Context: an optimization exercise on an open-source flow, tuned for small area, a short achievable clock period and few clock cycles. The choices shown serve that exercise and are no tape-out recipe.
At most, simulation tests tie the RTL to the original design; equivalence was not proved.
The series may have gaps, and a smaller design here may also do less where the tests do not look.
Function not checked in runs 5 and 6: the RTL went through the layout flow alone.
Power is estimated from default activity; no workload was simulated.

===== flow/config.mk =====
export PLATFORM = sky130hd
export DESIGN_NAME = cpu_v
export DESIGN_NICKNAME = cpu_v
export VERILOG_FILES = /design/flow/design.v
export SDC_FILE = /design/flow/constraint.sdc
export NUM_CORES = 4
export LEC_CHECK = 0
export CAP_MARGIN = 20
export CORE_MARGIN = 2
export CORE_UTILIZATION = 40
export SLEW_MARGIN = 20

===== flow/constraint.sdc =====
create_clock -name core_clock -period 32.0 [get_ports {wire_clock}]
set_input_delay 6.4000 -clock core_clock [delete_from_list [all_inputs] [get_ports {wire_clock}]]
set_output_delay 6.4000 -clock core_clock [all_outputs]
set_load 0.01 [all_outputs]

===== flow/design.v =====
module alu_v(wire_clock, wire_reset, enable_alu, m2, m3, m4, opCode, FR_in, FR_out, useCarry, flagToShifthAndRot, dec);
   input  wire         wire_clock;
   input  wire         wire_reset;
   input  wire         enable_alu;
   output reg  [15:0]  m2;
   input  wire [15:0]  m3;
   input  wire [15:0]  m4;
   input  wire [5:0]   opCode;
   input  wire [15:0]  FR_in;
   output reg  [15:0]  FR_out;
   input  wire         useCarry;
   input  wire [2:0]   flagToShifthAndRot;
   input  wire         dec;
   reg [15:0]  m2_next;
   reg [15:0]  FR_next;
   reg         m2_we;
   reg [31:0]  temp;
   reg [15:0]  m3c;
   wire        cin = useCarry & FR_out[11];
   always @* begin
      m2_next = m2;
      FR_next = FR_out;
      m2_we   = 1'b0;
      temp    = 32'h00000000;
      m3c     = 16'h0000;
      casez(opCode)
        6'b000110: begin
           FR_next = FR_in;
        end
        6'b100000: begin
           temp = {16'h0000, m3} + {16'h0000, m4} + {31'h0, cin};
           FR_next[11] = (temp > 32'h0000ffff);
           m2_next = temp[15:0];
           m2_we = 1'b1;
           FR_next[12] = (temp[15:0] == 16'h0000);
        end
        6'b100001: begin
           temp = {16'h0000, m3} - {16'h0000, m4} + {31'h0, cin};
           m3c = m3 + {15'h0000, cin};
           m2_we = 1'b1;
           if(m4 > m3c) begin
              FR_next[6] = 1'b1;
              m2_next = 16'h0000;
           end
           else begin
              FR_next[6] = 1'b0;
              m2_next = temp[15:0];
           end
           FR_next[12] = (temp[15:0] == 16'h0000);
        end
        6'b100010: begin
           temp = m3 * m4;
           m2_next = temp[15:0];
           m2_we = 1'b1;
           FR_next[10] = (temp > 32'h0000ffff);
           FR_next[12] = (temp[15:0] == 16'h0000);
        end
        6'b100011: begin
           m2_we = 1'b1;
           if(m4 == 16'h0000) begin
              FR_next[9] = 1'b1;
              m2_next = 16'h0000;
           end
           else begin
              FR_next[9] = 1'b0;
              m2_next = m3 / m4;
           end
           FR_next[12] = (m2_next == 16'h0000);
        end
        6'b100101: begin
           m2_we = 1'b1;
           if(m4 == 16'h0000) begin
              FR_next[9] = 1'b1;
              m2_next = 16'h0000;
           end
           else begin
              FR_next[9] = 1'b0;
              m2_next = m3 % m4;
           end
           FR_next[12] = (m2_next == 16'h0000);
        end
        6'b100100: begin
           m2_we = 1'b1;
           if(dec == 1'b0) begin
              m2_next = m3 + 16'h0001;
              FR_next[12] = 1'b0;
           end
           else begin
              m2_next = m3 - 16'h0001;
              FR_next[12] = (m2_next == 16'h0000);
           end
        end
        6'b010110: begin
           if(m3 == m4) FR_next[15:13] = 3'b001;
           if(m3 <  m4) FR_next[15:13] = 3'b010;
           if(m3 >  m4) FR_next[15:13] = 3'b100;
        end
        6'b010010: begin
           m2_next = m3 & m4;
           m2_we = 1'b1;
           if(m2_next == 16'h0000) FR_next[12] = 1'b1;
        end
        6'b010011: begin
           m2_next = m3 | m4;
           m2_we = 1'b1;
           if(m2_next == 16'h0000) FR_next[12] = 1'b1;
        end
        6'b010100: begin
           m2_next = m3 ^ m4;
           m2_we = 1'b1;
           if(m2_next == 16'h0000) FR_next[12] = 1'b1;
        end
        6'b010101: begin
           m2_next = ~m3;
           m2_we = 1'b1;
           if(m2_next == 16'h0000) FR_next[12] = 1'b1;
        end
        6'b010000: begin
           m2_we = 1'b1;
           casez(flagToShifthAndRot)
             3'b10?: m2_next = ((m3 << m4) & 16'hffff) | (m3 >> (16'h000f - m4));
             3'b11?: m2_next = ((m3 >> (16'h0010 - m4)) | (m3 << m4)) & 16'hffff;
             3'b00?: m2_next = m3 << m4;
             default: m2_next = m3 >> m4;
           endcase
        end
        default: begin
        end
      endcase
   end
   always @(posedge wire_clock) begin
      if(wire_reset) begin
         FR_out <= 16'h0000;
      end
      else if(enable_alu) begin
         FR_out <= FR_next;
         if(m2_we) m2 <= m2_next;
      end
   end
endmodule
module control_unit_v(wire_clock, wire_reset, bus_RAM_DATA_IN, bus_RAM_DATA_OUT, bus_RAM_ADDRESS, wire_RW, bus_keyboard, videoflag, bus_vga_pos, bus_vga_char, enable_alu, FR_in_at_control, FR_out_at_control, opcode, useCarry, flagToShifthAndRot, useDec, m2, m3, m4, data_debug, led);
   input  wire        wire_clock;
   input  wire        wire_reset;
   input  wire [15:0] bus_RAM_DATA_IN;
   output reg  [15:0] bus_RAM_DATA_OUT;
   output reg  [15:0] bus_RAM_ADDRESS;
   output reg         wire_RW;
   input  wire [7:0]  bus_keyboard;
   output reg         videoflag;
   output reg  [15:0] bus_vga_pos;
   output reg  [15:0] bus_vga_char;
   output reg         enable_alu;
   input  wire [15:0] FR_in_at_control;
   output reg  [15:0] FR_out_at_control;
   output reg  [5:0]  opcode;
   output reg         useCarry;
   output reg  [2:0]  flagToShifthAndRot;
   output reg         useDec;
   input  wire [15:0] m2;
   output reg  [15:0] m3;
   output reg  [15:0] m4;
   output wire [15:0] data_debug;
   output wire [15:0] led;
   reg [2:0]   stage;
   reg         processing_instruction;
   reg [15:0]  IR;
   reg [15:0]  PC;
   reg [15:0]  Rn [0:7];
   reg [15:0]  END;
   reg [15:0]  SP;
   assign led = 16'h0000;
   assign data_debug = 16'h0000;
   wire [2:0]  ra = IR[9:7];
   wire [2:0]  rb = IR[6:4];
   wire [2:0]  rc = IR[3:1];
   wire [15:0] FR = FR_in_at_control;
   reg cond;
   always @* begin
      case(IR[9:6])
        4'b0000: cond = 1'b1;
        4'b0001: cond = FR[13];
        4'b0010: cond = ~FR[13];
        4'b0011: cond = FR[12];
        4'b0100: cond = ~FR[12];
        4'b0101: cond = FR[11];
        4'b0110: cond = ~FR[11];
        4'b0111: cond = FR[15];
        4'b1000: cond = FR[14];
        4'b1001: cond = FR[15] | FR[13];
        4'b1010: cond = FR[14] | FR[13];
        4'b1011: cond = FR[10];
        4'b1100: cond = ~FR[10];
        4'b1101: cond = FR[6];
        4'b1110: cond = FR[9];
        default: cond = 1'b0;
      endcase
   end
   always @(posedge wire_clock) begin
      if(wire_reset) begin
         wire_RW <= 1'b0;
         PC <= 16'h0000;
         SP <= 16'h7ffc;
         videoflag <= 1'b0;
         enable_alu <= 1'b0;
         Rn[1] <= 16'h0121;
         Rn[3] <= 16'h0241;
         stage <= 3'd1;
         processing_instruction <= 1'b0;
      end
      else begin
         stage <= stage + 3'd1;
         enable_alu <= 1'b0;
         if(processing_instruction == 1'b0) begin
            case(stage)
              3'd1: begin
                 bus_RAM_ADDRESS <= PC;
              end
              3'd2: begin
                 processing_instruction <= 1'b1;
                 IR <= bus_RAM_DATA_IN;
                 PC <= PC + 16'h0001;
                 stage <= 3'd1;
              end
              default: ;
            endcase
         end
         else begin
            casez(IR)
              16'b110000??????????: begin
                 case(stage)
                   3'd1: bus_RAM_ADDRESS <= PC;
                   3'd2: END <= bus_RAM_DATA_IN;
                   3'd3: bus_RAM_ADDRESS <= END;
                   3'd4: begin
                      PC <= PC + 16'h0001;
                      Rn[ra] <= bus_RAM_DATA_IN;
                      processing_instruction <= 1'b0;
                      stage <= 3'd1;
                   end
                   default: ;
                 endcase
              end
              16'b110001??????????: begin
                 case(stage)
                   3'd1: bus_RAM_ADDRESS <= PC;
                   3'd2: END <= bus_RAM_DATA_IN;
                   3'd3: bus_RAM_ADDRESS <= END;
                   3'd4: begin
                      wire_RW <= 1'b1;
                      bus_RAM_DATA_OUT <= Rn[ra];
                   end
                   3'd5: begin
                      PC <= PC + 16'h0001;
                      wire_RW <= 1'b0;
                      processing_instruction <= 1'b0;
                      stage <= 3'd1;
                   end
                   default: ;
                 endcase
              end
              16'b111101??????????: begin
                 case(stage)
                   3'd1: bus_RAM_ADDRESS <= Rn[ra];
                   3'd2: begin
                      wire_RW <= 1'b1;
                      bus_RAM_DATA_OUT <= Rn[rb];
                   end
                   3'd3: begin
                      wire_RW <= 1'b0;
                      processing_instruction <= 1'b0;
                      stage <= 3'd1;
                   end
                   default: ;
                 endcase
              end
              16'b111100??????????: begin
                 case(stage)
                   3'd1: bus_RAM_ADDRESS <= Rn[rb];
                   3'd2: begin
                      Rn[ra] <= bus_RAM_DATA_IN;
                      processing_instruction <= 1'b0;
                      stage <= 3'd1;
                   end
                   default: ;
                 endcase
              end
              16'b111000??????????: begin
                 case(stage)
                   3'd1: bus_RAM_ADDRESS <= PC;
                   3'd2: begin
                      Rn[ra] <= bus_RAM_DATA_IN;
                      PC <= PC + 16'h0001;
                      processing_instruction <= 1'b0;
                      stage <= 3'd1;
                   end
                   default: ;
                 endcase
              end
              16'b110011??????????: begin
                 case(stage)
                   3'd1: begin
                      casez(IR[1:0])
                        2'b?0: Rn[ra] <= Rn[rb];
                        2'b01: Rn[ra] <= SP;
                        2'b11: SP <= Rn[ra];
                      endcase
                   end
                   3'd2: begin
                      processing_instruction <= 1'b0;
                      stage <= 3'd1;
                   end
                   default: ;
                 endcase
              end
              16'b110010??????????: begin
                 case(stage)
                   3'd1: begin
                      bus_vga_pos <= Rn[rb];
                      bus_vga_char <= Rn[ra];
                   end
                   3'd2: begin
                      if(bus_vga_char[11:8] == 4'h0)
                        bus_vga_char <= Rn[ra] + 16'h0f00;
                      else if(bus_vga_char[11:8] == 4'hf)
                        bus_vga_char <= Rn[ra] - 16'h0f00;
                   end
                   3'd3: videoflag <= 1'b1;
                   3'd4: videoflag <= 1'b0;
                   3'd5: begin
                      processing_instruction <= 1'b0;
                      stage <= 3'd1;
                   end
                   default: ;
                 endcase
              end
              16'b110101??????????: begin
                 case(stage)
                   3'd1: Rn[ra] <= {8'h00, bus_keyboard};
                   3'd2: begin
                      processing_instruction <= 1'b0;
                      stage <= 3'd1;
                   end
                   default: ;
                 endcase
              end
              16'b000101??????????: begin
                 case(stage)
                   3'd1: bus_RAM_ADDRESS <= SP;
                   3'd2: begin
                      wire_RW <= 1'b1;
                      if(IR[6] == 1'b0)
                        bus_RAM_DATA_OUT <= Rn[ra];
                      else
                        bus_RAM_DATA_OUT <= FR;
                   end
                   3'd3: begin
                      wire_RW <= 1'b0;
                      processing_instruction <= 1'b0;
                      stage <= 3'd1;
                      SP <= SP - 16'h0001;
                   end
                   default: ;
                 endcase
              end
              16'b000110??????????: begin
                 case(stage)
                   3'd1: SP <= SP + 16'h0001;
                   3'd2: bus_RAM_ADDRESS <= SP;
                   3'd3: begin
                      if(IR[6] == 1'b0) begin
                         Rn[ra] <= bus_RAM_DATA_IN;
                      end
                      else begin
                         FR_out_at_control <= bus_RAM_DATA_IN;
                         opcode <= IR[15:10];
                         enable_alu <= 1'b1;
                      end
                   end
                   3'd6: begin
                      processing_instruction <= 1'b0;
                      stage <= 3'd1;
                   end
                   default: ;
                 endcase
              end
              16'b000100??????????: begin
                 case(stage)
                   3'd1: SP <= SP + 16'h0001;
                   3'd2: bus_RAM_ADDRESS <= SP;
                   3'd3: PC <= bus_RAM_DATA_IN;
                   3'd4: begin
                      PC <= PC + 16'h0001;
                      processing_instruction <= 1'b0;
                      stage <= 3'd1;
                   end
                   default: ;
                 endcase
              end
              16'b100000??????????, 16'b100001??????????, 16'b100010??????????,
              16'b100011??????????, 16'b100101??????????, 16'b010010??????????,
              16'b010011??????????, 16'b010100??????????, 16'b010101??????????,
              16'b100100??????????, 16'b010110??????????, 16'b010000??????????: begin
                 case(stage)
                   3'd1: begin
                      opcode <= IR[15:10];
                      enable_alu <= 1'b1;
                      casez(IR[15:10])
                        6'b100100: begin
                           m3 <= Rn[ra];
                           useDec <= IR[6];
                        end
                        6'b010110: begin
                           m3 <= Rn[ra];
                           m4 <= Rn[rb];
                        end
                        6'b010101: begin
                           m3 <= Rn[rb];
                        end
                        6'b010000: begin
                           m3 <= Rn[ra];
                           m4 <= {12'h000, IR[3:0]};
                           flagToShifthAndRot <= IR[6:4];
                        end
                        6'b10000?: begin
                           m3 <= Rn[rb];
                           m4 <= Rn[rc];
                           useCarry <= IR[0];
                        end
                        default: begin
                           m3 <= Rn[rb];
                           m4 <= Rn[rc];
                        end
                      endcase
                   end
                   3'd6: begin
                      if(IR[15:10] == 6'b010110)
                        bus_vga_char <= FR;
                      else
                        Rn[ra] <= m2;
                      if(IR[15:10] == 6'b010100)
                        bus_vga_char <= m2;
                      processing_instruction <= 1'b0;
                      stage <= 3'd1;
                   end
                   default: ;
                 endcase
              end
              16'b000010??????????: begin
                 case(stage)
                   3'd1: bus_RAM_ADDRESS <= PC;
                   3'd2: if(cond) PC <= bus_RAM_DATA_IN - 16'h0001;
                   3'd3: PC <= PC + 16'h0001;
                   3'd4: begin
                      processing_instruction <= 1'b0;
                      stage <= 3'd1;
                   end
                   default: ;
                 endcase
              end
              16'b000011??????????: begin
                 case(stage)
                   3'd1: bus_RAM_ADDRESS <= SP;
                   3'd2: begin
                      wire_RW <= 1'b1;
                      bus_RAM_DATA_OUT <= PC;
                   end
                   3'd3: wire_RW <= 1'b0;
                   3'd4: bus_RAM_ADDRESS <= PC;
                   3'd5: begin
                      if(cond) begin
                         PC <= bus_RAM_DATA_IN - 16'h0001;
                         SP <= SP - 16'h0001;
                      end
                   end
                   3'd6: PC <= PC + 16'h0001;
                   3'd7: begin
                      processing_instruction <= 1'b0;
                      stage <= 3'd1;
                   end
                   default: ;
                 endcase
              end
              default: begin
                 wire_RW <= 1'b0;
                 processing_instruction <= 1'b0;
                 stage <= 3'd1;
              end
            endcase
         end
      end
   end
endmodule
module  cpu_v(wire_clock, wire_reset, bus_RAM_DATA_IN,bus_RAM_DATA_OUT,bus_RAM_ADDRESS,wire_RW, bus_keyboard, videoflag, bus_vga_pos, bus_vga_char,data_debug, led);
   input wire         wire_clock;
   input wire         wire_reset;
   input wire [15:0]  bus_RAM_DATA_IN;
   output wire [15:0]  bus_RAM_DATA_OUT;
   output wire [15:0]  bus_RAM_ADDRESS;
   output wire         wire_RW;
   input  wire [7:0]  bus_keyboard;
   output wire         videoflag;
   output wire [15:0]  bus_vga_pos;
   output wire [15:0]  bus_vga_char;
   output wire [15:0]  data_debug;
   output wire [15:0]  led;
   wire [15:0]         m2;
   wire [15:0]         m3;
   wire [15:0]         m4;
   wire                enable_alu;
   wire [5:0]          opCode;
   wire                useCarry;
   wire                useDec;
   wire [15:0]         FR_in_at_control;
   wire [15:0]         FR_out_at_control;
   wire [2:0]          flagToShifthAndRot;
   alu_v alu_v_dut(wire_clock,wire_reset,enable_alu,m2,m3,m4,opCode,FR_out_at_control,FR_in_at_control,useCarry,flagToShifthAndRot,useDec);
   control_unit_v control_v_dut(wire_clock, wire_reset, bus_RAM_DATA_IN,bus_RAM_DATA_OUT,bus_RAM_ADDRESS,wire_RW, bus_keyboard, videoflag, bus_vga_pos, bus_vga_char,enable_alu,FR_in_at_control,FR_out_at_control,opCode,useCarry,flagToShifthAndRot,useDec,m2,m3,m4,data_debug, led);
endmodule

===== flow/run.sh =====
#!/bin/bash
# synth_recipe.tcl (not shown) runs the flow's synth.tcl, then flattens the netlist and writes it again
# the make line also repeats each setting of config.mk as NAME=value (left out here)
make -C /OpenROAD-flow-scripts/flow DESIGN_CONFIG=/design/flow/config.mk WORK_HOME=/design/flow/orfs CLKGATE_MAP_FILE= SYNTH_SCRIPT=/design/flow/synth_recipe.tcl finish

==> run_1/metal_stack.png <==
Only two layers are drawn.
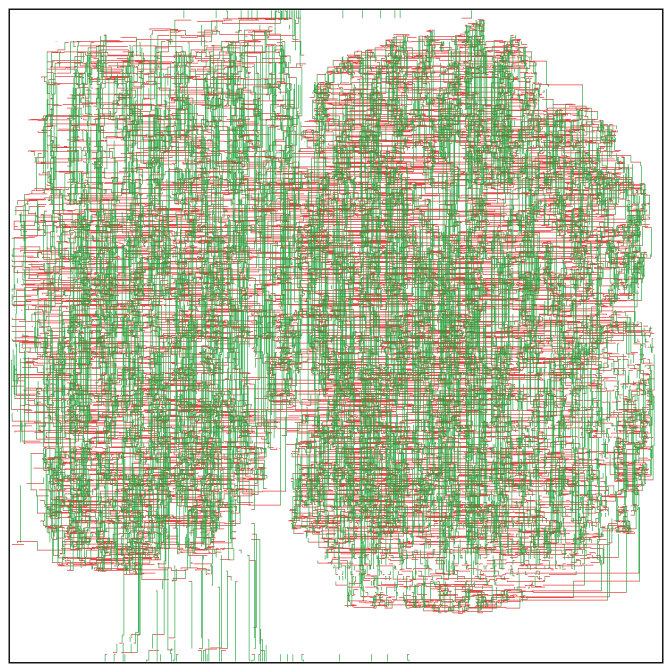
met1 -> red  # wire length 72.4 mm
met2 -> green  # wire length 81.7 mm

==> run_1/final_clocks.png <==
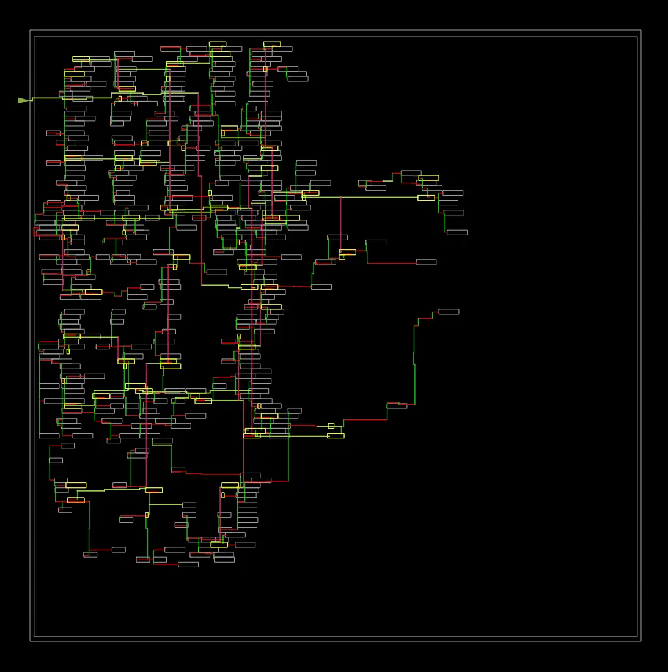
sequential cells: 362
TritonCTS Sinks: 362
Clock Latency Late Sink: 610 ps
clkbuf count: 50
Num CTS Buffers: 41

==> run_1/cell_classes.png <==
The bar under the picture is 100 um long. Fill, decap, tap and diode cells in gray.
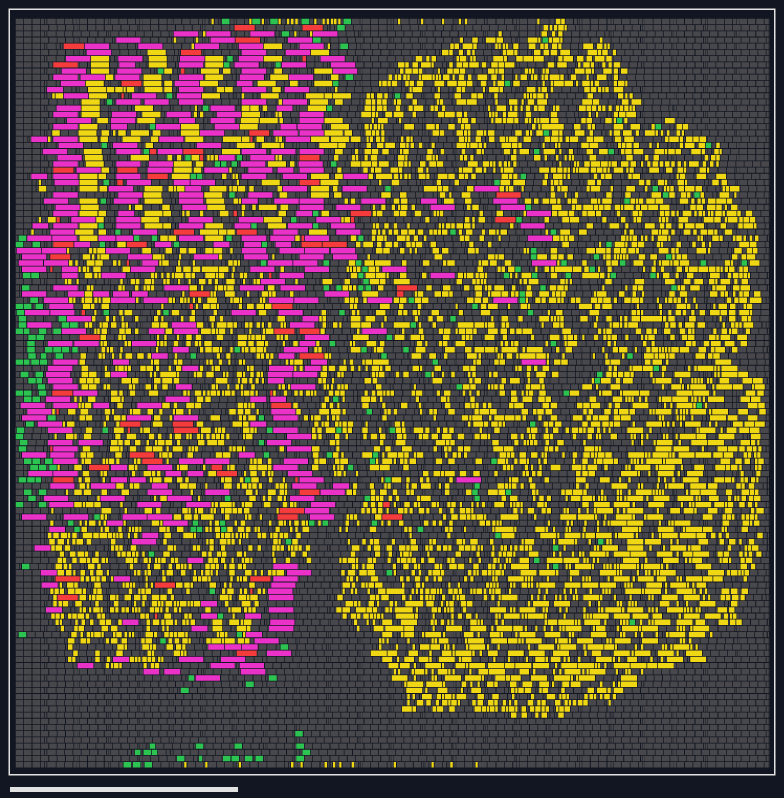
flip-flops -> magenta  # cells 362, share of their area 22%
clock drivers and dummy loads -> red  # cells 76, share of their area 3.1%
other buffers and delay cells -> green  # cells 260, share of their area 4.7%
all other logic -> yellow  # cells 4450, share of their area 71%

==> run_1/zoom.png <==
The bar under the picture is 10 um long. Region (64, 232) to (104, 272) um. Cells in gray, sequential cells in the stronger gray; small squares are vias.
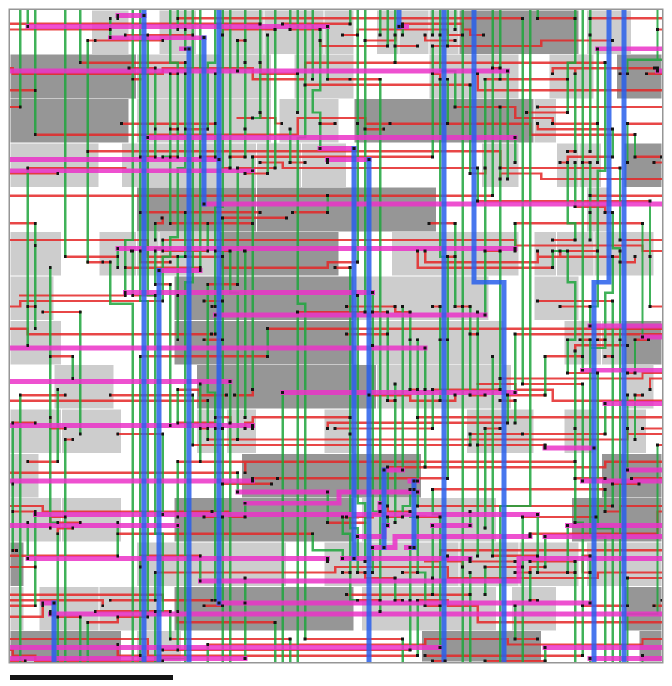
met1 -> red
met2 -> green
met4 -> blue
met3 -> magenta
sequential cells in the window = 16
cells with their middle in the window = 75
netlist names of flops here include = control_v_dut.Rn (13)
most frequent = mux2i_1 (11), edfxtp_1 (10), buf_4 (10)

==> run notes, run 1 <==
min setup slack post-route -> 1930 ps
complex-gate fraction of the synthesized area -> 0.203
vias in the first global route -> 40100
max FFs per register -> 128
sequential share of cell area -> 0.209
largest class -> multi-input gates
Slowest Stage Delay on Critical Path -> 680 ps
Synth top area share -> 0.193
beginning of the worst register-to-register path -> control_v_dut.m4[12]
clock network contribution to total cell area -> 0.0297
Sw Ratio -> 0.366
Design Area, Final -> 48200 um^2
outcome -> complete, no violations
Post-CTS Resized -> 0
Die ar. -> 113000 um^2
clock slew at reported path FFs -> 70 ps
fmax -> 0.0333 GHz
largest net degree at the start of global routing -> 46
TAP cells -> 1414
WL met3 -> 18800 um
P_clk -> 509 uW
Critical Path End -> alu_v_dut.m2[15]
Slew @ Worst Pin -> 1220 ps
wl on met1 -> 72400 um
Reg with most FFs -> control_v_dut.Rn
number of distinct library cells after synthesis -> 96
Placed Area -> 46700 um^2
Power Dens Cells -> 33.4 nW/um^2
Detailed Place HPWL -> 138000 um
period utilisation layout -> 0.940
clk_skew -> 42.8 ps
Max IR drop VDD -> 38.8 uV
Sequential Area -> 10100 um^2
gr busiest metal -> met2
Async SR Flop Fraction -> 0
Slew Limit Fails -> 0
Power Sequential -> 552 uW
Synth-to-Final Area Change -> 9.68%
Multi-input gate area -> 31400 um^2
largest cells by area after synthesis -> edfxtp_1 19%, ha_1 10%, fa_1 9.4%
DR DRC count -> 0
WL/cell -> 28.4 um
WP data required -> 32340 ps
Post-Route Setup TNS -> 0 ps
NonClk Buf Share -> 0.0451
met1 GRT Util -> 0.417
min-delay worst type -> flop to flop
via count -> 42500
# rows -> 121
CP dominant cell by count -> ha_1
P_int -> 1020 uW
CORE AREA -> 109000 um^2
Yosys warnings -> 2
Lkg Pwr -> 0.0198 uW
Worst setup SP type -> flop
post-synthesis mux area share -> 0.0903
arrival time of the worst setup path -> 30410 ps
Testbench counts for the RTL of run 1, summed over its fixed seeds: cycles 417,741.
==> run 2: a larger rewrite; changed files in full <==
==> flow/design.v <==
module alu_v(x, n, mode, y);
   input  wire [15:0] x;
   input  wire [4:0]  n;
   input  wire [1:0]  mode;
   output reg  [15:0] y;
   wire       rmode = (mode == 2'b01);
   wire [3:0] amt = rmode ? (4'd0 - n[3:0]) : n[3:0];
   wire [15:0] s0 = amt[0] ? {x[14:0],  x[15]}    : x;
   wire [15:0] s1 = amt[1] ? {s0[13:0], s0[15:14]} : s0;
   wire [15:0] s2 = amt[2] ? {s1[11:0], s1[15:12]} : s1;
   wire [15:0] rot = amt[3] ? {s2[7:0],  s2[15:8]}  : s2;
   reg [15:0] mhi, mle, mr;
   integer j;
   always @* begin
      for (j = 0; j < 16; j = j + 1) begin
         mhi[j] = (j >= n);
         mle[j] = (j <= n);
         mr[j]  = (j + n <= 15);
      end
      case (mode)
        2'b00: y = rot & mhi;
        2'b01: y = rot & mr;
        2'b10: y = (rot & mhi) | ({rot[14:0], rot[15]} & mle);
        default: y = rot;
      endcase
   end
endmodule
module control_unit_v(clk, rst, din, dout, addr, rw, kb, vf, vpos, vchar);
   input  wire        clk;
   input  wire        rst;
   input  wire [15:0] din;
   output reg  [15:0] dout;
   output reg  [15:0] addr;
   output wire        rw;
   input  wire [7:0]  kb;
   output wire        vf;
   output wire [15:0] vpos;
   output wire [15:0] vchar;
   reg [15:0] R0, R1, R2, R3, R4, R5, R6, R7;
   reg [15:0] PC, SP, FR, IR;
   reg [15:0] T;         
   reg [15:0] Q;         
   reg        ex;        
   reg        ph;        
   reg        it;        
   reg        ov;        
   reg [3:0]  cnt;       
   wire [5:0] op = IR[15:10];
   wire [2:0] ra = IR[9:7];
   wire [2:0] rb = IR[6:4];
   wire [2:0] rc = IR[3:1];
   wire isLOADN  = op == 6'b111000;
   wire isLOAD   = op == 6'b110000;
   wire isSTORE  = op == 6'b110001;
   wire isLOADI  = op == 6'b111100;
   wire isSTOREI = op == 6'b111101;
   wire isMOV    = op == 6'b110011;
   wire isOUT    = op == 6'b110010;
   wire isIN     = op == 6'b110101;
   wire isPUSH   = op == 6'b000101;
   wire isPOP    = op == 6'b000110;
   wire isRTS    = op == 6'b000100;
   wire isJMP    = op == 6'b000010;
   wire isCALL   = op == 6'b000011;
   wire isADD    = op == 6'b100000;
   wire isSUB    = op == 6'b100001;
   wire isMUL    = op == 6'b100010;
   wire isDIV    = op == 6'b100011;
   wire isMOD    = op == 6'b100101;
   wire isINC    = op == 6'b100100;
   wire isCMP    = op == 6'b010110;
   wire isAND    = op == 6'b010010;
   wire isOR     = op == 6'b010011;
   wire isXOR    = op == 6'b010100;
   wire isNOT    = op == 6'b010101;
   wire isSH     = op == 6'b010000;
   wire isDM   = isDIV | isMOD;
   wire isMD   = isMUL | isDM;
   wire isLOG  = isAND | isOR | isXOR | isNOT;
   wire isMEM  = isLOADN | isLOAD | isSTORE | isLOADI | isSTOREI | isPUSH | isPOP | isRTS | isJMP | isCALL;
   wire use_bc = isADD | isSUB | isMD | isLOG;
   wire [2:0] xs = use_bc ? rb : ra;
   wire [2:0] ys = use_bc ? rc : rb;
   reg [15:0] X, Y;
   always @* begin
      case (xs)
        3'd0: X = R0; 3'd1: X = R1; 3'd2: X = R2; 3'd3: X = R3;
        3'd4: X = R4; 3'd5: X = R5; 3'd6: X = R6; default: X = R7;
      endcase
      case (ys)
        3'd0: Y = R0; 3'd1: Y = R1; 3'd2: Y = R2; 3'd3: Y = R3;
        3'd4: Y = R4; 3'd5: Y = R5; 3'd6: Y = R6; default: Y = R7;
      endcase
   end
   reg cond;
   always @* begin
      case (IR[9:6])
        4'b0000: cond = 1'b1;
        4'b0001: cond = FR[13];
        4'b0010: cond = ~FR[13];
        4'b0011: cond = FR[12];
        4'b0100: cond = ~FR[12];
        4'b0101: cond = FR[11];
        4'b0110: cond = ~FR[11];
        4'b0111: cond = FR[15];
        4'b1000: cond = FR[14];
        4'b1001: cond = FR[15] | FR[13];
        4'b1010: cond = FR[14] | FR[13];
        4'b1011: cond = FR[10];
        4'b1100: cond = ~FR[10];
        4'b1101: cond = FR[6];
        4'b1110: cond = FR[9];
        default: cond = 1'b0;
      endcase
   end
   wire        subm = isSUB | isDM | isCMP;
   wire        kk   = isSUB & IR[0] & FR[11];
   wire [15:0] A    = X + {15'h0000, kk};
   wire [15:0] B    = subm ? ~Y : (isINC ? {{15{IR[6]}}, 1'b1} : Y);
   wire        ci   = subm | (isADD & IR[0] & FR[11]);
   wire [16:0] S    = {1'b0, A} + {1'b0, B} + {16'h0000, ci};
   wire        zS   = (S[15:0] == 16'h0000);
   wire        lt   = ~S[16];           
   reg  [4:0]  L;                       
   integer     j;
   always @* begin
      L = 5'd0;
      for (j = 0; j < 16; j = j + 1)
        if (Y[j]) L = j + 1;
   end
   wire [15:0] shres;
   alu_v shifter(.x(X), .n(isDM ? (5'd17 - L) : {1'b0, IR[3:0]}),
                 .mode(isDM ? 2'b01 : IR[6:5]), .y(shres));
   wire [16:0] mstep = {1'b0, T[14:0], 1'b0} + (Y[cnt] ? {1'b0, X} : 17'h00000);
   wire        movf  = ov | T[15] | mstep[16];
   wire [16:0] dsub  = {T, X[cnt]} - {1'b0, Y};
   wire        dge   = ~dsub[16];
   wire [15:0] drem  = dge ? dsub[15:0] : {T[14:0], X[cnt]};
   wire [15:0] dquo  = {Q[14:0], dge};
   wire yzero   = (Y == 16'h0000);
   wire md_init_done = isMUL ? (L <= 5'd1) : (yzero | lt);
   wire md_done = it ? (cnt == 4'd0) : md_init_done;
   reg [15:0] mdres;
   always @* begin
      if (!it) begin
         if (isMUL) mdres = Y[0] ? X : 16'h0000;
         else if (isDIV | yzero) mdres = 16'h0000;
         else mdres = X;
      end
      else if (isMUL) mdres = mstep[15:0];
      else if (isDIV) mdres = dquo;
      else mdres = drem;
   end
   reg [15:0] res;
   always @* begin
      if (isADD | isINC) res = S[15:0];
      else if (isSUB) res = lt ? 16'h0000 : S[15:0];
      else if (isAND) res = X & Y;
      else if (isOR)  res = X | Y;
      else if (isXOR) res = X ^ Y;
      else if (isNOT) res = ~X;
      else if (isSH)  res = shres;
      else if (isMD)  res = mdres;
      else if (isIN)  res = {8'h00, kb};
      else if (isMOV & (IR[1:0] == 2'b01)) res = SP;
      else if (isMOV) res = Y;
      else res = din;
   end
   wire zres = (res == 16'h0000);
   wire simple  = ~isMEM & ~isMD;
   wire fetch   = ~ex | simple | (isMD & md_done);
   wire memlast = isLOADN | isLOADI | isSTOREI | isPUSH | isPOP | isRTS | isJMP |
                  ((isLOAD | isSTORE | isCALL) & ph);
   wire we = ex & ((isADD | isSUB | isINC | isLOG | isSH | isIN) |
                   (isMOV & (IR[1:0] != 2'b11)) |
                   isLOADN | (isLOAD & ph) | isLOADI | (isPOP & ~IR[6]) |
                   (isMD & md_done));
   assign rw = ex & ((isSTORE & ph) | isSTOREI | isPUSH | (isCALL & ~ph));
   wire [15:0] SPp = SP + 16'h0001;
   always @* begin
      if (!ex) addr = PC;
      else if ((isLOAD | isSTORE) & ph) addr = T;
      else if (isLOADI) addr = Y;
      else if (isSTOREI) addr = X;
      else if (isPUSH | (isCALL & ~ph)) addr = SP;
      else if (isPOP | isRTS) addr = SPp;
      else addr = PC;
      if (isCALL) dout = PC;
      else if (isSTOREI) dout = Y;
      else if (isPUSH & IR[6]) dout = FR;
      else dout = X;
   end
   assign vf = ex & isOUT;
   assign vpos = Y;
   assign vchar = {X[15:12], (X[11:8] == 4'h0) ? 4'hf : ((X[11:8] == 4'hf) ? 4'h0 : X[11:8]), X[7:0]};
   wire [15:0] PCp = PC + 16'h0001;
   always @(posedge clk) begin
      if (rst) begin
         ex <= 1'b0;
         ph <= 1'b0;
         it <= 1'b0;
         PC <= 16'h0000;
         SP <= 16'h7ffc;
         FR <= 16'h0000;
         R1 <= 16'h0121;
         R3 <= 16'h0241;
      end
      else begin
         if (fetch) begin
            IR <= din;
            ex <= 1'b1;
            PC <= PCp;
         end
         else begin
            if (memlast) ex <= 1'b0;
            if (isLOADN | ((isLOAD | isSTORE) & ~ph)) PC <= PCp;
            if (isJMP | (isCALL & ph)) PC <= cond ? din : PCp;
            if (isRTS) PC <= din + 16'h0001;
         end
         ph <= ex & (isLOAD | isSTORE | isCALL) & ~ph;
         if (ex & (isLOAD | isSTORE) & ~ph) T <= din;
         if (ex) begin
            if (isPUSH) SP <= SP - 16'h0001;
            if (isPOP | isRTS) SP <= SPp;
            if (isCALL & ph & cond) SP <= SP - 16'h0001;
            if (isMOV & (IR[1:0] == 2'b11)) SP <= X;
            if (isPOP & IR[6]) FR <= din;
            if (isADD) begin FR[11] <= S[16]; FR[12] <= zS; end
            if (isSUB) begin FR[6] <= lt; FR[12] <= zS; end
            if (isINC) FR[12] <= IR[6] & zS;
            if (isCMP) FR[15:13] <= zS ? 3'b001 : (lt ? 3'b010 : 3'b100);
            if (isLOG & zres) FR[12] <= 1'b1;
            if (isMD & md_done) begin
               FR[12] <= zres;
               if (isMUL) FR[10] <= it & movf;
               else FR[9] <= yzero;
            end
            if (isMD & ~md_done) begin
               it <= 1'b1;
               if (!it) begin
                  ov <= 1'b0;
                  Q <= 16'h0000;
                  if (isMUL) begin
                     T <= X;
                     cnt <= L[3:0] - 4'd2;
                  end
                  else begin
                     T <= shres;
                     cnt <= 4'd0 - L[3:0];
                  end
               end
               else begin
                  cnt <= cnt - 4'd1;
                  T <= isMUL ? mstep[15:0] : drem;
                  Q <= dquo;
                  ov <= movf;
               end
            end
            else it <= 1'b0;
         end
         if (we) begin
            case (ra)
              3'd0: R0 <= res; 3'd1: R1 <= res; 3'd2: R2 <= res; 3'd3: R3 <= res;
              3'd4: R4 <= res; 3'd5: R5 <= res; 3'd6: R6 <= res; default: R7 <= res;
            endcase
         end
      end
   end
endmodule
module  cpu_v(wire_clock, wire_reset, bus_RAM_DATA_IN,bus_RAM_DATA_OUT,bus_RAM_ADDRESS,wire_RW, bus_keyboard, videoflag, bus_vga_pos, bus_vga_char,data_debug, led);
   input wire         wire_clock;
   input wire         wire_reset;
   input wire [15:0]  bus_RAM_DATA_IN;
   output wire [15:0]  bus_RAM_DATA_OUT;
   output wire [15:0]  bus_RAM_ADDRESS;
   output wire         wire_RW;
   input  wire [7:0]  bus_keyboard;
   output wire         videoflag;
   output wire [15:0]  bus_vga_pos;
   output wire [15:0]  bus_vga_char;
   output wire [15:0]  data_debug;
   output wire [15:0]  led;
   assign data_debug = 16'h0000;
   assign led = 16'h0000;
   control_unit_v cu(.clk(wire_clock), .rst(wire_reset), .din(bus_RAM_DATA_IN),
                     .dout(bus_RAM_DATA_OUT), .addr(bus_RAM_ADDRESS), .rw(wire_RW),
                     .kb(bus_keyboard), .vf(videoflag), .vpos(bus_vga_pos), .vchar(bus_vga_char));
endmodule
==> flow/config.mk <==
export PLATFORM = sky130hd
export DESIGN_NAME = cpu_v
export DESIGN_NICKNAME = cpu_v
export VERILOG_FILES = /design/flow/design.v
export SDC_FILE = /design/flow/constraint.sdc
export NUM_CORES = 4
export LEC_CHECK = 0
export ABC_CLOCK_PERIOD_IN_PS = 6000
export CAP_MARGIN = 20
export CORE_MARGIN = 2
export CORE_UTILIZATION = 40
export SLEW_MARGIN = 20
==> run_2/final_worst_path.png <==
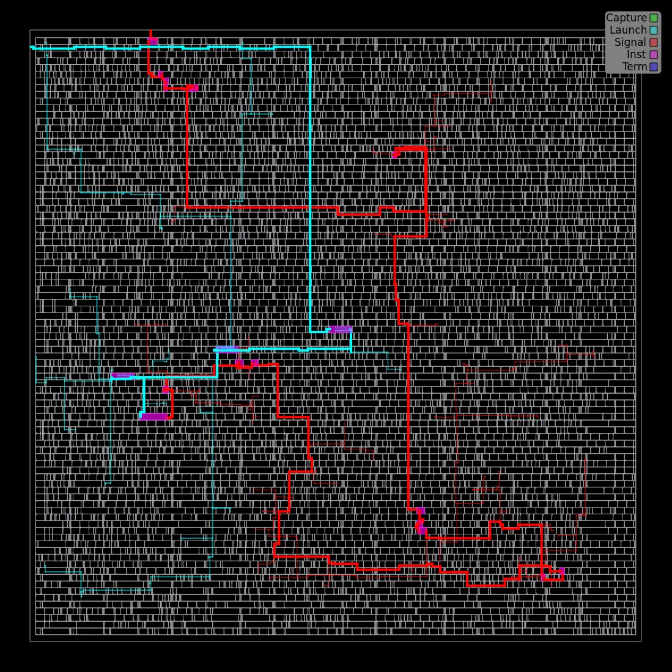
post-layout min period: 12870 ps
Layout Cells excl Fill: 4028
Post-Route Setup TNS: 0 ps
min setup slack post-route: 19130 ps
fin util: 0.452

==> run_2/cell_classes.png <==
The bar under the picture is 50 um long. Fill, decap, tap and diode cells in gray.
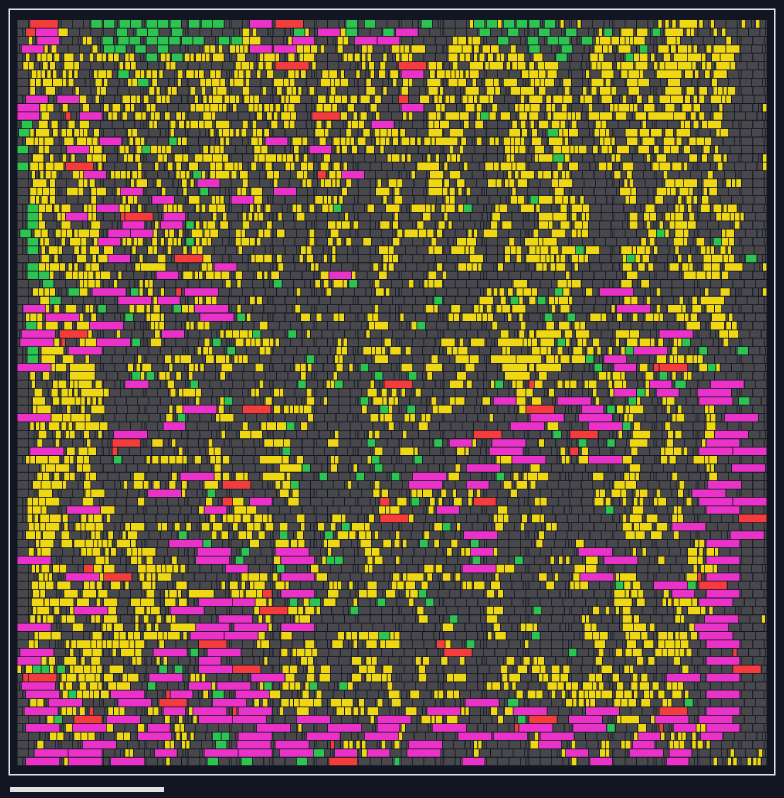
flip-flops -> magenta  # cells 231, share of their area 24%
other buffers and delay cells -> green  # cells 219, share of their area 7.3%
clock drivers and dummy loads -> red  # cells 58, share of their area 3.8%
all other logic -> yellow  # cells 2739, share of their area 65%
sequential share of cell area: 0.230
Design Area, Final: 26600 um^2
CORE AREA: 58900 um^2

==> run notes, run 2 <==
Slew Limit Fails -> 0 (unchanged)
Slowest Stage Delay on Critical Path -> 760 ps (was 680 ps)
NonClk Buf Share -> 0.0702 (was 0.0451)
clock slew at reported path FFs -> 70 ps (about the same)
DR DRC count -> 0 (unchanged)
complex-gate fraction of the synthesized area -> 0.313 (was 0.203)
via count -> 28600 (was 42500)
largest cells by area after synthesis -> edfxtp_1 19%, dfxtp_1 7.0%, a21oi_1 6.6% (was edfxtp_1 19%, ha_1 10%, fa_1 9.4%)
Post-CTS Resized -> 0 (unchanged)
Worst setup SP type -> flop (unchanged)
CP dominant cell by count -> a21oi_1 (was ha_1)
WP data required -> 25600 ps (was 32340 ps)
Sw Ratio -> 0.468 (was 0.366)
beginning of the worst register-to-register path -> cu.IR[13] (was control_v_dut.m4[12])
wl on met1 -> 54200 um (was 72400 um)
largest class -> multi-input gates (unchanged)
Placed Area -> 25600 um^2 (was 46700 um^2)
WL met3 -> 19700 um (was 18800 um)
Power Dens Cells -> 51.6 nW/um^2 (was 33.4 nW/um^2)
WL/cell -> 36.0 um (was 28.4 um)
Async SR Flop Fraction -> 0 (unchanged)
fmax -> 0.0777 GHz (was 0.0333 GHz)
arrival time of the worst setup path -> 6470 ps (was 30410 ps)
TAP cells -> 773 (was 1414)
number of distinct library cells after synthesis -> 109 (was 96)
Lkg Pwr -> 0.0100 uW (was 0.0198 uW)
clk_skew -> 15.4 ps (was 42.8 ps)
P_int -> 730 uW (was 1020 uW)
Synth top area share -> 0.187 (was 0.193)
Num CTS Buffers -> 31 (was 41)
Sequential Area -> 6110 um^2 (was 10100 um^2)
outcome -> complete, no violations (unchanged)
post-synthesis mux area share -> 0.0593 (was 0.0903)
TritonCTS Sinks -> 231 (was 362)
Clock Latency Late Sink -> 640 ps (was 610 ps)
Detailed Place HPWL -> 108000 um (was 138000 um)
Yosys warnings -> 2 (unchanged)
largest net degree at the start of global routing -> 65 (was 46)
P_clk -> 345 uW (was 509 uW)
clkbuf count -> 38 (was 50)
vias in the first global route -> 25600 (was 40100)
met1 GRT Util -> 0.578 (was 0.417)
Testbench counts for the RTL of run 2, summed over its fixed seeds: cycles 119,277.
==> run 3: changes to the inputs <==
--- a/flow/config.mk
+++ b/flow/config.mk
@@ -5,7 +5,6 @@
 export SDC_FILE = /design/flow/constraint.sdc
 export NUM_CORES = 4
 export LEC_CHECK = 0
-export ABC_CLOCK_PERIOD_IN_PS = 6000
 export CAP_MARGIN = 20
 export CORE_MARGIN = 2
 export CORE_UTILIZATION = 40
==> run_3/final_clocks.png <==
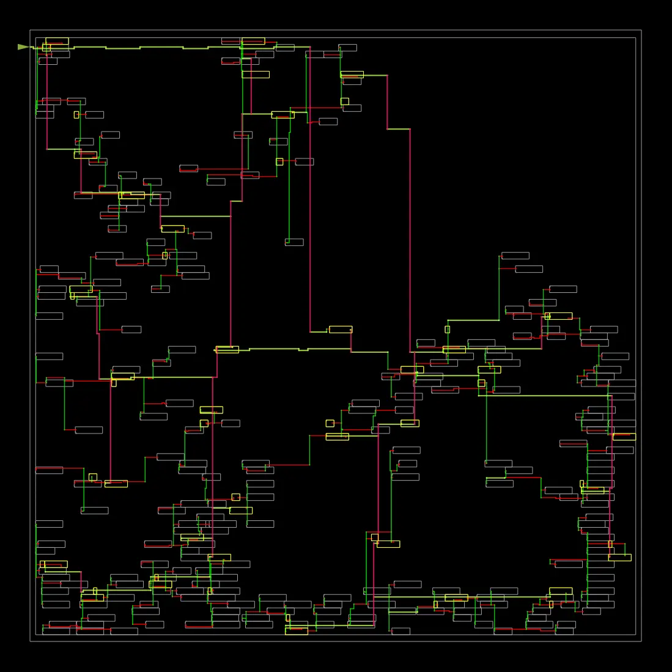
sequential cells: 231
clkbuf count: 38
P_clk: 345 uW
TritonCTS Sinks: 231
Num CTS Buffers: 31

==> run_3/port_nets.png <==
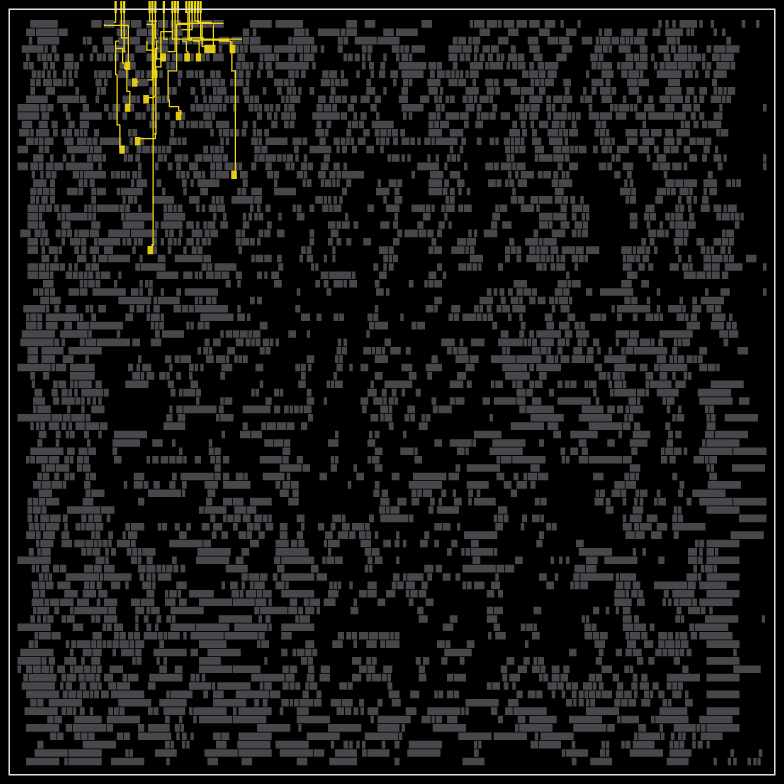
bus_RAM_DATA_OUT -> yellow  # bits 16, direction output, edge top, end cells 16, buffers 16, wire 583 um

==> run notes, run 3 <==
wl on met1 -> 54200 um (unchanged)
Power Sequential -> 341 uW (about the same)
Die ar. -> 61500 um^2 (unchanged)
DR DRC count -> 0 (unchanged)
Detailed Place HPWL -> 108000 um (unchanged)
WL/cell -> 36.0 um (unchanged)
largest class -> multi-input gates (unchanged)
min setup slack post-route -> 19130 ps (unchanged)
via count -> 28600 (unchanged)
clock network contribution to total cell area -> 0.0364 (unchanged)
NonClk Buf Share -> 0.0702 (unchanged)
Layout Cells excl Fill -> 4028 (unchanged)
beginning of the worst register-to-register path -> cu.IR[13] (unchanged)
TAP cells -> 773 (unchanged)
Worst setup SP type -> flop (unchanged)
P_int -> 730 uW (unchanged)
Synth Area in XOR/XNOR -> 0.0254 (unchanged)
vias in the first global route -> 25600 (unchanged)
largest net degree at the start of global routing -> 65 (unchanged)
WL met3 -> 19700 um (unchanged)
Post-CTS Resized -> 0 (unchanged)
Slowest Stage Delay on Critical Path -> 760 ps (about the same)
fin util -> 0.452 (unchanged)
Clock Latency Late Sink -> 640 ps (about the same)
Yosys warnings -> 2 (unchanged)
Placed Area -> 25600 um^2 (unchanged)
gr busiest metal -> met2 (unchanged)
Async SR Flop Fraction -> 0 (unchanged)
met1 GRT Util -> 0.578 (unchanged)
period utilisation layout -> 0.402 (unchanged)
Adder-Cell Fraction of Synth Area -> 0.0554 (unchanged)
Post-Route Setup TNS -> 0 ps (unchanged)
Sw Ratio -> 0.468 (unchanged)
Slew Limit Fails -> 0 (unchanged)
largest cells by area after synthesis -> edfxtp_1 19%, dfxtp_1 7.0%, a21oi_1 6.6% (unchanged)
post-synthesis mux area share -> 0.0593 (unchanged)
CP dominant cell by count -> a21oi_1 (unchanged)
# rows -> 89 (unchanged)
Design Area, Final -> 26600 um^2 (unchanged)
most common cell after layout, fill and taps aside -> nand2_1 (unchanged)
Max IR drop VDD -> 50.4 uV (unchanged)
WP data required -> 25600 ps (about the same)
Synth-to-Final Area Change -> 11.8% (unchanged)
Lkg Pwr -> 0.0100 uW (unchanged)
clk_skew -> 15.4 ps (unchanged)
post-layout min period -> 12870 ps (unchanged)
arrival time of the worst setup path -> 6470 ps (about the same)
Critical Path End -> bus_RAM_ADDRESS[9] (unchanged)
clock slew at reported path FFs -> 70 ps (about the same)
CORE AREA -> 58900 um^2 (unchanged)
number of distinct library cells after synthesis -> 109 (unchanged)
outcome -> complete, no violations (unchanged)
min-delay worst type -> flop to flop (unchanged)
sequential share of cell area -> 0.230 (unchanged)
==> run 4: changes to the inputs <==
==> flow/flow/run.sh (new file) <==
#!/bin/bash
set -e
cat >> config.mk <<EOC
export SETUP_SLACK_MARGIN = 22
EOC
bash standard.sh > standard.log 2>&1
==> flow/standard.sh (new file) <==
#!/bin/bash
# synth_recipe.tcl (not shown) runs the flow's synth.tcl, then flattens the netlist and writes it again
# the make line also repeats each setting of config.mk as NAME=value (left out here)
make -C /OpenROAD-flow-scripts/flow DESIGN_CONFIG=/design/flow/config.mk WORK_HOME=/design/flow/orfs CLKGATE_MAP_FILE= SYNTH_SCRIPT=/design/flow/synth_recipe.tcl "${@:-finish}"
--- a/flow/config.mk
+++ b/flow/config.mk
@@ -9,3 +9,4 @@
 export CORE_MARGIN = 2
 export CORE_UTILIZATION = 40
 export SLEW_MARGIN = 20
+export SETUP_SLACK_MARGIN = 22
removed: flow/run.sh
==> run_4/cell_classes.png <==
The bar under the picture is 50 um long. Fill, decap, tap and diode cells in gray.
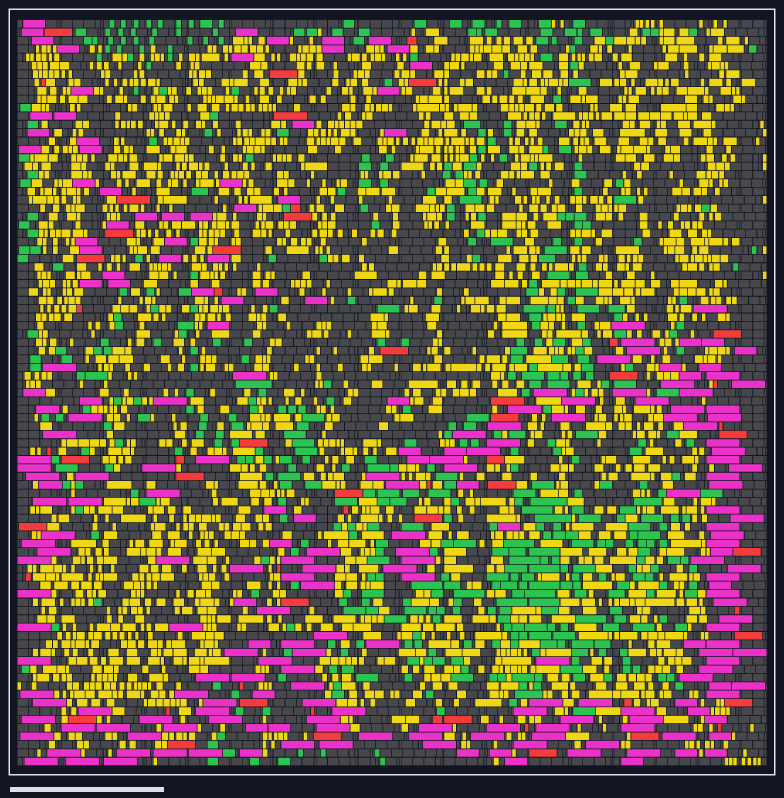
clock drivers and dummy loads -> red  # cells 56, share of their area 3.2%
all other logic -> yellow  # cells 2740, share of their area 59%
flip-flops -> magenta  # cells 231, share of their area 20%
other buffers and delay cells -> green  # cells 528, share of their area 18%
fin util: 0.538
sequential share of cell area: 0.193

==> run_4/final_clocks.png <==
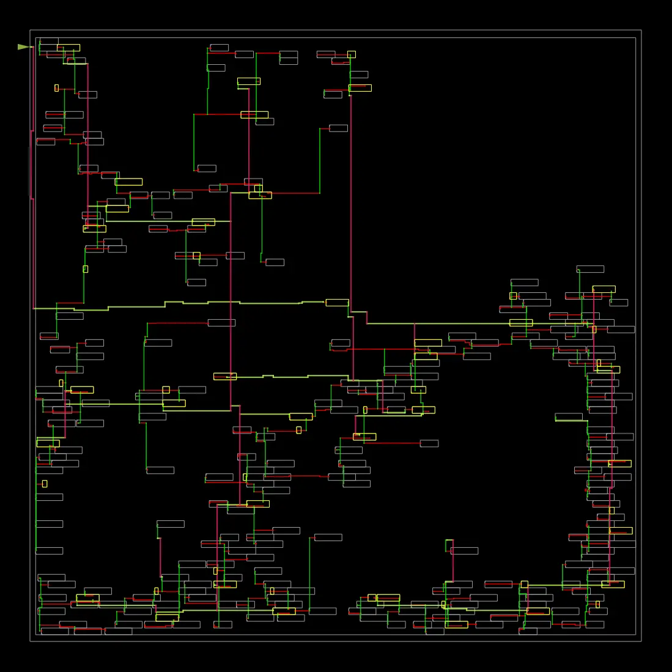
Clock Latency Late Sink: 630 ps
Num CTS Buffers: 30
P_clk: 350 uW
clk_skew: 33.3 ps

==> run notes, run 4 <==
via count -> 30700 (was 28600)
post-layout min period -> 10650 ps (was 12870 ps)
largest net degree at the start of global routing -> 65 (unchanged)
Post-Route Setup TNS -> 0 ps (unchanged)
DR DRC count -> 0 (unchanged)
most common cell after layout, fill and taps aside -> nand2_1 (unchanged)
Adder-Cell Fraction of Synth Area -> 0.0554 (unchanged)
# rows -> 89 (unchanged)
largest cells by area after synthesis -> edfxtp_1 19%, dfxtp_1 7.0%, a21oi_1 6.6% (unchanged)
P_int -> 848 uW (was 730 uW)
number of distinct library cells after synthesis -> 109 (unchanged)
outcome -> complete, no violations (unchanged)
Slowest Stage Delay on Critical Path -> 520 ps (was 760 ps)
Slew Limit Fails -> 0 (unchanged)
Placed Area -> 25600 um^2 (about the same)
CORE AREA -> 58900 um^2 (unchanged)
TAP cells -> 773 (unchanged)
clkbuf count -> 38 (unchanged)
wl on met1 -> 55400 um (was 54200 um)
period utilisation layout -> 0.333 (was 0.402)
WL met3 -> 22400 um (was 19700 um)
vias in the first global route -> 27900 (was 25600)
Synth-to-Final Area Change -> 33.2% (was 11.8%)
Synth Area in XOR/XNOR -> 0.0254 (unchanged)
gr busiest metal -> met2 (unchanged)
Max IR drop VDD -> 46.1 uV (was 50.4 uV)
Die ar. -> 61500 um^2 (unchanged)
Yosys warnings -> 2 (unchanged)
TritonCTS Sinks -> 231 (unchanged)
Sw Ratio -> 0.460 (was 0.468)
WL/cell -> 36.4 um (was 36.0 um)
WP data required -> 25600 ps (about the same)
==> run 5: a larger rewrite; changed files in full <==
==> flow/design.v <==
module alu_v(x, n, mode, y);
   input  wire [15:0] x;
   input  wire [4:0]  n;
   input  wire [1:0]  mode;
   output reg  [15:0] y;
   wire       rmode = (mode == 2'b01);
   wire [3:0] amt = rmode ? (4'd0 - n[3:0]) : n[3:0];
   wire [15:0] s0 = amt[0] ? {x[14:0],  x[15]}    : x;
   wire [15:0] s1 = amt[1] ? {s0[13:0], s0[15:14]} : s0;
   wire [15:0] s2 = amt[2] ? {s1[11:0], s1[15:12]} : s1;
   wire [15:0] rot = amt[3] ? {s2[7:0],  s2[15:8]}  : s2;
   reg [15:0] mhi, mle, mr;
   integer j;
   always @* begin
      for (j = 0; j < 16; j = j + 1) begin
         mhi[j] = (j >= n);
         mle[j] = (j <= n);
         mr[j]  = (j + n <= 15);
      end
      case (mode)
        2'b00: y = rot & mhi;
        2'b01: y = rot & mr;
        2'b10: y = (rot & mhi) | ({rot[14:0], rot[15]} & mle);
        default: y = rot;
      endcase
   end
endmodule
module control_unit_v(clk, rst, din, dout, addr, rw, kb, vf, vpos, vchar);
   input  wire        clk;
   input  wire        rst;
   input  wire [15:0] din;
   output wire [15:0] dout;
   output wire [15:0] addr;
   output reg         rw;
   input  wire [7:0]  kb;
   output reg         vf;
   output wire [15:0] vpos;
   output wire [15:0] vchar;
   reg [15:0] R0, R1, R2, R3, R4, R5, R6, R7;
   reg [15:0] PC, SP, FR, IR;
   reg [15:0] T;         
   reg [15:0] Q;         
   reg        ex;        
   reg        ph;        
   reg        it;        
   reg        ov;        
   reg [3:0]  cnt;       
   reg [7:0]  xoh, yoh;  
   reg [5:0]  asel;      
   reg [3:0]  dsel;      
   wire [5:0] op = IR[15:10];
   wire [2:0] ra = IR[9:7];
   wire isLOADN  = op == 6'b111000;
   wire isLOAD   = op == 6'b110000;
   wire isSTORE  = op == 6'b110001;
   wire isLOADI  = op == 6'b111100;
   wire isSTOREI = op == 6'b111101;
   wire isMOV    = op == 6'b110011;
   wire isOUT    = op == 6'b110010;
   wire isIN     = op == 6'b110101;
   wire isPUSH   = op == 6'b000101;
   wire isPOP    = op == 6'b000110;
   wire isRTS    = op == 6'b000100;
   wire isJMP    = op == 6'b000010;
   wire isCALL   = op == 6'b000011;
   wire isADD    = op == 6'b100000;
   wire isSUB    = op == 6'b100001;
   wire isMUL    = op == 6'b100010;
   wire isDIV    = op == 6'b100011;
   wire isMOD    = op == 6'b100101;
   wire isINC    = op == 6'b100100;
   wire isCMP    = op == 6'b010110;
   wire isAND    = op == 6'b010010;
   wire isOR     = op == 6'b010011;
   wire isXOR    = op == 6'b010100;
   wire isNOT    = op == 6'b010101;
   wire isSH     = op == 6'b010000;
   wire isDM   = isDIV | isMOD;
   wire isMD   = isMUL | isDM;
   wire isLOG  = isAND | isOR | isXOR | isNOT;
   wire isMEM  = isLOADN | isLOAD | isSTORE | isLOADI | isSTOREI | isPUSH | isPOP | isRTS | isJMP | isCALL;
   reg [15:0] X, Y;
   integer    k;
   always @* begin
      X = 16'h0000;
      Y = 16'h0000;
      for (k = 0; k < 16; k = k + 1) begin
         X[k] = (xoh[0] & R0[k]) | (xoh[1] & R1[k]) | (xoh[2] & R2[k]) | (xoh[3] & R3[k]) |
                (xoh[4] & R4[k]) | (xoh[5] & R5[k]) | (xoh[6] & R6[k]) | (xoh[7] & R7[k]);
         Y[k] = (yoh[0] & R0[k]) | (yoh[1] & R1[k]) | (yoh[2] & R2[k]) | (yoh[3] & R3[k]) |
                (yoh[4] & R4[k]) | (yoh[5] & R5[k]) | (yoh[6] & R6[k]) | (yoh[7] & R7[k]);
      end
   end
   reg cond;
   always @* begin
      case (IR[9:6])
        4'b0000: cond = 1'b1;
        4'b0001: cond = FR[13];
        4'b0010: cond = ~FR[13];
        4'b0011: cond = FR[12];
        4'b0100: cond = ~FR[12];
        4'b0101: cond = FR[11];
        4'b0110: cond = ~FR[11];
        4'b0111: cond = FR[15];
        4'b1000: cond = FR[14];
        4'b1001: cond = FR[15] | FR[13];
        4'b1010: cond = FR[14] | FR[13];
        4'b1011: cond = FR[10];
        4'b1100: cond = ~FR[10];
        4'b1101: cond = FR[6];
        4'b1110: cond = FR[9];
        default: cond = 1'b0;
      endcase
   end
   wire        subm  = isSUB | isDM | isCMP;
   wire        kk    = isSUB & IR[0] & FR[11];
   reg  [4:0]  L;                                 
   integer     j;
   always @* begin
      L = 5'd0;
      for (j = 0; j < 16; j = j + 1)
        if (Y[j]) L = j + 1;
   end
   wire [3:0]  mcnt  = it ? cnt : ((L == 5'd0) ? 4'd0 : (L[3:0] - 4'd1));
   wire        mbit  = Y[mcnt];
   wire        xb    = X[cnt];
   wire        diter = isDM & it;
   reg  [15:0] A, B;
   reg         ci;
   always @* begin
      A  = X;
      B  = Y;
      ci = 1'b0;
      if (isMUL) begin
         A  = mbit ? X : 16'h0000;
         B  = it ? {T[14:0], 1'b0} : 16'h0000;
      end
      else if (diter) begin
         A  = T;
         B  = {1'b1, ~Y[15:1]};
         ci = xb | ~Y[0];
      end
      else if (subm) begin
         A  = X + {15'h0000, kk};
         B  = ~Y;
         ci = 1'b1;
      end
      else if (isINC) begin
         B  = {16{IR[6]}};
         ci = ~IR[6];
      end
      else ci = IR[0] & FR[11];
   end
   wire [16:0] S    = {1'b0, A} + {1'b0, B} + {16'h0000, ci};
   wire        zS   = (S[15:0] == 16'h0000);
   wire        lt   = ~S[16];
   wire [15:0] shres;
   alu_v shifter(.x(X), .n(isDM ? (5'd17 - L) : {1'b0, IR[3:0]}),
                 .mode(isDM ? 2'b01 : IR[6:5]), .y(shres));
   wire        movf  = (it & (ov | T[15])) | S[16];
   wire        dge   = S[16];
   wire [15:0] drem  = dge ? {S[14:0], xb ^ Y[0]} : {T[14:0], xb};
   wire [15:0] dquo  = {Q[14:0], dge};
   wire yzero   = (Y == 16'h0000);
   wire md_done = isMUL ? (mcnt == 4'd0) : (it ? (cnt == 4'd0) : (yzero | lt));
   reg [15:0] mdres;
   always @* begin
      if (isMUL) mdres = S[15:0];
      else if (it) mdres = isDIV ? dquo : drem;
      else if (isDIV | yzero) mdres = 16'h0000;
      else mdres = X;
   end
   reg [15:0] res;
   always @* begin
      if (isADD | isINC) res = S[15:0];
      else if (isSUB) res = lt ? 16'h0000 : S[15:0];
      else if (isAND) res = X & Y;
      else if (isOR)  res = X | Y;
      else if (isXOR) res = X ^ Y;
      else if (isNOT) res = ~X;
      else if (isSH)  res = shres;
      else if (isMD)  res = mdres;
      else if (isIN)  res = {8'h00, kb};
      else if (isMOV & (IR[1:0] == 2'b01)) res = SP;
      else res = Y;
   end
   wire zres = (res == 16'h0000);
   wire ldw  = isLOADN | isLOAD | isLOADI | isPOP;    
   wire [15:0] wd = ldw ? din : res;
   wire simple  = ~isMEM & ~isMD;
   wire fetch   = ~ex | simple | (isMD & md_done);
   wire memlast = isLOADN | isLOADI | isSTOREI | isPUSH | isPOP | isRTS | isJMP |
                  ((isLOAD | isSTORE | isCALL) & ph);
   wire we = ex & ((isADD | isSUB | isINC | isLOG | isSH | isIN) |
                   (isMOV & (IR[1:0] != 2'b11)) |
                   isLOADN | (isLOAD & ph) | isLOADI | (isPOP & ~IR[6]) |
                   (isMD & md_done));
   wire        ex_n = fetch | ~memlast;
   wire        ph_n = ex & (isLOAD | isSTORE | isCALL) & ~ph;
   wire [15:0] IR_n = fetch ? din : IR;
   wire [5:0]  op_n = IR_n[15:10];
   wire        bc_n = (op_n == 6'b100000) | (op_n == 6'b100001) | (op_n == 6'b100010) |
                      (op_n == 6'b100011) | (op_n == 6'b100101) | (op_n == 6'b010010) |
                      (op_n == 6'b010011) | (op_n == 6'b010100) | (op_n == 6'b010101);
   wire [2:0]  xs_n = bc_n ? IR_n[6:4] : IR_n[9:7];
   wire [2:0]  ys_n = bc_n ? IR_n[3:1] : IR_n[6:4];
   reg  [5:0]  asel_n;
   reg  [3:0]  dsel_n;
   reg         rw_n;
   always @* begin
      asel_n = 6'b000001;
      dsel_n = 4'b1000;
      rw_n   = 1'b0;
      if (ex_n) begin
         case (op_n)
           6'b110000: if (ph_n) asel_n = 6'b000010;                       
           6'b110001: if (ph_n) begin asel_n = 6'b000010; rw_n = 1'b1; end  
           6'b111100: asel_n = 6'b000100;                                 
           6'b111101: begin asel_n = 6'b001000; rw_n = 1'b1; dsel_n = 4'b0010; end  
           6'b000101: begin asel_n = 6'b010000; rw_n = 1'b1;              
                            if (IR_n[6]) dsel_n = 4'b0100; end
           6'b000110, 6'b000100: asel_n = 6'b100000;                      
           6'b000011: begin dsel_n = 4'b0001;                             
                            if (!ph_n) begin asel_n = 6'b010000; rw_n = 1'b1; end end
           default: ;
         endcase
      end
   end
   wire [15:0] SPp = SP + 16'h0001;
   assign addr = ({16{asel[0]}} & PC) | ({16{asel[1]}} & T) | ({16{asel[2]}} & Y) |
                 ({16{asel[3]}} & X)  | ({16{asel[4]}} & SP) | ({16{asel[5]}} & SPp);
   assign dout = ({16{dsel[0]}} & PC) | ({16{dsel[1]}} & Y) | ({16{dsel[2]}} & FR) |
                 ({16{dsel[3]}} & X);
   assign vpos = Y;
   assign vchar = {X[15:12], (X[11:8] == 4'h0) ? 4'hf : ((X[11:8] == 4'hf) ? 4'h0 : X[11:8]), X[7:0]};
   wire [15:0] PCp = PC + 16'h0001;
   always @(posedge clk) begin
      if (rst) begin
         ex <= 1'b0;
         ph <= 1'b0;
         it <= 1'b0;
         rw <= 1'b0;
         vf <= 1'b0;
         asel <= 6'b000001;
         PC <= 16'h0000;
         SP <= 16'h7ffc;
         FR <= 16'h0000;
         R1 <= 16'h0121;
         R3 <= 16'h0241;
      end
      else begin
         ex <= ex_n;
         ph <= ph_n;
         rw <= rw_n;
         vf <= ex_n & (op_n == 6'b110010);
         asel <= asel_n;
         dsel <= dsel_n;
         xoh <= 8'h01 << xs_n;
         yoh <= 8'h01 << ys_n;
         if (fetch) begin
            IR <= din;
            PC <= PCp;
         end
         else begin
            if (isLOADN | ((isLOAD | isSTORE) & ~ph)) PC <= PCp;
            if (isJMP | (isCALL & ph)) PC <= cond ? din : PCp;
            if (isRTS) PC <= din + 16'h0001;
         end
         if (ex & (isLOAD | isSTORE) & ~ph) T <= din;
         if (ex) begin
            if (isPUSH) SP <= SP - 16'h0001;
            if (isPOP | isRTS) SP <= SPp;
            if (isCALL & ph & cond) SP <= SP - 16'h0001;
            if (isMOV & (IR[1:0] == 2'b11)) SP <= X;
            if (isPOP & IR[6]) FR <= din;
            if (isADD) begin FR[11] <= S[16]; FR[12] <= zS; end
            if (isSUB) begin FR[6] <= lt; FR[12] <= zS; end
            if (isINC) FR[12] <= IR[6] & zS;
            if (isCMP) FR[15:13] <= zS ? 3'b001 : (lt ? 3'b010 : 3'b100);
            if (isLOG & zres) FR[12] <= 1'b1;
            if (isMD & md_done) begin
               FR[12] <= zres;
               if (isMUL) FR[10] <= movf;
               else FR[9] <= yzero;
            end
            if (isMD & ~md_done) begin
               it <= 1'b1;
               if (isMUL) begin
                  T <= S[15:0];
                  ov <= movf;
                  cnt <= mcnt - 4'd1;
               end
               else if (!it) begin
                  Q <= 16'h0000;
                  T <= shres;
                  cnt <= 4'd0 - L[3:0];
               end
               else begin
                  cnt <= cnt - 4'd1;
                  T <= drem;
                  Q <= dquo;
               end
            end
            else it <= 1'b0;
         end
         if (we) begin
            case (ra)
              3'd0: R0 <= wd; 3'd1: R1 <= wd; 3'd2: R2 <= wd; 3'd3: R3 <= wd;
              3'd4: R4 <= wd; 3'd5: R5 <= wd; 3'd6: R6 <= wd; default: R7 <= wd;
            endcase
         end
      end
   end
endmodule
module  cpu_v(wire_clock, wire_reset, bus_RAM_DATA_IN,bus_RAM_DATA_OUT,bus_RAM_ADDRESS,wire_RW, bus_keyboard, videoflag, bus_vga_pos, bus_vga_char,data_debug, led);
   input wire         wire_clock;
   input wire         wire_reset;
   input wire [15:0]  bus_RAM_DATA_IN;
   output wire [15:0]  bus_RAM_DATA_OUT;
   output wire [15:0]  bus_RAM_ADDRESS;
   output wire         wire_RW;
   input  wire [7:0]  bus_keyboard;
   output wire         videoflag;
   output wire [15:0]  bus_vga_pos;
   output wire [15:0]  bus_vga_char;
   output wire [15:0]  data_debug;
   output wire [15:0]  led;
   assign data_debug = 16'h0000;
   assign led = 16'h0000;
   control_unit_v cu(.clk(wire_clock), .rst(wire_reset), .din(bus_RAM_DATA_IN),
                     .dout(bus_RAM_DATA_OUT), .addr(bus_RAM_ADDRESS), .rw(wire_RW),
                     .kb(bus_keyboard), .vf(videoflag), .vpos(bus_vga_pos), .vchar(bus_vga_char));
endmodule
==> flow/flow/run.sh <==
#!/bin/bash
set -e
cat >> config.mk <<EOC
export SETUP_SLACK_MARGIN = 21
EOC
bash standard.sh > standard.log 2>&1
==> flow/config.mk <==
export PLATFORM = sky130hd
export DESIGN_NAME = cpu_v
export DESIGN_NICKNAME = cpu_v
export VERILOG_FILES = /design/flow/design.v
export SDC_FILE = /design/flow/constraint.sdc
export NUM_CORES = 4
export LEC_CHECK = 0
export CAP_MARGIN = 20
export CORE_MARGIN = 2
export CORE_UTILIZATION = 40
export SLEW_MARGIN = 20
export SETUP_SLACK_MARGIN = 21
==> run_5/final_clocks.png <==
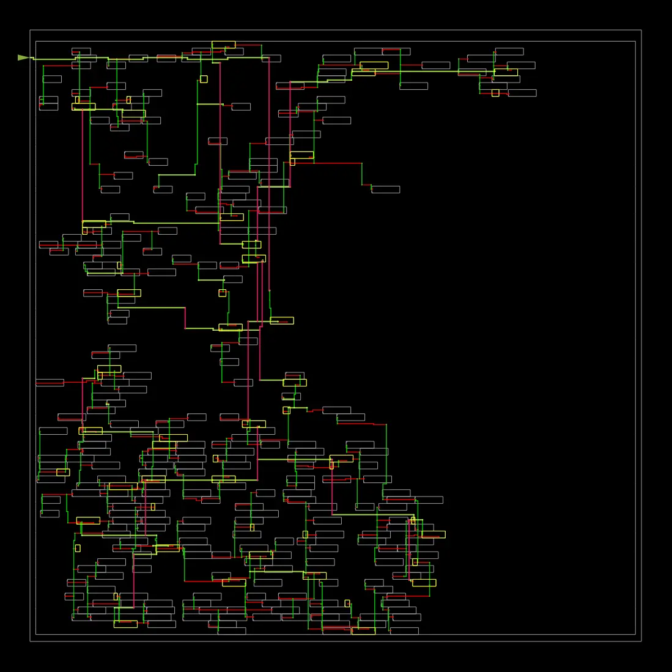
clkbuf count: 36
TritonCTS Sinks: 259
Clock Latency Late Sink: 610 ps

==> run_5/port_nets.png <==
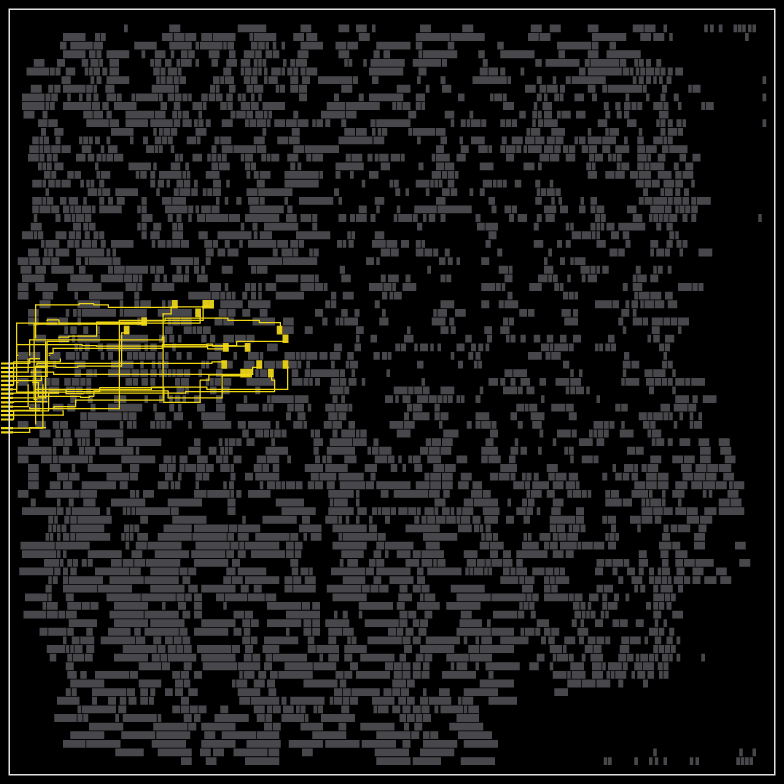
bus_RAM_DATA_OUT -> yellow  # bits 16, direction output, edge left, end cells 16, buffers 16, wire 1470 um

==> run notes, run 5 <==
CP dominant cell by count -> o21a_1
period utilisation layout -> 0.334 (was 0.333)
Design Area, Final -> 24900 um^2 (was 31700 um^2)
P_int -> 698 uW (was 848 uW)
Worst setup SP type -> flop (unchanged)
CORE AREA -> 55300 um^2 (was 58900 um^2)
Lkg Pwr -> 0.00904 uW (was 0.0123 uW)
Slew @ Worst Pin -> 1160 ps (was 1390 ps)
gr busiest metal -> met2 (unchanged)
min setup slack post-route -> 21300 ps (was 21350 ps)
WL/cell -> 35.2 um (was 36.4 um)
arrival time of the worst setup path -> 11040 ps (was 4250 ps)
Synth-to-Final Area Change -> 10.7% (was 33.2%)
min-delay worst type -> flop to flop (unchanged)
Detailed Place HPWL -> 85300 um (was 106000 um)
post-layout min period -> 10700 ps (was 10650 ps)
Post-Route Setup TNS -> 0 ps (unchanged)
Yosys warnings -> 2 (unchanged)
DR DRC count -> 0 (unchanged)
Sw Ratio -> 0.404 (was 0.460)
via count -> 24900 (was 30700)
Sequential Area -> 6870 um^2 (was 6110 um^2)
fmax -> 0.0935 GHz (was 0.0939 GHz)
# rows -> 86 (was 89)
outcome -> complete, no violations (unchanged)
clock network contribution to total cell area -> 0.0382 (was 0.0307)
beginning of the worst register-to-register path -> cu.yoh[1] (was cu.IR[14])
Die ar. -> 58100 um^2 (was 61500 um^2)
Layout Cells excl Fill -> 3444 (was 4344)
vias in the first global route -> 22700 (was 27900)
Placed Area -> 23900 um^2 (was 25600 um^2)
fin util -> 0.450 (was 0.538)
Multi-input gate area -> 14200 um^2 (was 17700 um^2)
sequential share of cell area -> 0.276 (was 0.193)
==> run 6: changes to the inputs <==
==> flow/run.sh (new file) <==
#!/bin/bash
# synth_recipe.tcl (not shown) runs the flow's synth.tcl, then flattens the netlist and writes it again
# the make line also repeats each setting of config.mk as NAME=value (left out here)
make -C /OpenROAD-flow-scripts/flow DESIGN_CONFIG=/design/flow/config.mk WORK_HOME=/design/flow/orfs CLKGATE_MAP_FILE= SYNTH_SCRIPT=/design/flow/synth_recipe.tcl finish
--- a/flow/config.mk
+++ b/flow/config.mk
@@ -9,4 +9,3 @@
 export CORE_MARGIN = 2
 export CORE_UTILIZATION = 40
 export SLEW_MARGIN = 20
-export SETUP_SLACK_MARGIN = 21
removed: flow/flow/run.sh
removed: flow/standard.sh
==> run_6/port_nets.png <==
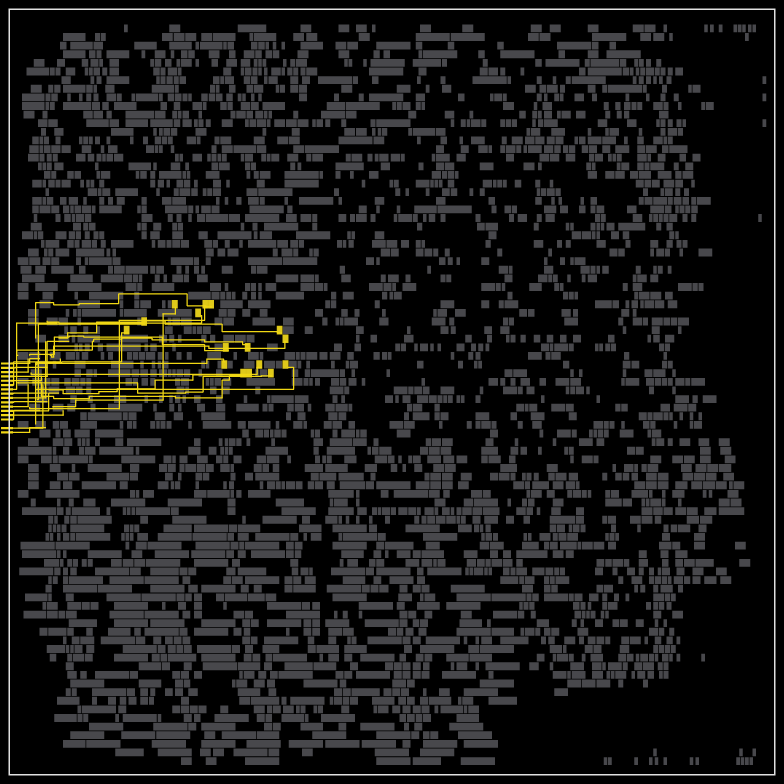
bus_RAM_DATA_OUT -> yellow  # bits 16, direction output, edge left, end cells 16, buffers 16, wire 1470 um
IO Port Bufs: 91
Ports: 124

==> run_6/metal_stack.png <==
Only two layers are drawn.
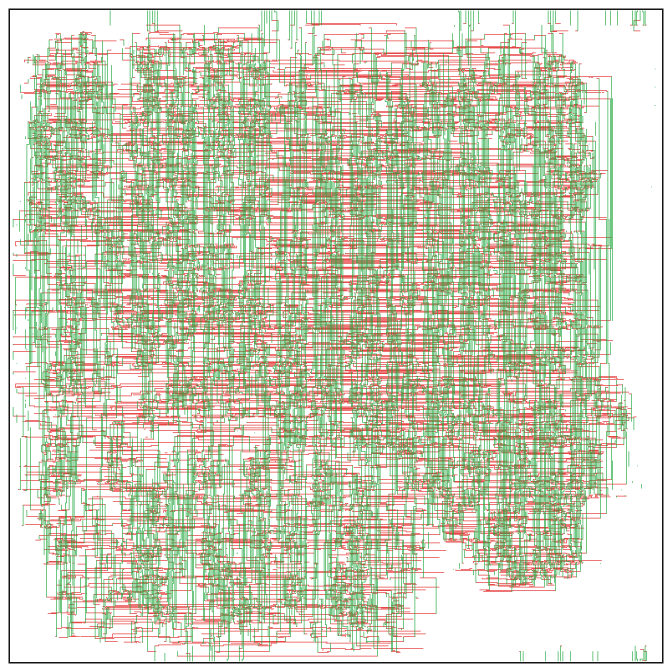
met1 -> red  # wire length 45.2 mm
met2 -> green  # wire length 49.4 mm
via count: 25100
drt total wl: 121000 um
WL/cell: 35.2 um

==> run notes, run 6 <==
clk_skew -> 26.1 ps (was 21.8 ps)
wl on met1 -> 45200 um (was 45000 um)
Synth-to-Final Area Change -> 10.6% (was 10.7%)
Slowest Stage Delay on Critical Path -> 730 ps (about the same)
largest net degree at the start of global routing -> 57 (unchanged)
Post-CTS Resized -> 0 (unchanged)
outcome -> complete, no violations (unchanged)
Adder-Cell Fraction of Synth Area -> 0.0396 (unchanged)
DR DRC count -> 0 (unchanged)
Synth Area in XOR/XNOR -> 0.0211 (unchanged)
arrival time of the worst setup path -> 11470 ps (was 11040 ps)
Design Area, Final -> 24900 um^2 (about the same)
Post-Route Setup TNS -> 0 ps (unchanged)
min setup slack post-route -> 20880 ps (was 21300 ps)
Critical Path End -> cu.xoh[7] (unchanged)
Synth top area share -> 0.224 (unchanged)
Async SR Flop Fraction -> 0 (unchanged)
Clock Latency Late Sink -> 620 ps (was 610 ps)
Slew @ Worst Pin -> 1110 ps (was 1160 ps)
Yosys warnings -> 2 (unchanged)
Detailed Place HPWL -> 85300 um (unchanged)
beginning of the worst register-to-register path -> cu.yoh[2] (was cu.yoh[1])
WP data required -> 32350 ps (about the same)
TAP cells -> 748 (unchanged)
largest cells by area after synthesis -> edfxtp_1 22%, dfxtp_1 8.1%, mux2i_1 5.9% (unchanged)
--- run 7 (changed files replaced; the others as in run 6) ---
removed: flow/run.sh
==> flow/design.v <==
module alu_v(x, n, mode, y);
   input  wire [15:0] x;
   input  wire [4:0]  n;
   input  wire [1:0]  mode;
   output reg  [15:0] y;
   wire       rmode = (mode == 2'b01);
   wire [3:0] amt = rmode ? (4'd0 - n[3:0]) : n[3:0];
   wire [15:0] s0 = amt[0] ? {x[14:0],  x[15]}    : x;
   wire [15:0] s1 = amt[1] ? {s0[13:0], s0[15:14]} : s0;
   wire [15:0] s2 = amt[2] ? {s1[11:0], s1[15:12]} : s1;
   wire [15:0] rot = amt[3] ? {s2[7:0],  s2[15:8]}  : s2;
   reg [15:0] mhi, mle, mr;
   integer j;
   always @* begin
      for (j = 0; j < 16; j = j + 1) begin
         mhi[j] = (j >= n);
         mle[j] = (j <= n);
         mr[j]  = (j + n <= 15);
      end
      case (mode)
        2'b00: y = rot & mhi;
        2'b01: y = rot & mr;
        2'b10: y = (rot & mhi) | ({rot[14:0], rot[15]} & mle);
        default: y = rot;
      endcase
   end
endmodule
module control_unit_v(clk, rst, din, dout, addr, rw, kb, vf, vpos, vchar);
   input  wire        clk;
   input  wire        rst;
   input  wire [15:0] din;
   output wire [15:0] dout;
   output wire [15:0] addr;
   output reg         rw;
   input  wire [7:0]  kb;
   output reg         vf;
   output wire [15:0] vpos;
   output wire [15:0] vchar;
   reg [15:0] R0, R1, R2, R3, R4, R5, R6, R7;
   reg [15:0] PC, SP, FR, IR;
   reg [15:0] T;         
   reg [15:0] Q;         
   reg        ex;        
   reg        ph;        
   reg        it;        
   reg        ov;        
   reg [3:0]  cnt;       
   reg [7:0]  xoh, yoh;  
   reg [5:0]  asel;      
   reg [3:0]  dsel;      
   wire [5:0] op = IR[15:10];
   wire [2:0] ra = IR[9:7];
   wire isLOADN  = op == 6'b111000;
   wire isLOAD   = op == 6'b110000;
   wire isSTORE  = op == 6'b110001;
   wire isLOADI  = op == 6'b111100;
   wire isSTOREI = op == 6'b111101;
   wire isMOV    = op == 6'b110011;
   wire isOUT    = op == 6'b110010;
   wire isIN     = op == 6'b110101;
   wire isPUSH   = op == 6'b000101;
   wire isPOP    = op == 6'b000110;
   wire isRTS    = op == 6'b000100;
   wire isJMP    = op == 6'b000010;
   wire isCALL   = op == 6'b000011;
   wire isADD    = op == 6'b100000;
   wire isSUB    = op == 6'b100001;
   wire isMUL    = op == 6'b100010;
   wire isDIV    = op == 6'b100011;
   wire isMOD    = op == 6'b100101;
   wire isINC    = op == 6'b100100;
   wire isCMP    = op == 6'b010110;
   wire isAND    = op == 6'b010010;
   wire isOR     = op == 6'b010011;
   wire isXOR    = op == 6'b010100;
   wire isNOT    = op == 6'b010101;
   wire isSH     = op == 6'b010000;
   wire isDM   = isDIV | isMOD;
   wire isMD   = isMUL | isDM;
   wire isLOG  = isAND | isOR | isXOR | isNOT;
   wire isMEM  = isLOADN | isLOAD | isSTORE | isLOADI | isSTOREI | isPUSH | isPOP | isRTS | isJMP | isCALL;
   function [16:0] addpp;
      input [15:0] a, b;
      input        c;
      reg   [16:0] g, p, g2, p2;
      integer      i, d;
      begin
         g = {a & b, c};
         p = {a ^ b, 1'b0};
         for (d = 1; d < 17; d = d * 2) begin
            g2 = g; p2 = p;
            for (i = d; i < 17; i = i + 1) begin
               g2[i] = g[i] | (p[i] & g[i-d]);
               p2[i] = p[i] & p[i-d];
            end
            g = g2; p = p2;
         end
         addpp = {g[16], (a ^ b) ^ g[15:0]};
      end
   endfunction
   function [15:0] incpp;
      input [15:0] a;
      integer i;
      begin
         for (i = 0; i < 16; i = i + 1)
           incpp[i] = a[i] ^ ((i == 0) ? 1'b1 : &(a | ~((16'h0001 << i) - 16'h0001)));
      end
   endfunction
   function [15:0] decpp;
      input [15:0] a;
      integer i;
      begin
         for (i = 0; i < 16; i = i + 1)
           decpp[i] = a[i] ^ ((i == 0) ? 1'b1 : ~|(a & ((16'h0001 << i) - 16'h0001)));
      end
   endfunction
   reg [15:0] X, Y;
   integer    k;
   always @* begin
      X = 16'h0000;
      Y = 16'h0000;
      for (k = 0; k < 16; k = k + 1) begin
         X[k] = (xoh[0] & R0[k]) | (xoh[1] & R1[k]) | (xoh[2] & R2[k]) | (xoh[3] & R3[k]) |
                (xoh[4] & R4[k]) | (xoh[5] & R5[k]) | (xoh[6] & R6[k]) | (xoh[7] & R7[k]);
         Y[k] = (yoh[0] & R0[k]) | (yoh[1] & R1[k]) | (yoh[2] & R2[k]) | (yoh[3] & R3[k]) |
                (yoh[4] & R4[k]) | (yoh[5] & R5[k]) | (yoh[6] & R6[k]) | (yoh[7] & R7[k]);
      end
   end
   reg cond;
   always @* begin
      case (IR[9:6])
        4'b0000: cond = 1'b1;
        4'b0001: cond = FR[13];
        4'b0010: cond = ~FR[13];
        4'b0011: cond = FR[12];
        4'b0100: cond = ~FR[12];
        4'b0101: cond = FR[11];
        4'b0110: cond = ~FR[11];
        4'b0111: cond = FR[15];
        4'b1000: cond = FR[14];
        4'b1001: cond = FR[15] | FR[13];
        4'b1010: cond = FR[14] | FR[13];
        4'b1011: cond = FR[10];
        4'b1100: cond = ~FR[10];
        4'b1101: cond = FR[6];
        4'b1110: cond = FR[9];
        default: cond = 1'b0;
      endcase
   end
   wire        subm  = isSUB | isDM | isCMP;
   wire        kk    = isSUB & IR[0] & FR[11];    
   wire        sub1  = kk & ~it;
   reg  [4:0]  L;                                 
   integer     j;
   always @* begin
      L = 5'd0;
      for (j = 0; j < 16; j = j + 1)
        if (Y[j]) L = j + 1;
   end
   wire        yzero = (Y == 16'h0000);
   wire [3:0]  mcnt  = it ? cnt : ((L == 5'd0) ? 4'd0 : (L[3:0] - 4'd1));
   wire        mbit  = it ? Y[cnt] : ~yzero;    
   wire        xb    = X[cnt];
   wire        diter = isDM & it;
   reg  [15:0] A, B;
   reg         ci;
   always @* begin
      A  = X;
      B  = Y;
      ci = 1'b0;
      if (isMUL) begin
         A  = mbit ? X : 16'h0000;
         B  = it ? {T[14:0], 1'b0} : 16'h0000;
      end
      else if (diter) begin
         A  = T;
         B  = {1'b1, ~Y[15:1]};
         ci = xb | ~Y[0];
      end
      else if (sub1) begin
         B  = 16'h0000;
         ci = 1'b1;
      end
      else if (subm) begin
         if (kk) A = T;
         B  = ~Y;
         ci = 1'b1;
      end
      else if (isINC) begin
         B  = {16{IR[6]}};
         ci = ~IR[6];
      end
      else ci = IR[0] & FR[11];
   end
   wire [16:0] S    = addpp(A, B, ci);
   wire        zS   = (S[15:0] == 16'h0000);
   wire        lt   = ~S[16];
   wire [15:0] shres;
   alu_v shifter(.x(X), .n(isDM ? (5'd17 - L) : {1'b0, IR[3:0]}),
                 .mode(isDM ? 2'b01 : IR[6:5]), .y(shres));
   wire        movf  = (it & (ov | T[15])) | S[16];
   wire        dge   = S[16];
   wire [15:0] drem  = dge ? {S[14:0], xb ^ Y[0]} : {T[14:0], xb};
   wire [15:0] dquo  = {Q[14:0], dge};
   reg [15:0] cg, ce;
   reg [7:0]  cg1, ce1;
   reg [3:0]  cg2, ce2;
   reg [1:0]  cg3, ce3;
   integer    m;
   always @* begin
      cg = X & ~Y;
      ce = ~(X ^ Y);
      for (m = 0; m < 8; m = m + 1) begin
         cg1[m] = cg[2*m+1] | (ce[2*m+1] & cg[2*m]);
         ce1[m] = ce[2*m+1] & ce[2*m];
      end
      for (m = 0; m < 4; m = m + 1) begin
         cg2[m] = cg1[2*m+1] | (ce1[2*m+1] & cg1[2*m]);
         ce2[m] = ce1[2*m+1] & ce1[2*m];
      end
      for (m = 0; m < 2; m = m + 1) begin
         cg3[m] = cg2[2*m+1] | (ce2[2*m+1] & cg2[2*m]);
         ce3[m] = ce2[2*m+1] & ce2[2*m];
      end
   end
   wire xlty = ~(cg3[1] | (ce3[1] & cg3[0])) & ~(ce3[1] & ce3[0]);
   wire md_done = isMUL ? (it ? (cnt == 4'd0) : ~|Y[15:1]) : (it ? (cnt == 4'd0) : (yzero | xlty));
   reg [15:0] mdres;
   always @* begin
      if (isMUL) mdres = S[15:0];
      else if (it) mdres = isDIV ? dquo : drem;
      else if (isDIV | yzero) mdres = 16'h0000;
      else mdres = X;
   end
   reg [15:0] res;
   always @* begin
      if (isADD | isINC) res = S[15:0];
      else if (isSUB) res = lt ? 16'h0000 : S[15:0];
      else if (isAND) res = X & Y;
      else if (isOR)  res = X | Y;
      else if (isXOR) res = X ^ Y;
      else if (isNOT) res = ~X;
      else if (isSH)  res = shres;
      else if (isMD)  res = mdres;
      else if (isIN)  res = {8'h00, kb};
      else if (isMOV & (IR[1:0] == 2'b01)) res = SP;
      else res = Y;
   end
   wire zres = (res == 16'h0000);
   wire ldw  = isLOADN | isLOAD | isLOADI | isPOP;    
   wire [15:0] wd = ldw ? din : res;
   wire simple  = ~isMEM & ~isMD & ~sub1;
   wire fetch   = ~ex | simple | (isMD & md_done);
   wire memlast = isLOADN | isLOADI | isSTOREI | isPUSH | isPOP | isRTS | isJMP |
                  ((isLOAD | isSTORE | isCALL) & ph);
   wire we = ex & ((isADD | (isSUB & ~sub1) | isINC | isLOG | isSH | isIN) |
                   (isMOV & (IR[1:0] != 2'b11)) |
                   isLOADN | (isLOAD & ph) | isLOADI | (isPOP & ~IR[6]) |
                   (isMD & md_done));
   wire [5:0]  fop  = din[15:10];
   wire        fbc  = (fop == 6'b100000) | (fop == 6'b100001) | (fop == 6'b100010) |
                      (fop == 6'b100011) | (fop == 6'b100101) | (fop == 6'b010010) |
                      (fop == 6'b010011) | (fop == 6'b010100) | (fop == 6'b010101);
   wire [2:0]  fxs  = fbc ? din[6:4] : din[9:7];
   wire [2:0]  fys  = fbc ? din[3:1] : din[6:4];
   reg  [5:0]  fasel;
   reg  [3:0]  fdsel;
   reg         frw;
   always @* begin
      fasel = 6'b000001;
      fdsel = 4'b1000;
      frw   = 1'b0;
      case (fop)
        6'b111100: fasel = 6'b000100;                                       
        6'b111101: begin fasel = 6'b001000; frw = 1'b1; fdsel = 4'b0010; end  
        6'b000101: begin fasel = 6'b010000; frw = 1'b1;                     
                         if (din[6]) fdsel = 4'b0100; end
        6'b000110, 6'b000100: fasel = 6'b100000;                            
        6'b000011: begin fdsel = 4'b0001; fasel = 6'b010000; frw = 1'b1; end  
        default: ;
      endcase
   end
   wire        p2   = ex & (isLOAD | isSTORE) & ~ph;
   wire [5:0]  iasel = p2 ? 6'b000010 : 6'b000001;
   wire [3:0]  idsel = isCALL ? 4'b0001 : 4'b1000;
   wire        irw   = p2 & isSTORE;
   wire        ph_n  = ex & (isLOAD | isSTORE | isCALL) & ~ph;
   wire        ex_n  = fetch | ~memlast;
   wire [15:0] SPp = incpp(SP);
   assign addr = ({16{asel[0]}} & PC) | ({16{asel[1]}} & T) | ({16{asel[2]}} & Y) |
                 ({16{asel[3]}} & X)  | ({16{asel[4]}} & SP) | ({16{asel[5]}} & SPp);
   assign dout = ({16{dsel[0]}} & PC) | ({16{dsel[1]}} & Y) | ({16{dsel[2]}} & FR) |
                 ({16{dsel[3]}} & X);
   assign vpos = Y;
   assign vchar = {X[15:12], (X[11:8] == 4'h0) ? 4'hf : ((X[11:8] == 4'hf) ? 4'h0 : X[11:8]), X[7:0]};
   wire [15:0] PCp = incpp(PC);
   always @(posedge clk) begin
      if (rst) begin
         ex <= 1'b0;
         ph <= 1'b0;
         it <= 1'b0;
         rw <= 1'b0;
         vf <= 1'b0;
         asel <= 6'b000001;
         PC <= 16'h0000;
         SP <= 16'h7ffc;
         FR <= 16'h0000;
         R1 <= 16'h0121;
         R3 <= 16'h0241;
      end
      else begin
         ex <= ex_n;
         ph <= ph_n;
         if (fetch) begin
            rw <= frw;
            vf <= (fop == 6'b110010);
            asel <= fasel;
            dsel <= fdsel;
            xoh <= 8'h01 << fxs;
            yoh <= 8'h01 << fys;
         end
         else begin
            rw <= irw;
            vf <= 1'b0;
            asel <= iasel;
            dsel <= idsel;
         end
         if (fetch) begin
            IR <= din;
            PC <= PCp;
         end
         else begin
            if (isLOADN | ((isLOAD | isSTORE) & ~ph)) PC <= PCp;
            if (isJMP | (isCALL & ph)) PC <= cond ? din : PCp;
            if (isRTS) PC <= incpp(din);
         end
         if (ex & (isLOAD | isSTORE) & ~ph) T <= din;
         if (ex) begin
            if (isPUSH) SP <= decpp(SP);
            if (isPOP | isRTS) SP <= SPp;
            if (isCALL & ph & cond) SP <= decpp(SP);
            if (isMOV & (IR[1:0] == 2'b11)) SP <= X;
            if (isPOP & IR[6]) FR <= din;
            if (isADD) begin FR[11] <= S[16]; FR[12] <= zS; end
            if (isSUB & ~sub1) begin FR[6] <= lt; FR[12] <= zS; end
            if (isINC) FR[12] <= IR[6] & zS;
            if (isCMP) FR[15:13] <= zS ? 3'b001 : (lt ? 3'b010 : 3'b100);
            if (isLOG & zres) FR[12] <= 1'b1;
            if (isMD & md_done) begin
               FR[12] <= zres;
               if (isMUL) FR[10] <= movf;
               else FR[9] <= yzero;
            end
            if ((isMD & ~md_done) | sub1) begin
               it <= 1'b1;
               if (sub1) T <= S[15:0];
               else if (isMUL) begin
                  T <= S[15:0];
                  ov <= movf;
                  cnt <= mcnt - 4'd1;
               end
               else if (!it) begin
                  Q <= 16'h0000;
                  T <= shres;
                  cnt <= 4'd0 - L[3:0];
               end
               else begin
                  cnt <= cnt - 4'd1;
                  T <= drem;
                  Q <= dquo;
               end
            end
            else it <= 1'b0;
         end
         if (we) begin
            case (ra)
              3'd0: R0 <= wd; 3'd1: R1 <= wd; 3'd2: R2 <= wd; 3'd3: R3 <= wd;
              3'd4: R4 <= wd; 3'd5: R5 <= wd; 3'd6: R6 <= wd; default: R7 <= wd;
            endcase
         end
      end
   end
endmodule
module  cpu_v(wire_clock, wire_reset, bus_RAM_DATA_IN,bus_RAM_DATA_OUT,bus_RAM_ADDRESS,wire_RW, bus_keyboard, videoflag, bus_vga_pos, bus_vga_char,data_debug, led);
   input wire         wire_clock;
   input wire         wire_reset;
   input wire [15:0]  bus_RAM_DATA_IN;
   output wire [15:0]  bus_RAM_DATA_OUT;
   output wire [15:0]  bus_RAM_ADDRESS;
   output wire         wire_RW;
   input  wire [7:0]  bus_keyboard;
   output wire         videoflag;
   output wire [15:0]  bus_vga_pos;
   output wire [15:0]  bus_vga_char;
   output wire [15:0]  data_debug;
   output wire [15:0]  led;
   assign data_debug = 16'h0000;
   assign led = 16'h0000;
   control_unit_v cu(.clk(wire_clock), .rst(wire_reset), .din(bus_RAM_DATA_IN),
                     .dout(bus_RAM_DATA_OUT), .addr(bus_RAM_ADDRESS), .rw(wire_RW),
                     .kb(bus_keyboard), .vf(videoflag), .vpos(bus_vga_pos), .vchar(bus_vga_char));
endmodule
==> flow/flow/run.sh <==
#!/bin/bash
# The standard layout, with two changes to how it is made:
#  - the port buffers are sky130_fd_sc_hd__buf_4 (buffer_ports picks a slow
#    delay cell by default);
#  - repair_timing aims for extra setup slack, to get a shorter achieved period.
# The constraints (constraint.sdc, the clock period) are the standard flow's, unchanged.
set -e
cat >> config.mk <<EOC
export BUFFER_PORTS_ARGS = -buffer_cell sky130_fd_sc_hd__buf_4
export SETUP_SLACK_MARGIN = 22.5
EOC
bash standard.sh > standard.log 2>&1
==> flow/standard.sh <==
#!/bin/bash
# synth_recipe.tcl (not shown) runs the flow's synth.tcl, then flattens the netlist and writes it again
# the make line also repeats each setting of config.mk as NAME=value (left out here)
make -C /OpenROAD-flow-scripts/flow DESIGN_CONFIG=/design/flow/config.mk WORK_HOME=/design/flow/orfs CLKGATE_MAP_FILE= SYNTH_SCRIPT=/design/flow/synth_recipe.tcl "${@:-finish}"
==> flow/config.mk <==
export PLATFORM = sky130hd
export DESIGN_NAME = cpu_v
export DESIGN_NICKNAME = cpu_v
export VERILOG_FILES = /design/flow/design.v
export SDC_FILE = /design/flow/constraint.sdc
export NUM_CORES = 4
export LEC_CHECK = 0
export CAP_MARGIN = 20
export CORE_MARGIN = 2
export CORE_UTILIZATION = 40
export SLEW_MARGIN = 20
export BUFFER_PORTS_ARGS = -buffer_cell sky130_fd_sc_hd__buf_4
export SETUP_SLACK_MARGIN = 22.5
==> run_7/final_clocks.png <==
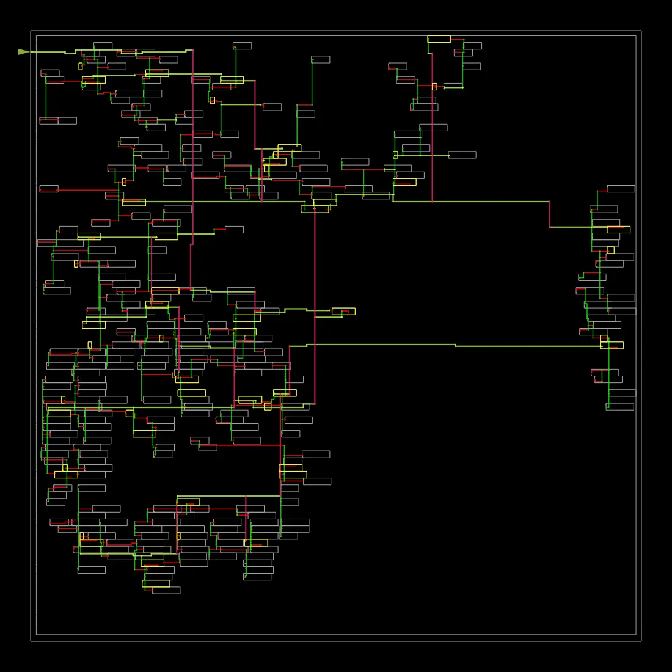
clkbuf count: 34
clk_skew: 73.2 ps
Num CTS Buffers: 28
sequential cells: 258

==> run_7/metal_stack.png <==
Only two layers are drawn.
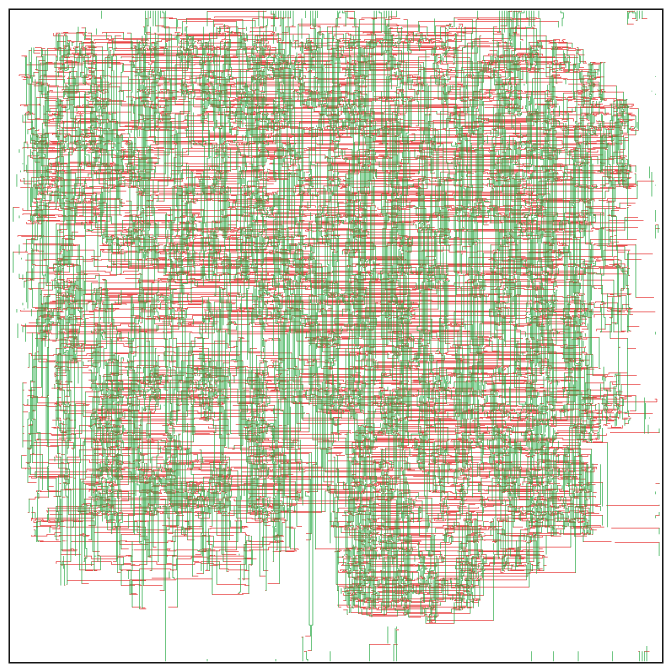
met2 -> green  # wire length 47.8 mm
met1 -> red  # wire length 44.5 mm
WL/cell: 32.7 um
via count: 25400
GRT Util Overall: 0.377

==> run notes, run 7 <==
arrival time of the worst setup path -> 3020 ps (was 11470 ps)
Layout Cells excl Fill -> 3587 (was 3444)
Lkg Pwr -> 0.00951 uW (was 0.00905 uW)
wl on met1 -> 44500 um (was 45200 um)
# rows -> 88 (was 86)
Synth-to-Final Area Change -> 10.6% (about the same)
Slowest Stage Delay on Critical Path -> 650 ps (was 730 ps)
post-layout min period -> 9420 ps (was 11120 ps)
Die ar. -> 59600 um^2 (was 58100 um^2)
CORE AREA -> 57400 um^2 (was 55300 um^2)
outcome -> complete, no violations (unchanged)
fmax -> 0.106 GHz (was 0.0899 GHz)
sequential share of cell area -> 0.268 (was 0.276)
largest cells by area after synthesis -> edfxtp_1 22%, dfxtp_1 7.9%, a22oi_1 5.5% (was edfxtp_1 22%, dfxtp_1 8.1%, mux2i_1 5.9%)
DR DRC count -> 0 (unchanged)
WP data required -> 25600 ps (was 32350 ps)
Clock Latency Late Sink -> 650 ps (was 620 ps)
largest class -> multi-input gates (unchanged)
Synth top area share -> 0.217 (was 0.224)
complex-gate fraction of the synthesized area -> 0.303 (about the same)
Sequential Area -> 6840 um^2 (was 6870 um^2)
IO Port Bufs -> 91 (unchanged)
period utilisation layout -> 0.294 (was 0.347)
Slew Limit Fails -> 0 (unchanged)
post-synthesis mux area share -> 0.0783 (was 0.0820)
Synth Area in XOR/XNOR -> 0.0148 (was 0.0211)
Multi-input gate area -> 14800 um^2 (was 14200 um^2)
Sw Ratio -> 0.396 (was 0.404)
Testbench counts for the RTL of run 7, summed over its fixed seeds: cycles 119,612.
==> run 8: changes to the inputs <==
==> flow/run.sh (new file) <==
#!/bin/bash
# synth_recipe.tcl (not shown) runs the flow's synth.tcl, then flattens the netlist and writes it again
# the make line also repeats each setting of config.mk as NAME=value (left out here)
make -C /OpenROAD-flow-scripts/flow DESIGN_CONFIG=/design/flow/config.mk WORK_HOME=/design/flow/orfs CLKGATE_MAP_FILE= SYNTH_SCRIPT=/design/flow/synth_recipe.tcl finish
--- a/flow/config.mk
+++ b/flow/config.mk
@@ -9,5 +9,3 @@
 export CORE_MARGIN = 2
 export CORE_UTILIZATION = 40
 export SLEW_MARGIN = 20
-export BUFFER_PORTS_ARGS = -buffer_cell sky130_fd_sc_hd__buf_4
-export SETUP_SLACK_MARGIN = 22.5
removed: flow/flow/run.sh
removed: flow/standard.sh
==> run_8/metal_stack.png <==
Only two layers are drawn.
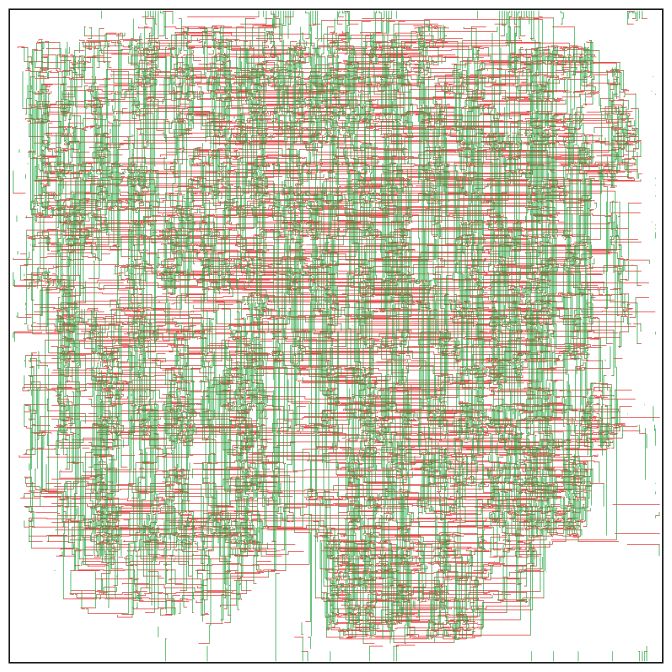
met2 -> green  # wire length 48.9 mm
met1 -> red  # wire length 45.3 mm
GRT Util Overall: 0.378
WL/cell: 33.1 um
via count: 25000
drt total wl: 118000 um

==> run_8/cell_classes.png <==
The bar under the picture is 50 um long. Fill, decap, tap and diode cells in gray.
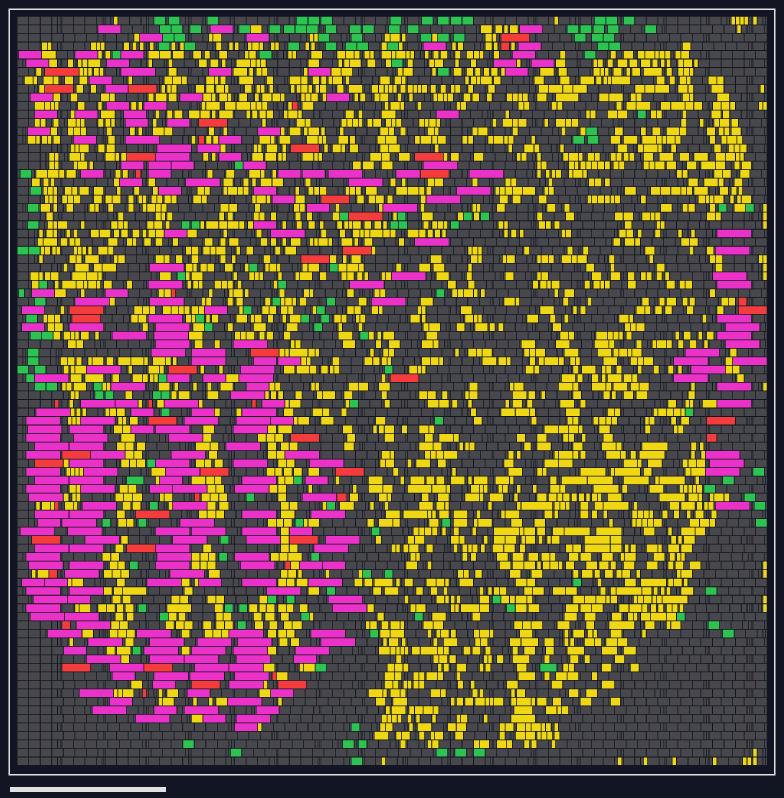
other buffers and delay cells -> green  # cells 170, share of their area 6.2%
flip-flops -> magenta  # cells 258, share of their area 28%
clock drivers and dummy loads -> red  # cells 52, share of their area 4.0%
all other logic -> yellow  # cells 2307, share of their area 62%
fin util: 0.442
sequential share of cell area: 0.270
# rows: 88
CORE AREA: 57400 um^2
Design Area, Final: 25400 um^2

==> run notes, run 8 <==
WP data required -> 25600 ps (about the same)
clock slew at reported path FFs -> 60 ps (about the same)
Sw Ratio -> 0.399 (was 0.396)
Sequential Area -> 6840 um^2 (about the same)
sequential cells -> 258 (unchanged)
DR DRC count -> 0 (unchanged)
crit path max fanout -> 18 (was 16)
Yosys warnings -> 2 (unchanged)
clock network contribution to total cell area -> 0.0382 (was 0.0381)
Async SR Flop Fraction -> 0 (unchanged)
Die ar. -> 59600 um^2 (unchanged)
Synth top area share -> 0.217 (unchanged)
largest net degree at the start of global routing -> 63 (was 66)
WL met3 -> 15000 um (was 15500 um)
largest class -> multi-input gates (unchanged)
Ports -> 124 (unchanged)
arrival time of the worst setup path -> 3920 ps (was 3020 ps)
setup violators final -> 0 (unchanged)
Synth Area in XOR/XNOR -> 0.0148 (unchanged)
post-layout min period -> 10320 ps (was 9420 ps)
Adder-Cell Fraction of Synth Area -> 0.0535 (unchanged)
Post-Route Setup TNS -> 0 ps (unchanged)
TAP cells -> 765 (unchanged)
Post-CTS Resized -> 0 (was 5)
Gate power share -> 0.361 (was 0.366)
Power Sequential -> 397 uW (was 388 uW)
largest cells by area after synthesis -> edfxtp_1 22%, dfxtp_1 7.9%, a22oi_1 5.5% (unchanged)
period utilisation layout -> 0.322 (was 0.294)
wl on met1 -> 45300 um (was 44500 um)
first-pass GRT wire length -> 166000 um (about the same)
IO Port Bufs -> 91 (unchanged)
Lkg Pwr -> 0.00924 uW (was 0.00951 uW)
number of distinct library cells after synthesis -> 109 (unchanged)
gr busiest metal -> met2 (unchanged)
Multi-input gate area -> 14800 um^2 (about the same)
clk_skew -> 62.5 ps (was 73.2 ps)
Worst setup SP type -> flop (unchanged)
Detailed Place HPWL -> 83300 um (was 82900 um)
Slowest Stage Delay on Critical Path -> 700 ps (was 650 ps)
Critical Path End -> bus_vga_char[11] (was bus_RAM_DATA_OUT[11])
Slew @ Worst Pin -> 1240 ps (was 1140 ps)
most frequent cells in the layout -> 264 x nand2_1, 259 x nor2_1, 242 x a21oi_1, 169 x a22oi_1, 168 x o21ai_0 (was 264 x nand2_1, 259 x nor2_1, 242 x a21oi_1, 196 x buf_4, 169 x a22oi_1)
Slew Limit Fails -> 0 (unchanged)
Placed Area -> 24400 um^2 (was 24100 um^2)
min setup slack post-route -> 21680 ps (was 22580 ps)
NonClk Buf Share -> 0.0598 (was 0.0635)
P_int -> 697 uW (was 705 uW)
met1 GRT Util -> 0.504 (was 0.498)
Detailed Route Iter0 Violations -> 4171 (was 4364)
Clock Latency Late Sink -> 630 ps (was 650 ps)
Layout Cells excl Fill -> 3553 (was 3587)
min-delay worst type -> flop to flop (unchanged)
outcome -> complete, no violations (unchanged)
post-synthesis mux area share -> 0.0783 (unchanged)
Num CTS Buffers -> 28 (unchanged)
TritonCTS Sinks -> 258 (unchanged)
total power -> 1160 uW (was 1170 uW)
==> run 9: changes to the inputs <==
--- a/flow/config.mk
+++ b/flow/config.mk
@@ -7,5 +7,5 @@
 export LEC_CHECK = 0
 export CAP_MARGIN = 20
 export CORE_MARGIN = 2
-export CORE_UTILIZATION = 40
+export CORE_UTILIZATION = 60
 export SLEW_MARGIN = 20
==> run_9/zoom.png <==
The bar under the picture is 10 um long. Region (30, 130) to (70, 170) um. Cells in gray, sequential cells in the stronger gray; small squares are vias.
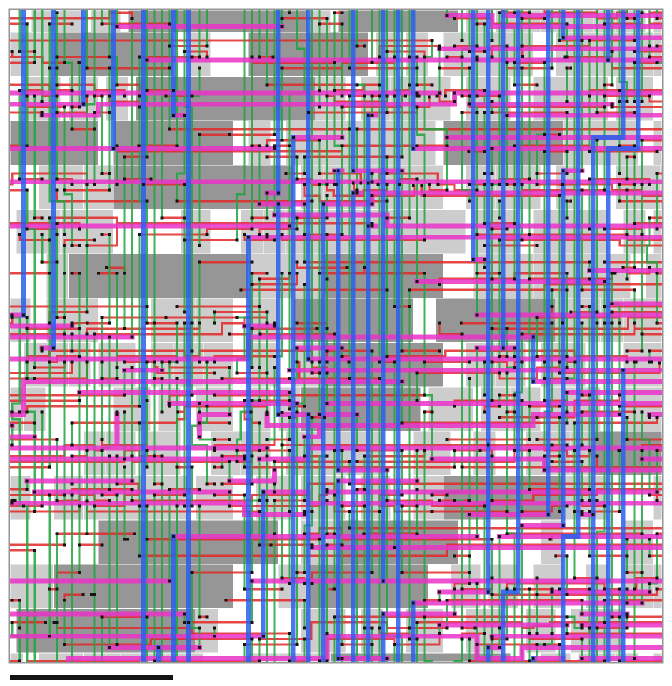
met1 -> red
met4 -> blue
met3 -> magenta
met2 -> green
netlist names of flops here include = cu.asel (6), cu.FR (3), cu.SP (3)
cells with their middle in the window = 132
most frequent = nand2_1 (14), a21oi_1 (14), dfxtp_1 (14)
sequential cells in the window = 20

==> run_9/port_nets.png <==
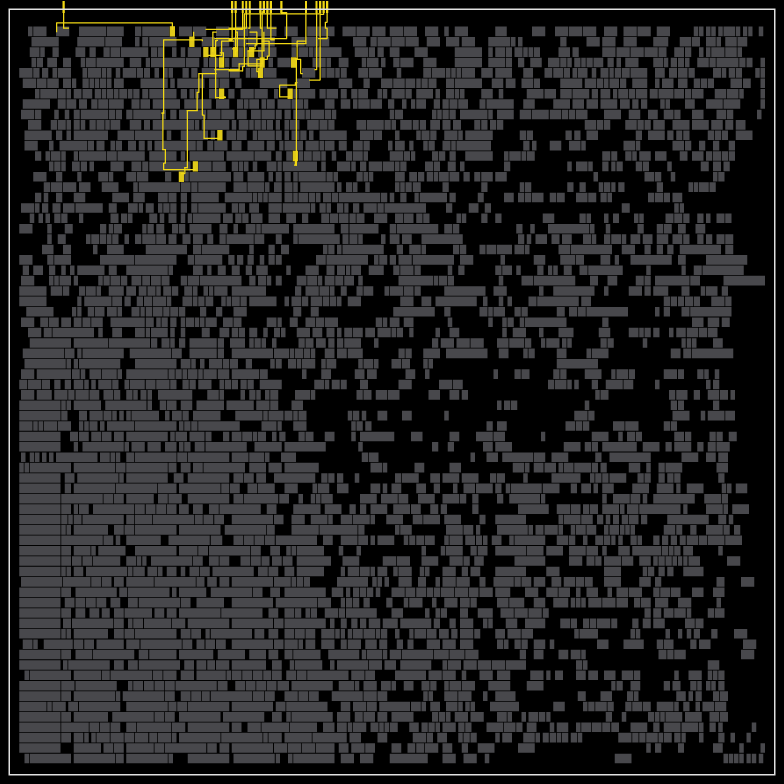
bus_RAM_DATA_OUT -> yellow  # bits 16, direction output, edge top, end cells 16, buffers 16, wire 529 um

==> run notes, run 9 <==
outcome -> complete, no violations (unchanged)
most common cell after layout, fill and taps aside -> nand2_1 (unchanged)
wl on met1 -> 36000 um (was 45300 um)
Synth top area share -> 0.217 (unchanged)
Sequential Area -> 6840 um^2 (unchanged)
met1 GRT Util -> 0.675 (was 0.504)
first-pass GRT wire length -> 161000 um (was 166000 um)
clk_skew -> 65.2 ps (was 62.5 ps)
Detailed Place HPWL -> 76700 um (was 83300 um)
Yosys warnings -> 2 (unchanged)
Gate power share -> 0.363 (was 0.361)
Die ar. -> 40000 um^2 (was 59600 um^2)
beginning of the worst register-to-register path -> cu.yoh[0] (was cu.yoh[7])
sequential cells -> 258 (unchanged)
largest cells by area after synthesis -> edfxtp_1 22%, dfxtp_1 7.9%, a22oi_1 5.5% (unchanged)
TAP cells -> 511 (was 765)
Placed Area -> 24100 um^2 (was 24400 um^2)
Power Dens Cells -> 45.9 nW/um^2 (was 45.7 nW/um^2)
Synth Area in XOR/XNOR -> 0.0148 (unchanged)
largest class -> multi-input gates (unchanged)
IO Port Bufs -> 91 (unchanged)
vias in the first global route -> 24600 (was 23000)
Design Area, Final -> 25000 um^2 (was 25400 um^2)
GRT Util Overall -> 0.551 (was 0.378)
WP data required -> 25600 ps (about the same)
arrival time of the worst setup path -> 3930 ps (was 3920 ps)
CP dominant cell by count -> a22oi_1
Critical Path End -> bus_RAM_ADDRESS[1] (was bus_vga_char[11])
# rows -> 71 (was 88)
Power Sequential -> 396 uW (was 397 uW)
min-delay worst type -> flop to flop (unchanged)
Detailed Route Iter0 Violations -> 5339 (was 4171)
setup violators final -> 0 (unchanged)
Worst setup SP type -> flop (unchanged)
==> run 10: changes to the inputs <==
--- a/flow/design.v
+++ b/flow/design.v
@@ -196,8 +196,8 @@
    wire        zS   = (S[15:0] == 16'h0000);
    wire        lt   = ~S[16];
    wire [15:0] shres;
-   alu_v shifter(.x(X), .n(isDM ? (5'd17 - L) : {1'b0, IR[3:0]}),
-                 .mode(isDM ? 2'b01 : IR[6:5]), .y(shres));
+   alu_v shifter(.x(X), .n({1'b0, IR[3:0]}),
+                 .mode(IR[6:5]), .y(shres));
    wire        movf  = (it & (ov | T[15])) | S[16];
    wire        dge   = S[16];
    wire [15:0] drem  = dge ? {S[14:0], xb ^ Y[0]} : {T[14:0], xb};
@@ -242,13 +242,12 @@
       else if (isNOT) res = ~X;
       else if (isSH)  res = shres;
       else if (isMD)  res = mdres;
-      else if (isIN)  res = {8'h00, kb};
       else if (isMOV & (IR[1:0] == 2'b01)) res = SP;
       else res = Y;
    end
    wire zres = (res == 16'h0000);
    wire ldw  = isLOADN | isLOAD | isLOADI | isPOP;    
-   wire [15:0] wd = ldw ? din : res;
+   wire [15:0] wd = ldw ? din : (isIN ? {8'h00, kb} : res);
    wire simple  = ~isMEM & ~isMD & ~sub1;
    wire fetch   = ~ex | simple | (isMD & md_done);
    wire memlast = isLOADN | isLOADI | isSTOREI | isPUSH | isPOP | isRTS | isJMP |
@@ -361,8 +360,22 @@
                end
                else if (!it) begin
                   Q <= 16'h0000;
-                  T <= shres;
-                  cnt <= 4'd0 - L[3:0];
+                  if (Y[15]) begin
+                     T <= {1'b0, X[15:1]};
+                     cnt <= 4'd0;
+                  end
+                  else if (|Y[14:12]) begin
+                     T <= {4'h0, X[15:4]};
+                     cnt <= 4'd3;
+                  end
+                  else if (|Y[11:8]) begin
+                     T <= {8'h00, X[15:8]};
+                     cnt <= 4'd7;
+                  end
+                  else begin
+                     T <= 16'h0000;
+                     cnt <= 4'd15;
+                  end
                end
                else begin
                   cnt <= cnt - 4'd1;
==> flow/flow/run.sh (new file) <==
#!/bin/bash
# The standard layout, with two changes to how it is made:
#  - the port buffers are sky130_fd_sc_hd__buf_4 (buffer_ports picks a slow
#    delay cell by default);
#  - repair_timing aims for extra setup slack, to get a shorter achieved period.
# The constraints (constraint.sdc, the clock period) are the standard flow's, unchanged.
set -e
cat >> config.mk <<EOC
export BUFFER_PORTS_ARGS = -buffer_cell sky130_fd_sc_hd__buf_4
export SETUP_SLACK_MARGIN = 23
EOC
bash standard.sh > standard.log 2>&1
==> flow/standard.sh (new file) <==
#!/bin/bash
# synth_recipe.tcl (not shown) runs the flow's synth.tcl, then flattens the netlist and writes it again
# the make line also repeats each setting of config.mk as NAME=value (left out here)
make -C /OpenROAD-flow-scripts/flow DESIGN_CONFIG=/design/flow/config.mk WORK_HOME=/design/flow/orfs CLKGATE_MAP_FILE= SYNTH_SCRIPT=/design/flow/synth_recipe.tcl "${@:-finish}"
--- a/flow/config.mk
+++ b/flow/config.mk
@@ -7,5 +7,7 @@
 export LEC_CHECK = 0
 export CAP_MARGIN = 20
 export CORE_MARGIN = 2
-export CORE_UTILIZATION = 60
+export CORE_UTILIZATION = 40
 export SLEW_MARGIN = 20
+export BUFFER_PORTS_ARGS = -buffer_cell sky130_fd_sc_hd__buf_4
+export SETUP_SLACK_MARGIN = 23
removed: flow/run.sh
==> run_10/port_nets.png <==
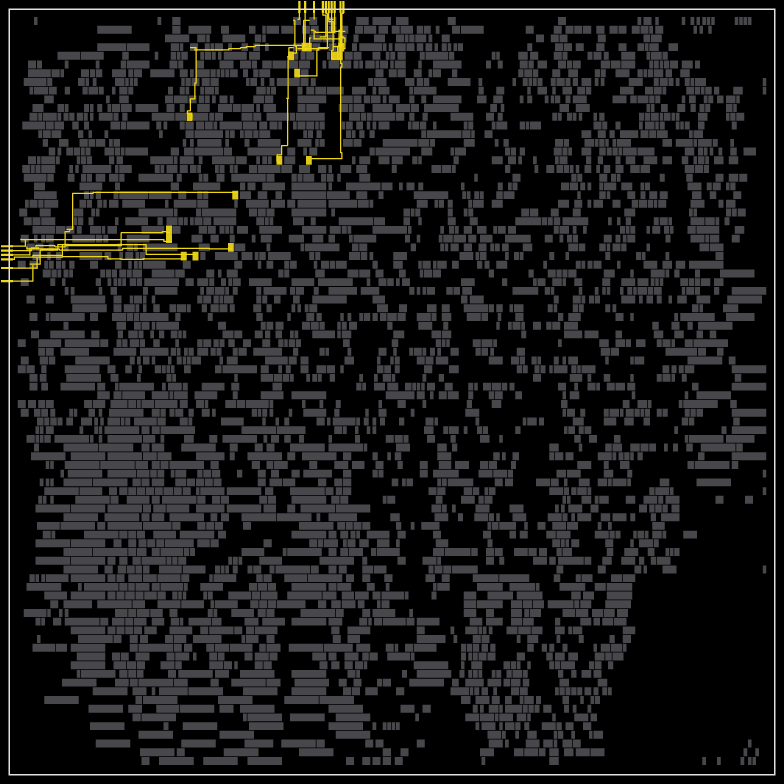
bus_RAM_DATA_OUT -> yellow  # bits 16, direction output, edge 10 top, 6 left, end cells 16, buffers 16, wire 753 um

==> run_10/final_worst_path.png <==
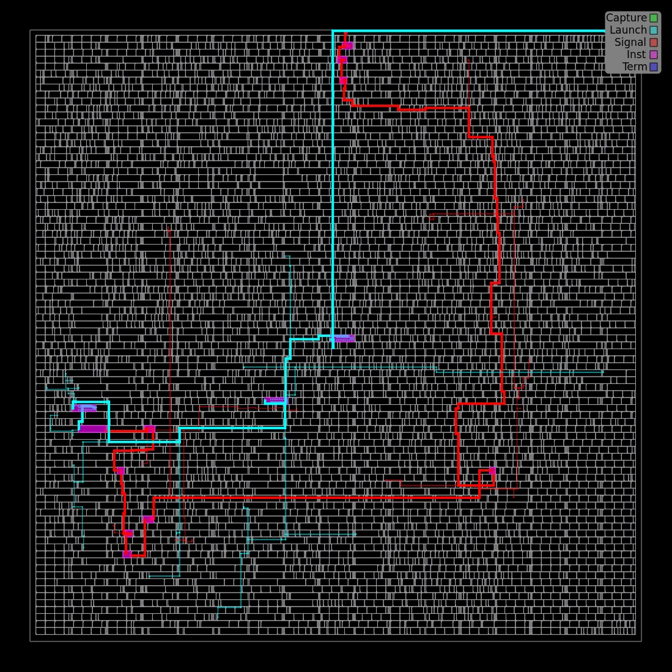
fin util: 0.481
Layout Cells excl Fill: 3570
min setup slack post-route: 22860 ps

==> run notes, run 10 <==
outcome -> complete, no violations (unchanged)
Lkg Pwr -> 0.00992 uW (was 0.00924 uW)
IO Port Bufs -> 91 (unchanged)
number of distinct library cells after synthesis -> 104 (was 109)
most common cell after layout, fill and taps aside -> buf_4 (was nand2_1)
largest class -> multi-input gates (unchanged)
largest net degree at the start of global routing -> 60 (was 66)
clk_skew -> 20.0 ps (was 65.2 ps)
Synth-to-Final Area Change -> 19.6% (was 8.58%)
clock network contribution to total cell area -> 0.0387 (was 0.0370)
clkbuf count -> 41 (was 39)
Async SR Flop Fraction -> 0 (unchanged)
clock slew at reported path FFs -> 70 ps (was 60 ps)
Max IR drop VDD -> 47.1 uV (was 50.2 uV)
fmax -> 0.109 GHz (was 0.0968 GHz)
Sw Ratio -> 0.392 (was 0.402)
arrival time of the worst setup path -> 2740 ps (was 3930 ps)
complex-gate fraction of the synthesized area -> 0.305 (was 0.303)
WL met3 -> 17400 um (was 19800 um)
NonClk Buf Share -> 0.114 (was 0.0615)
Slowest Stage Delay on Critical Path -> 430 ps (was 750 ps)
DR DRC count -> 0 (unchanged)
Power Dens Cells -> 44.6 nW/um^2 (was 45.9 nW/um^2)
CP dominant cell by count -> buf_6 (was a22oi_1)
gr busiest metal -> met2 (unchanged)
largest cells by area after synthesis -> edfxtp_1 23%, dfxtp_1 8.3%, a22oi_1 5.9% (was edfxtp_1 22%, dfxtp_1 7.9%, a22oi_1 5.5%)
crit path max fanout -> 10 (was 16)
Slew @ Worst Pin -> 1250 ps (about the same)
TAP cells -> 704 (was 511)
Synth top area share -> 0.228 (was 0.217)
post-layout min period -> 9140 ps (was 10330 ps)
Testbench counts for the RTL of run 10, summed over its fixed seeds: cycles 120,680.

==> gallery <==
The clock network.
picture 1
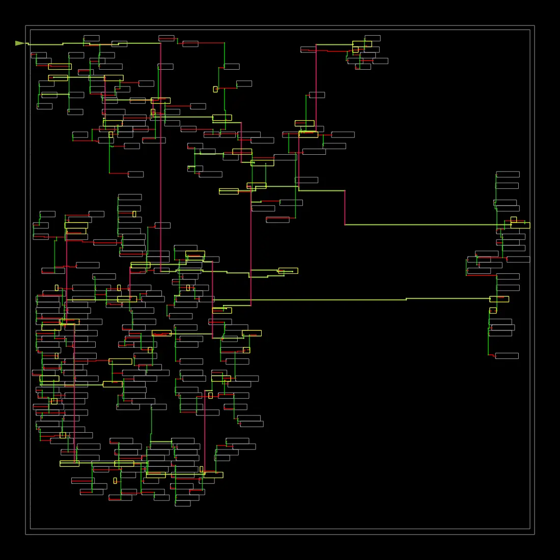
picture 2
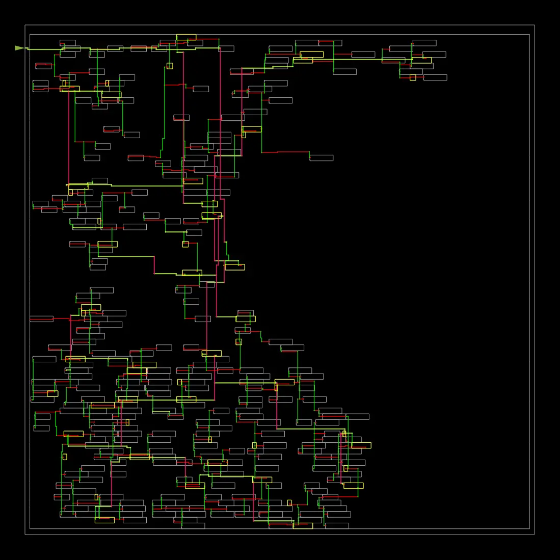
picture 3
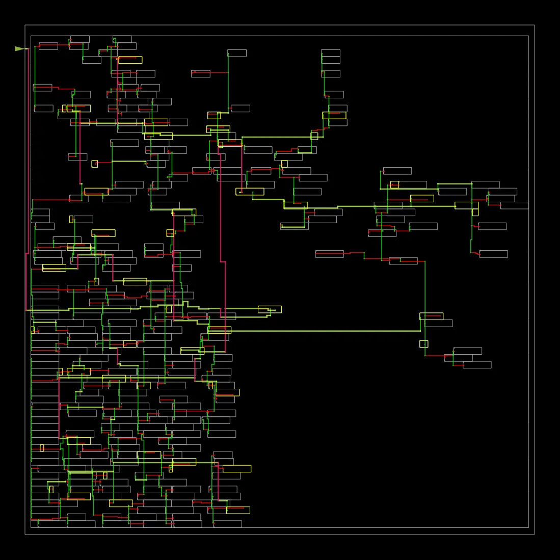
For run 8, see picture 1.
For run 9, see picture 3.
For run 6, see picture 2.


==> notes/layouts.md <==
Pictures saved along the way, in no particular order.

Critical path on the layout.
Plate I
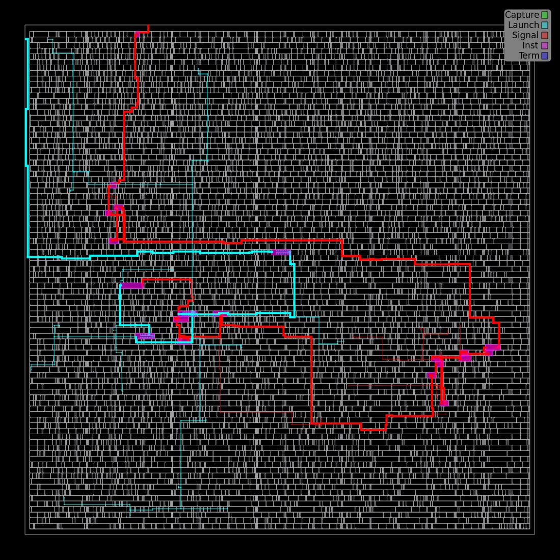
Plate II
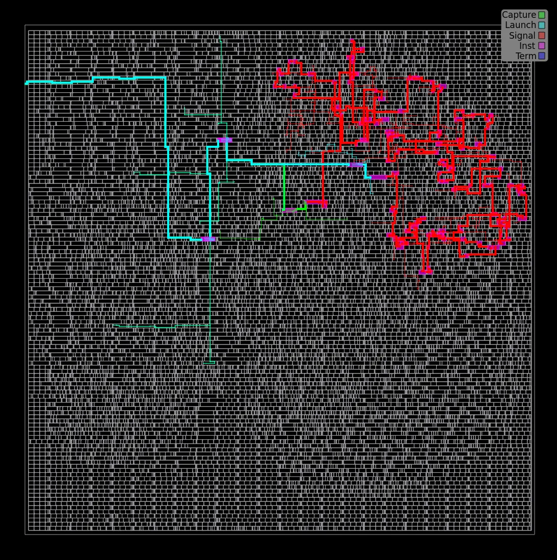
Plate III
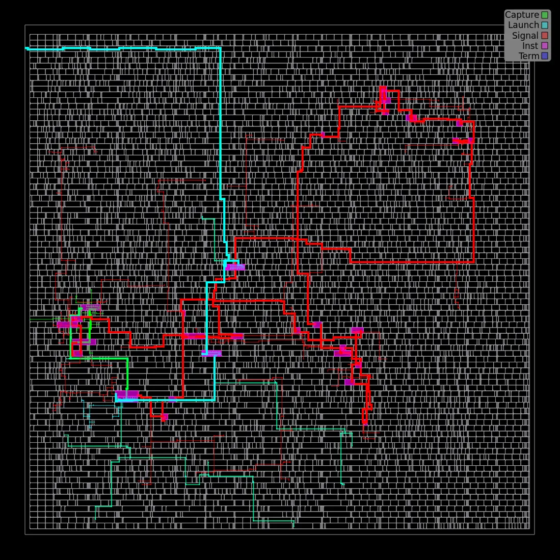
| from | picture |
|---|---|
| run 6 | Plate III |
| run 1 | Plate II |
| run 4 | Plate I |

separate check: timing with driven ports:
How much do the figures lean on ideal ports? The routed layouts below were timed once more, with nothing changed but the port constraints. Step 1, drivers: a clkbuf_16 drives wire_clock and a buf_2 each remaining input, both assumed. Step 2 also shifts input and output timing later by t, the mid clock arrival at the registers, as if the neighbouring blocks saw the same clock. Three values: ideal ports, drivers, drivers and shift; two values: the first two.
run | t (ns) | slack for setup (ns) | latest minus earliest clock arrival (ns) | cell pins on the clock port's net
run 1 | 0.653 | 1.926 / 1.926 / 1.926 | 0.044 / 0.043 | 1
run 2 | 0.693 | 19.126 / 19.061 / 19.754 | 0.016 / 0.016 | 1
run 3 | 0.693 | 19.126 / 19.061 / 19.754 | 0.016 / 0.016 | 1
run 4 | 0.682 | 21.352 / 21.288 / 21.518 | 0.034 / 0.034 | 1
run 5 | 0.654 | 21.301 / 21.287 / 21.301 | 0.022 / 0.022 | 1
run 6 | 0.660 | 20.881 / 20.881 / 20.881 | 0.026 / 0.026 | 1
run 7 | 0.674 | 22.582 / 22.518 / 22.987 | 0.073 / 0.073 | 1
run 8 | 0.668 | 21.685 / 21.619 / 22.287 | 0.063 / 0.062 | 1
run 9 | 0.655 | 21.666 / 21.607 / 22.180 | 0.065 / 0.065 | 1
run 10 | 0.670 | 22.863 / 22.803 / 22.427 | 0.020 / 0.020 | 1
After both steps setup and hold are still met in every run listed. For run 10, which loses most, drivers alone change the setup slack by -0.060 ns; drivers and shift together by -0.436 ns.
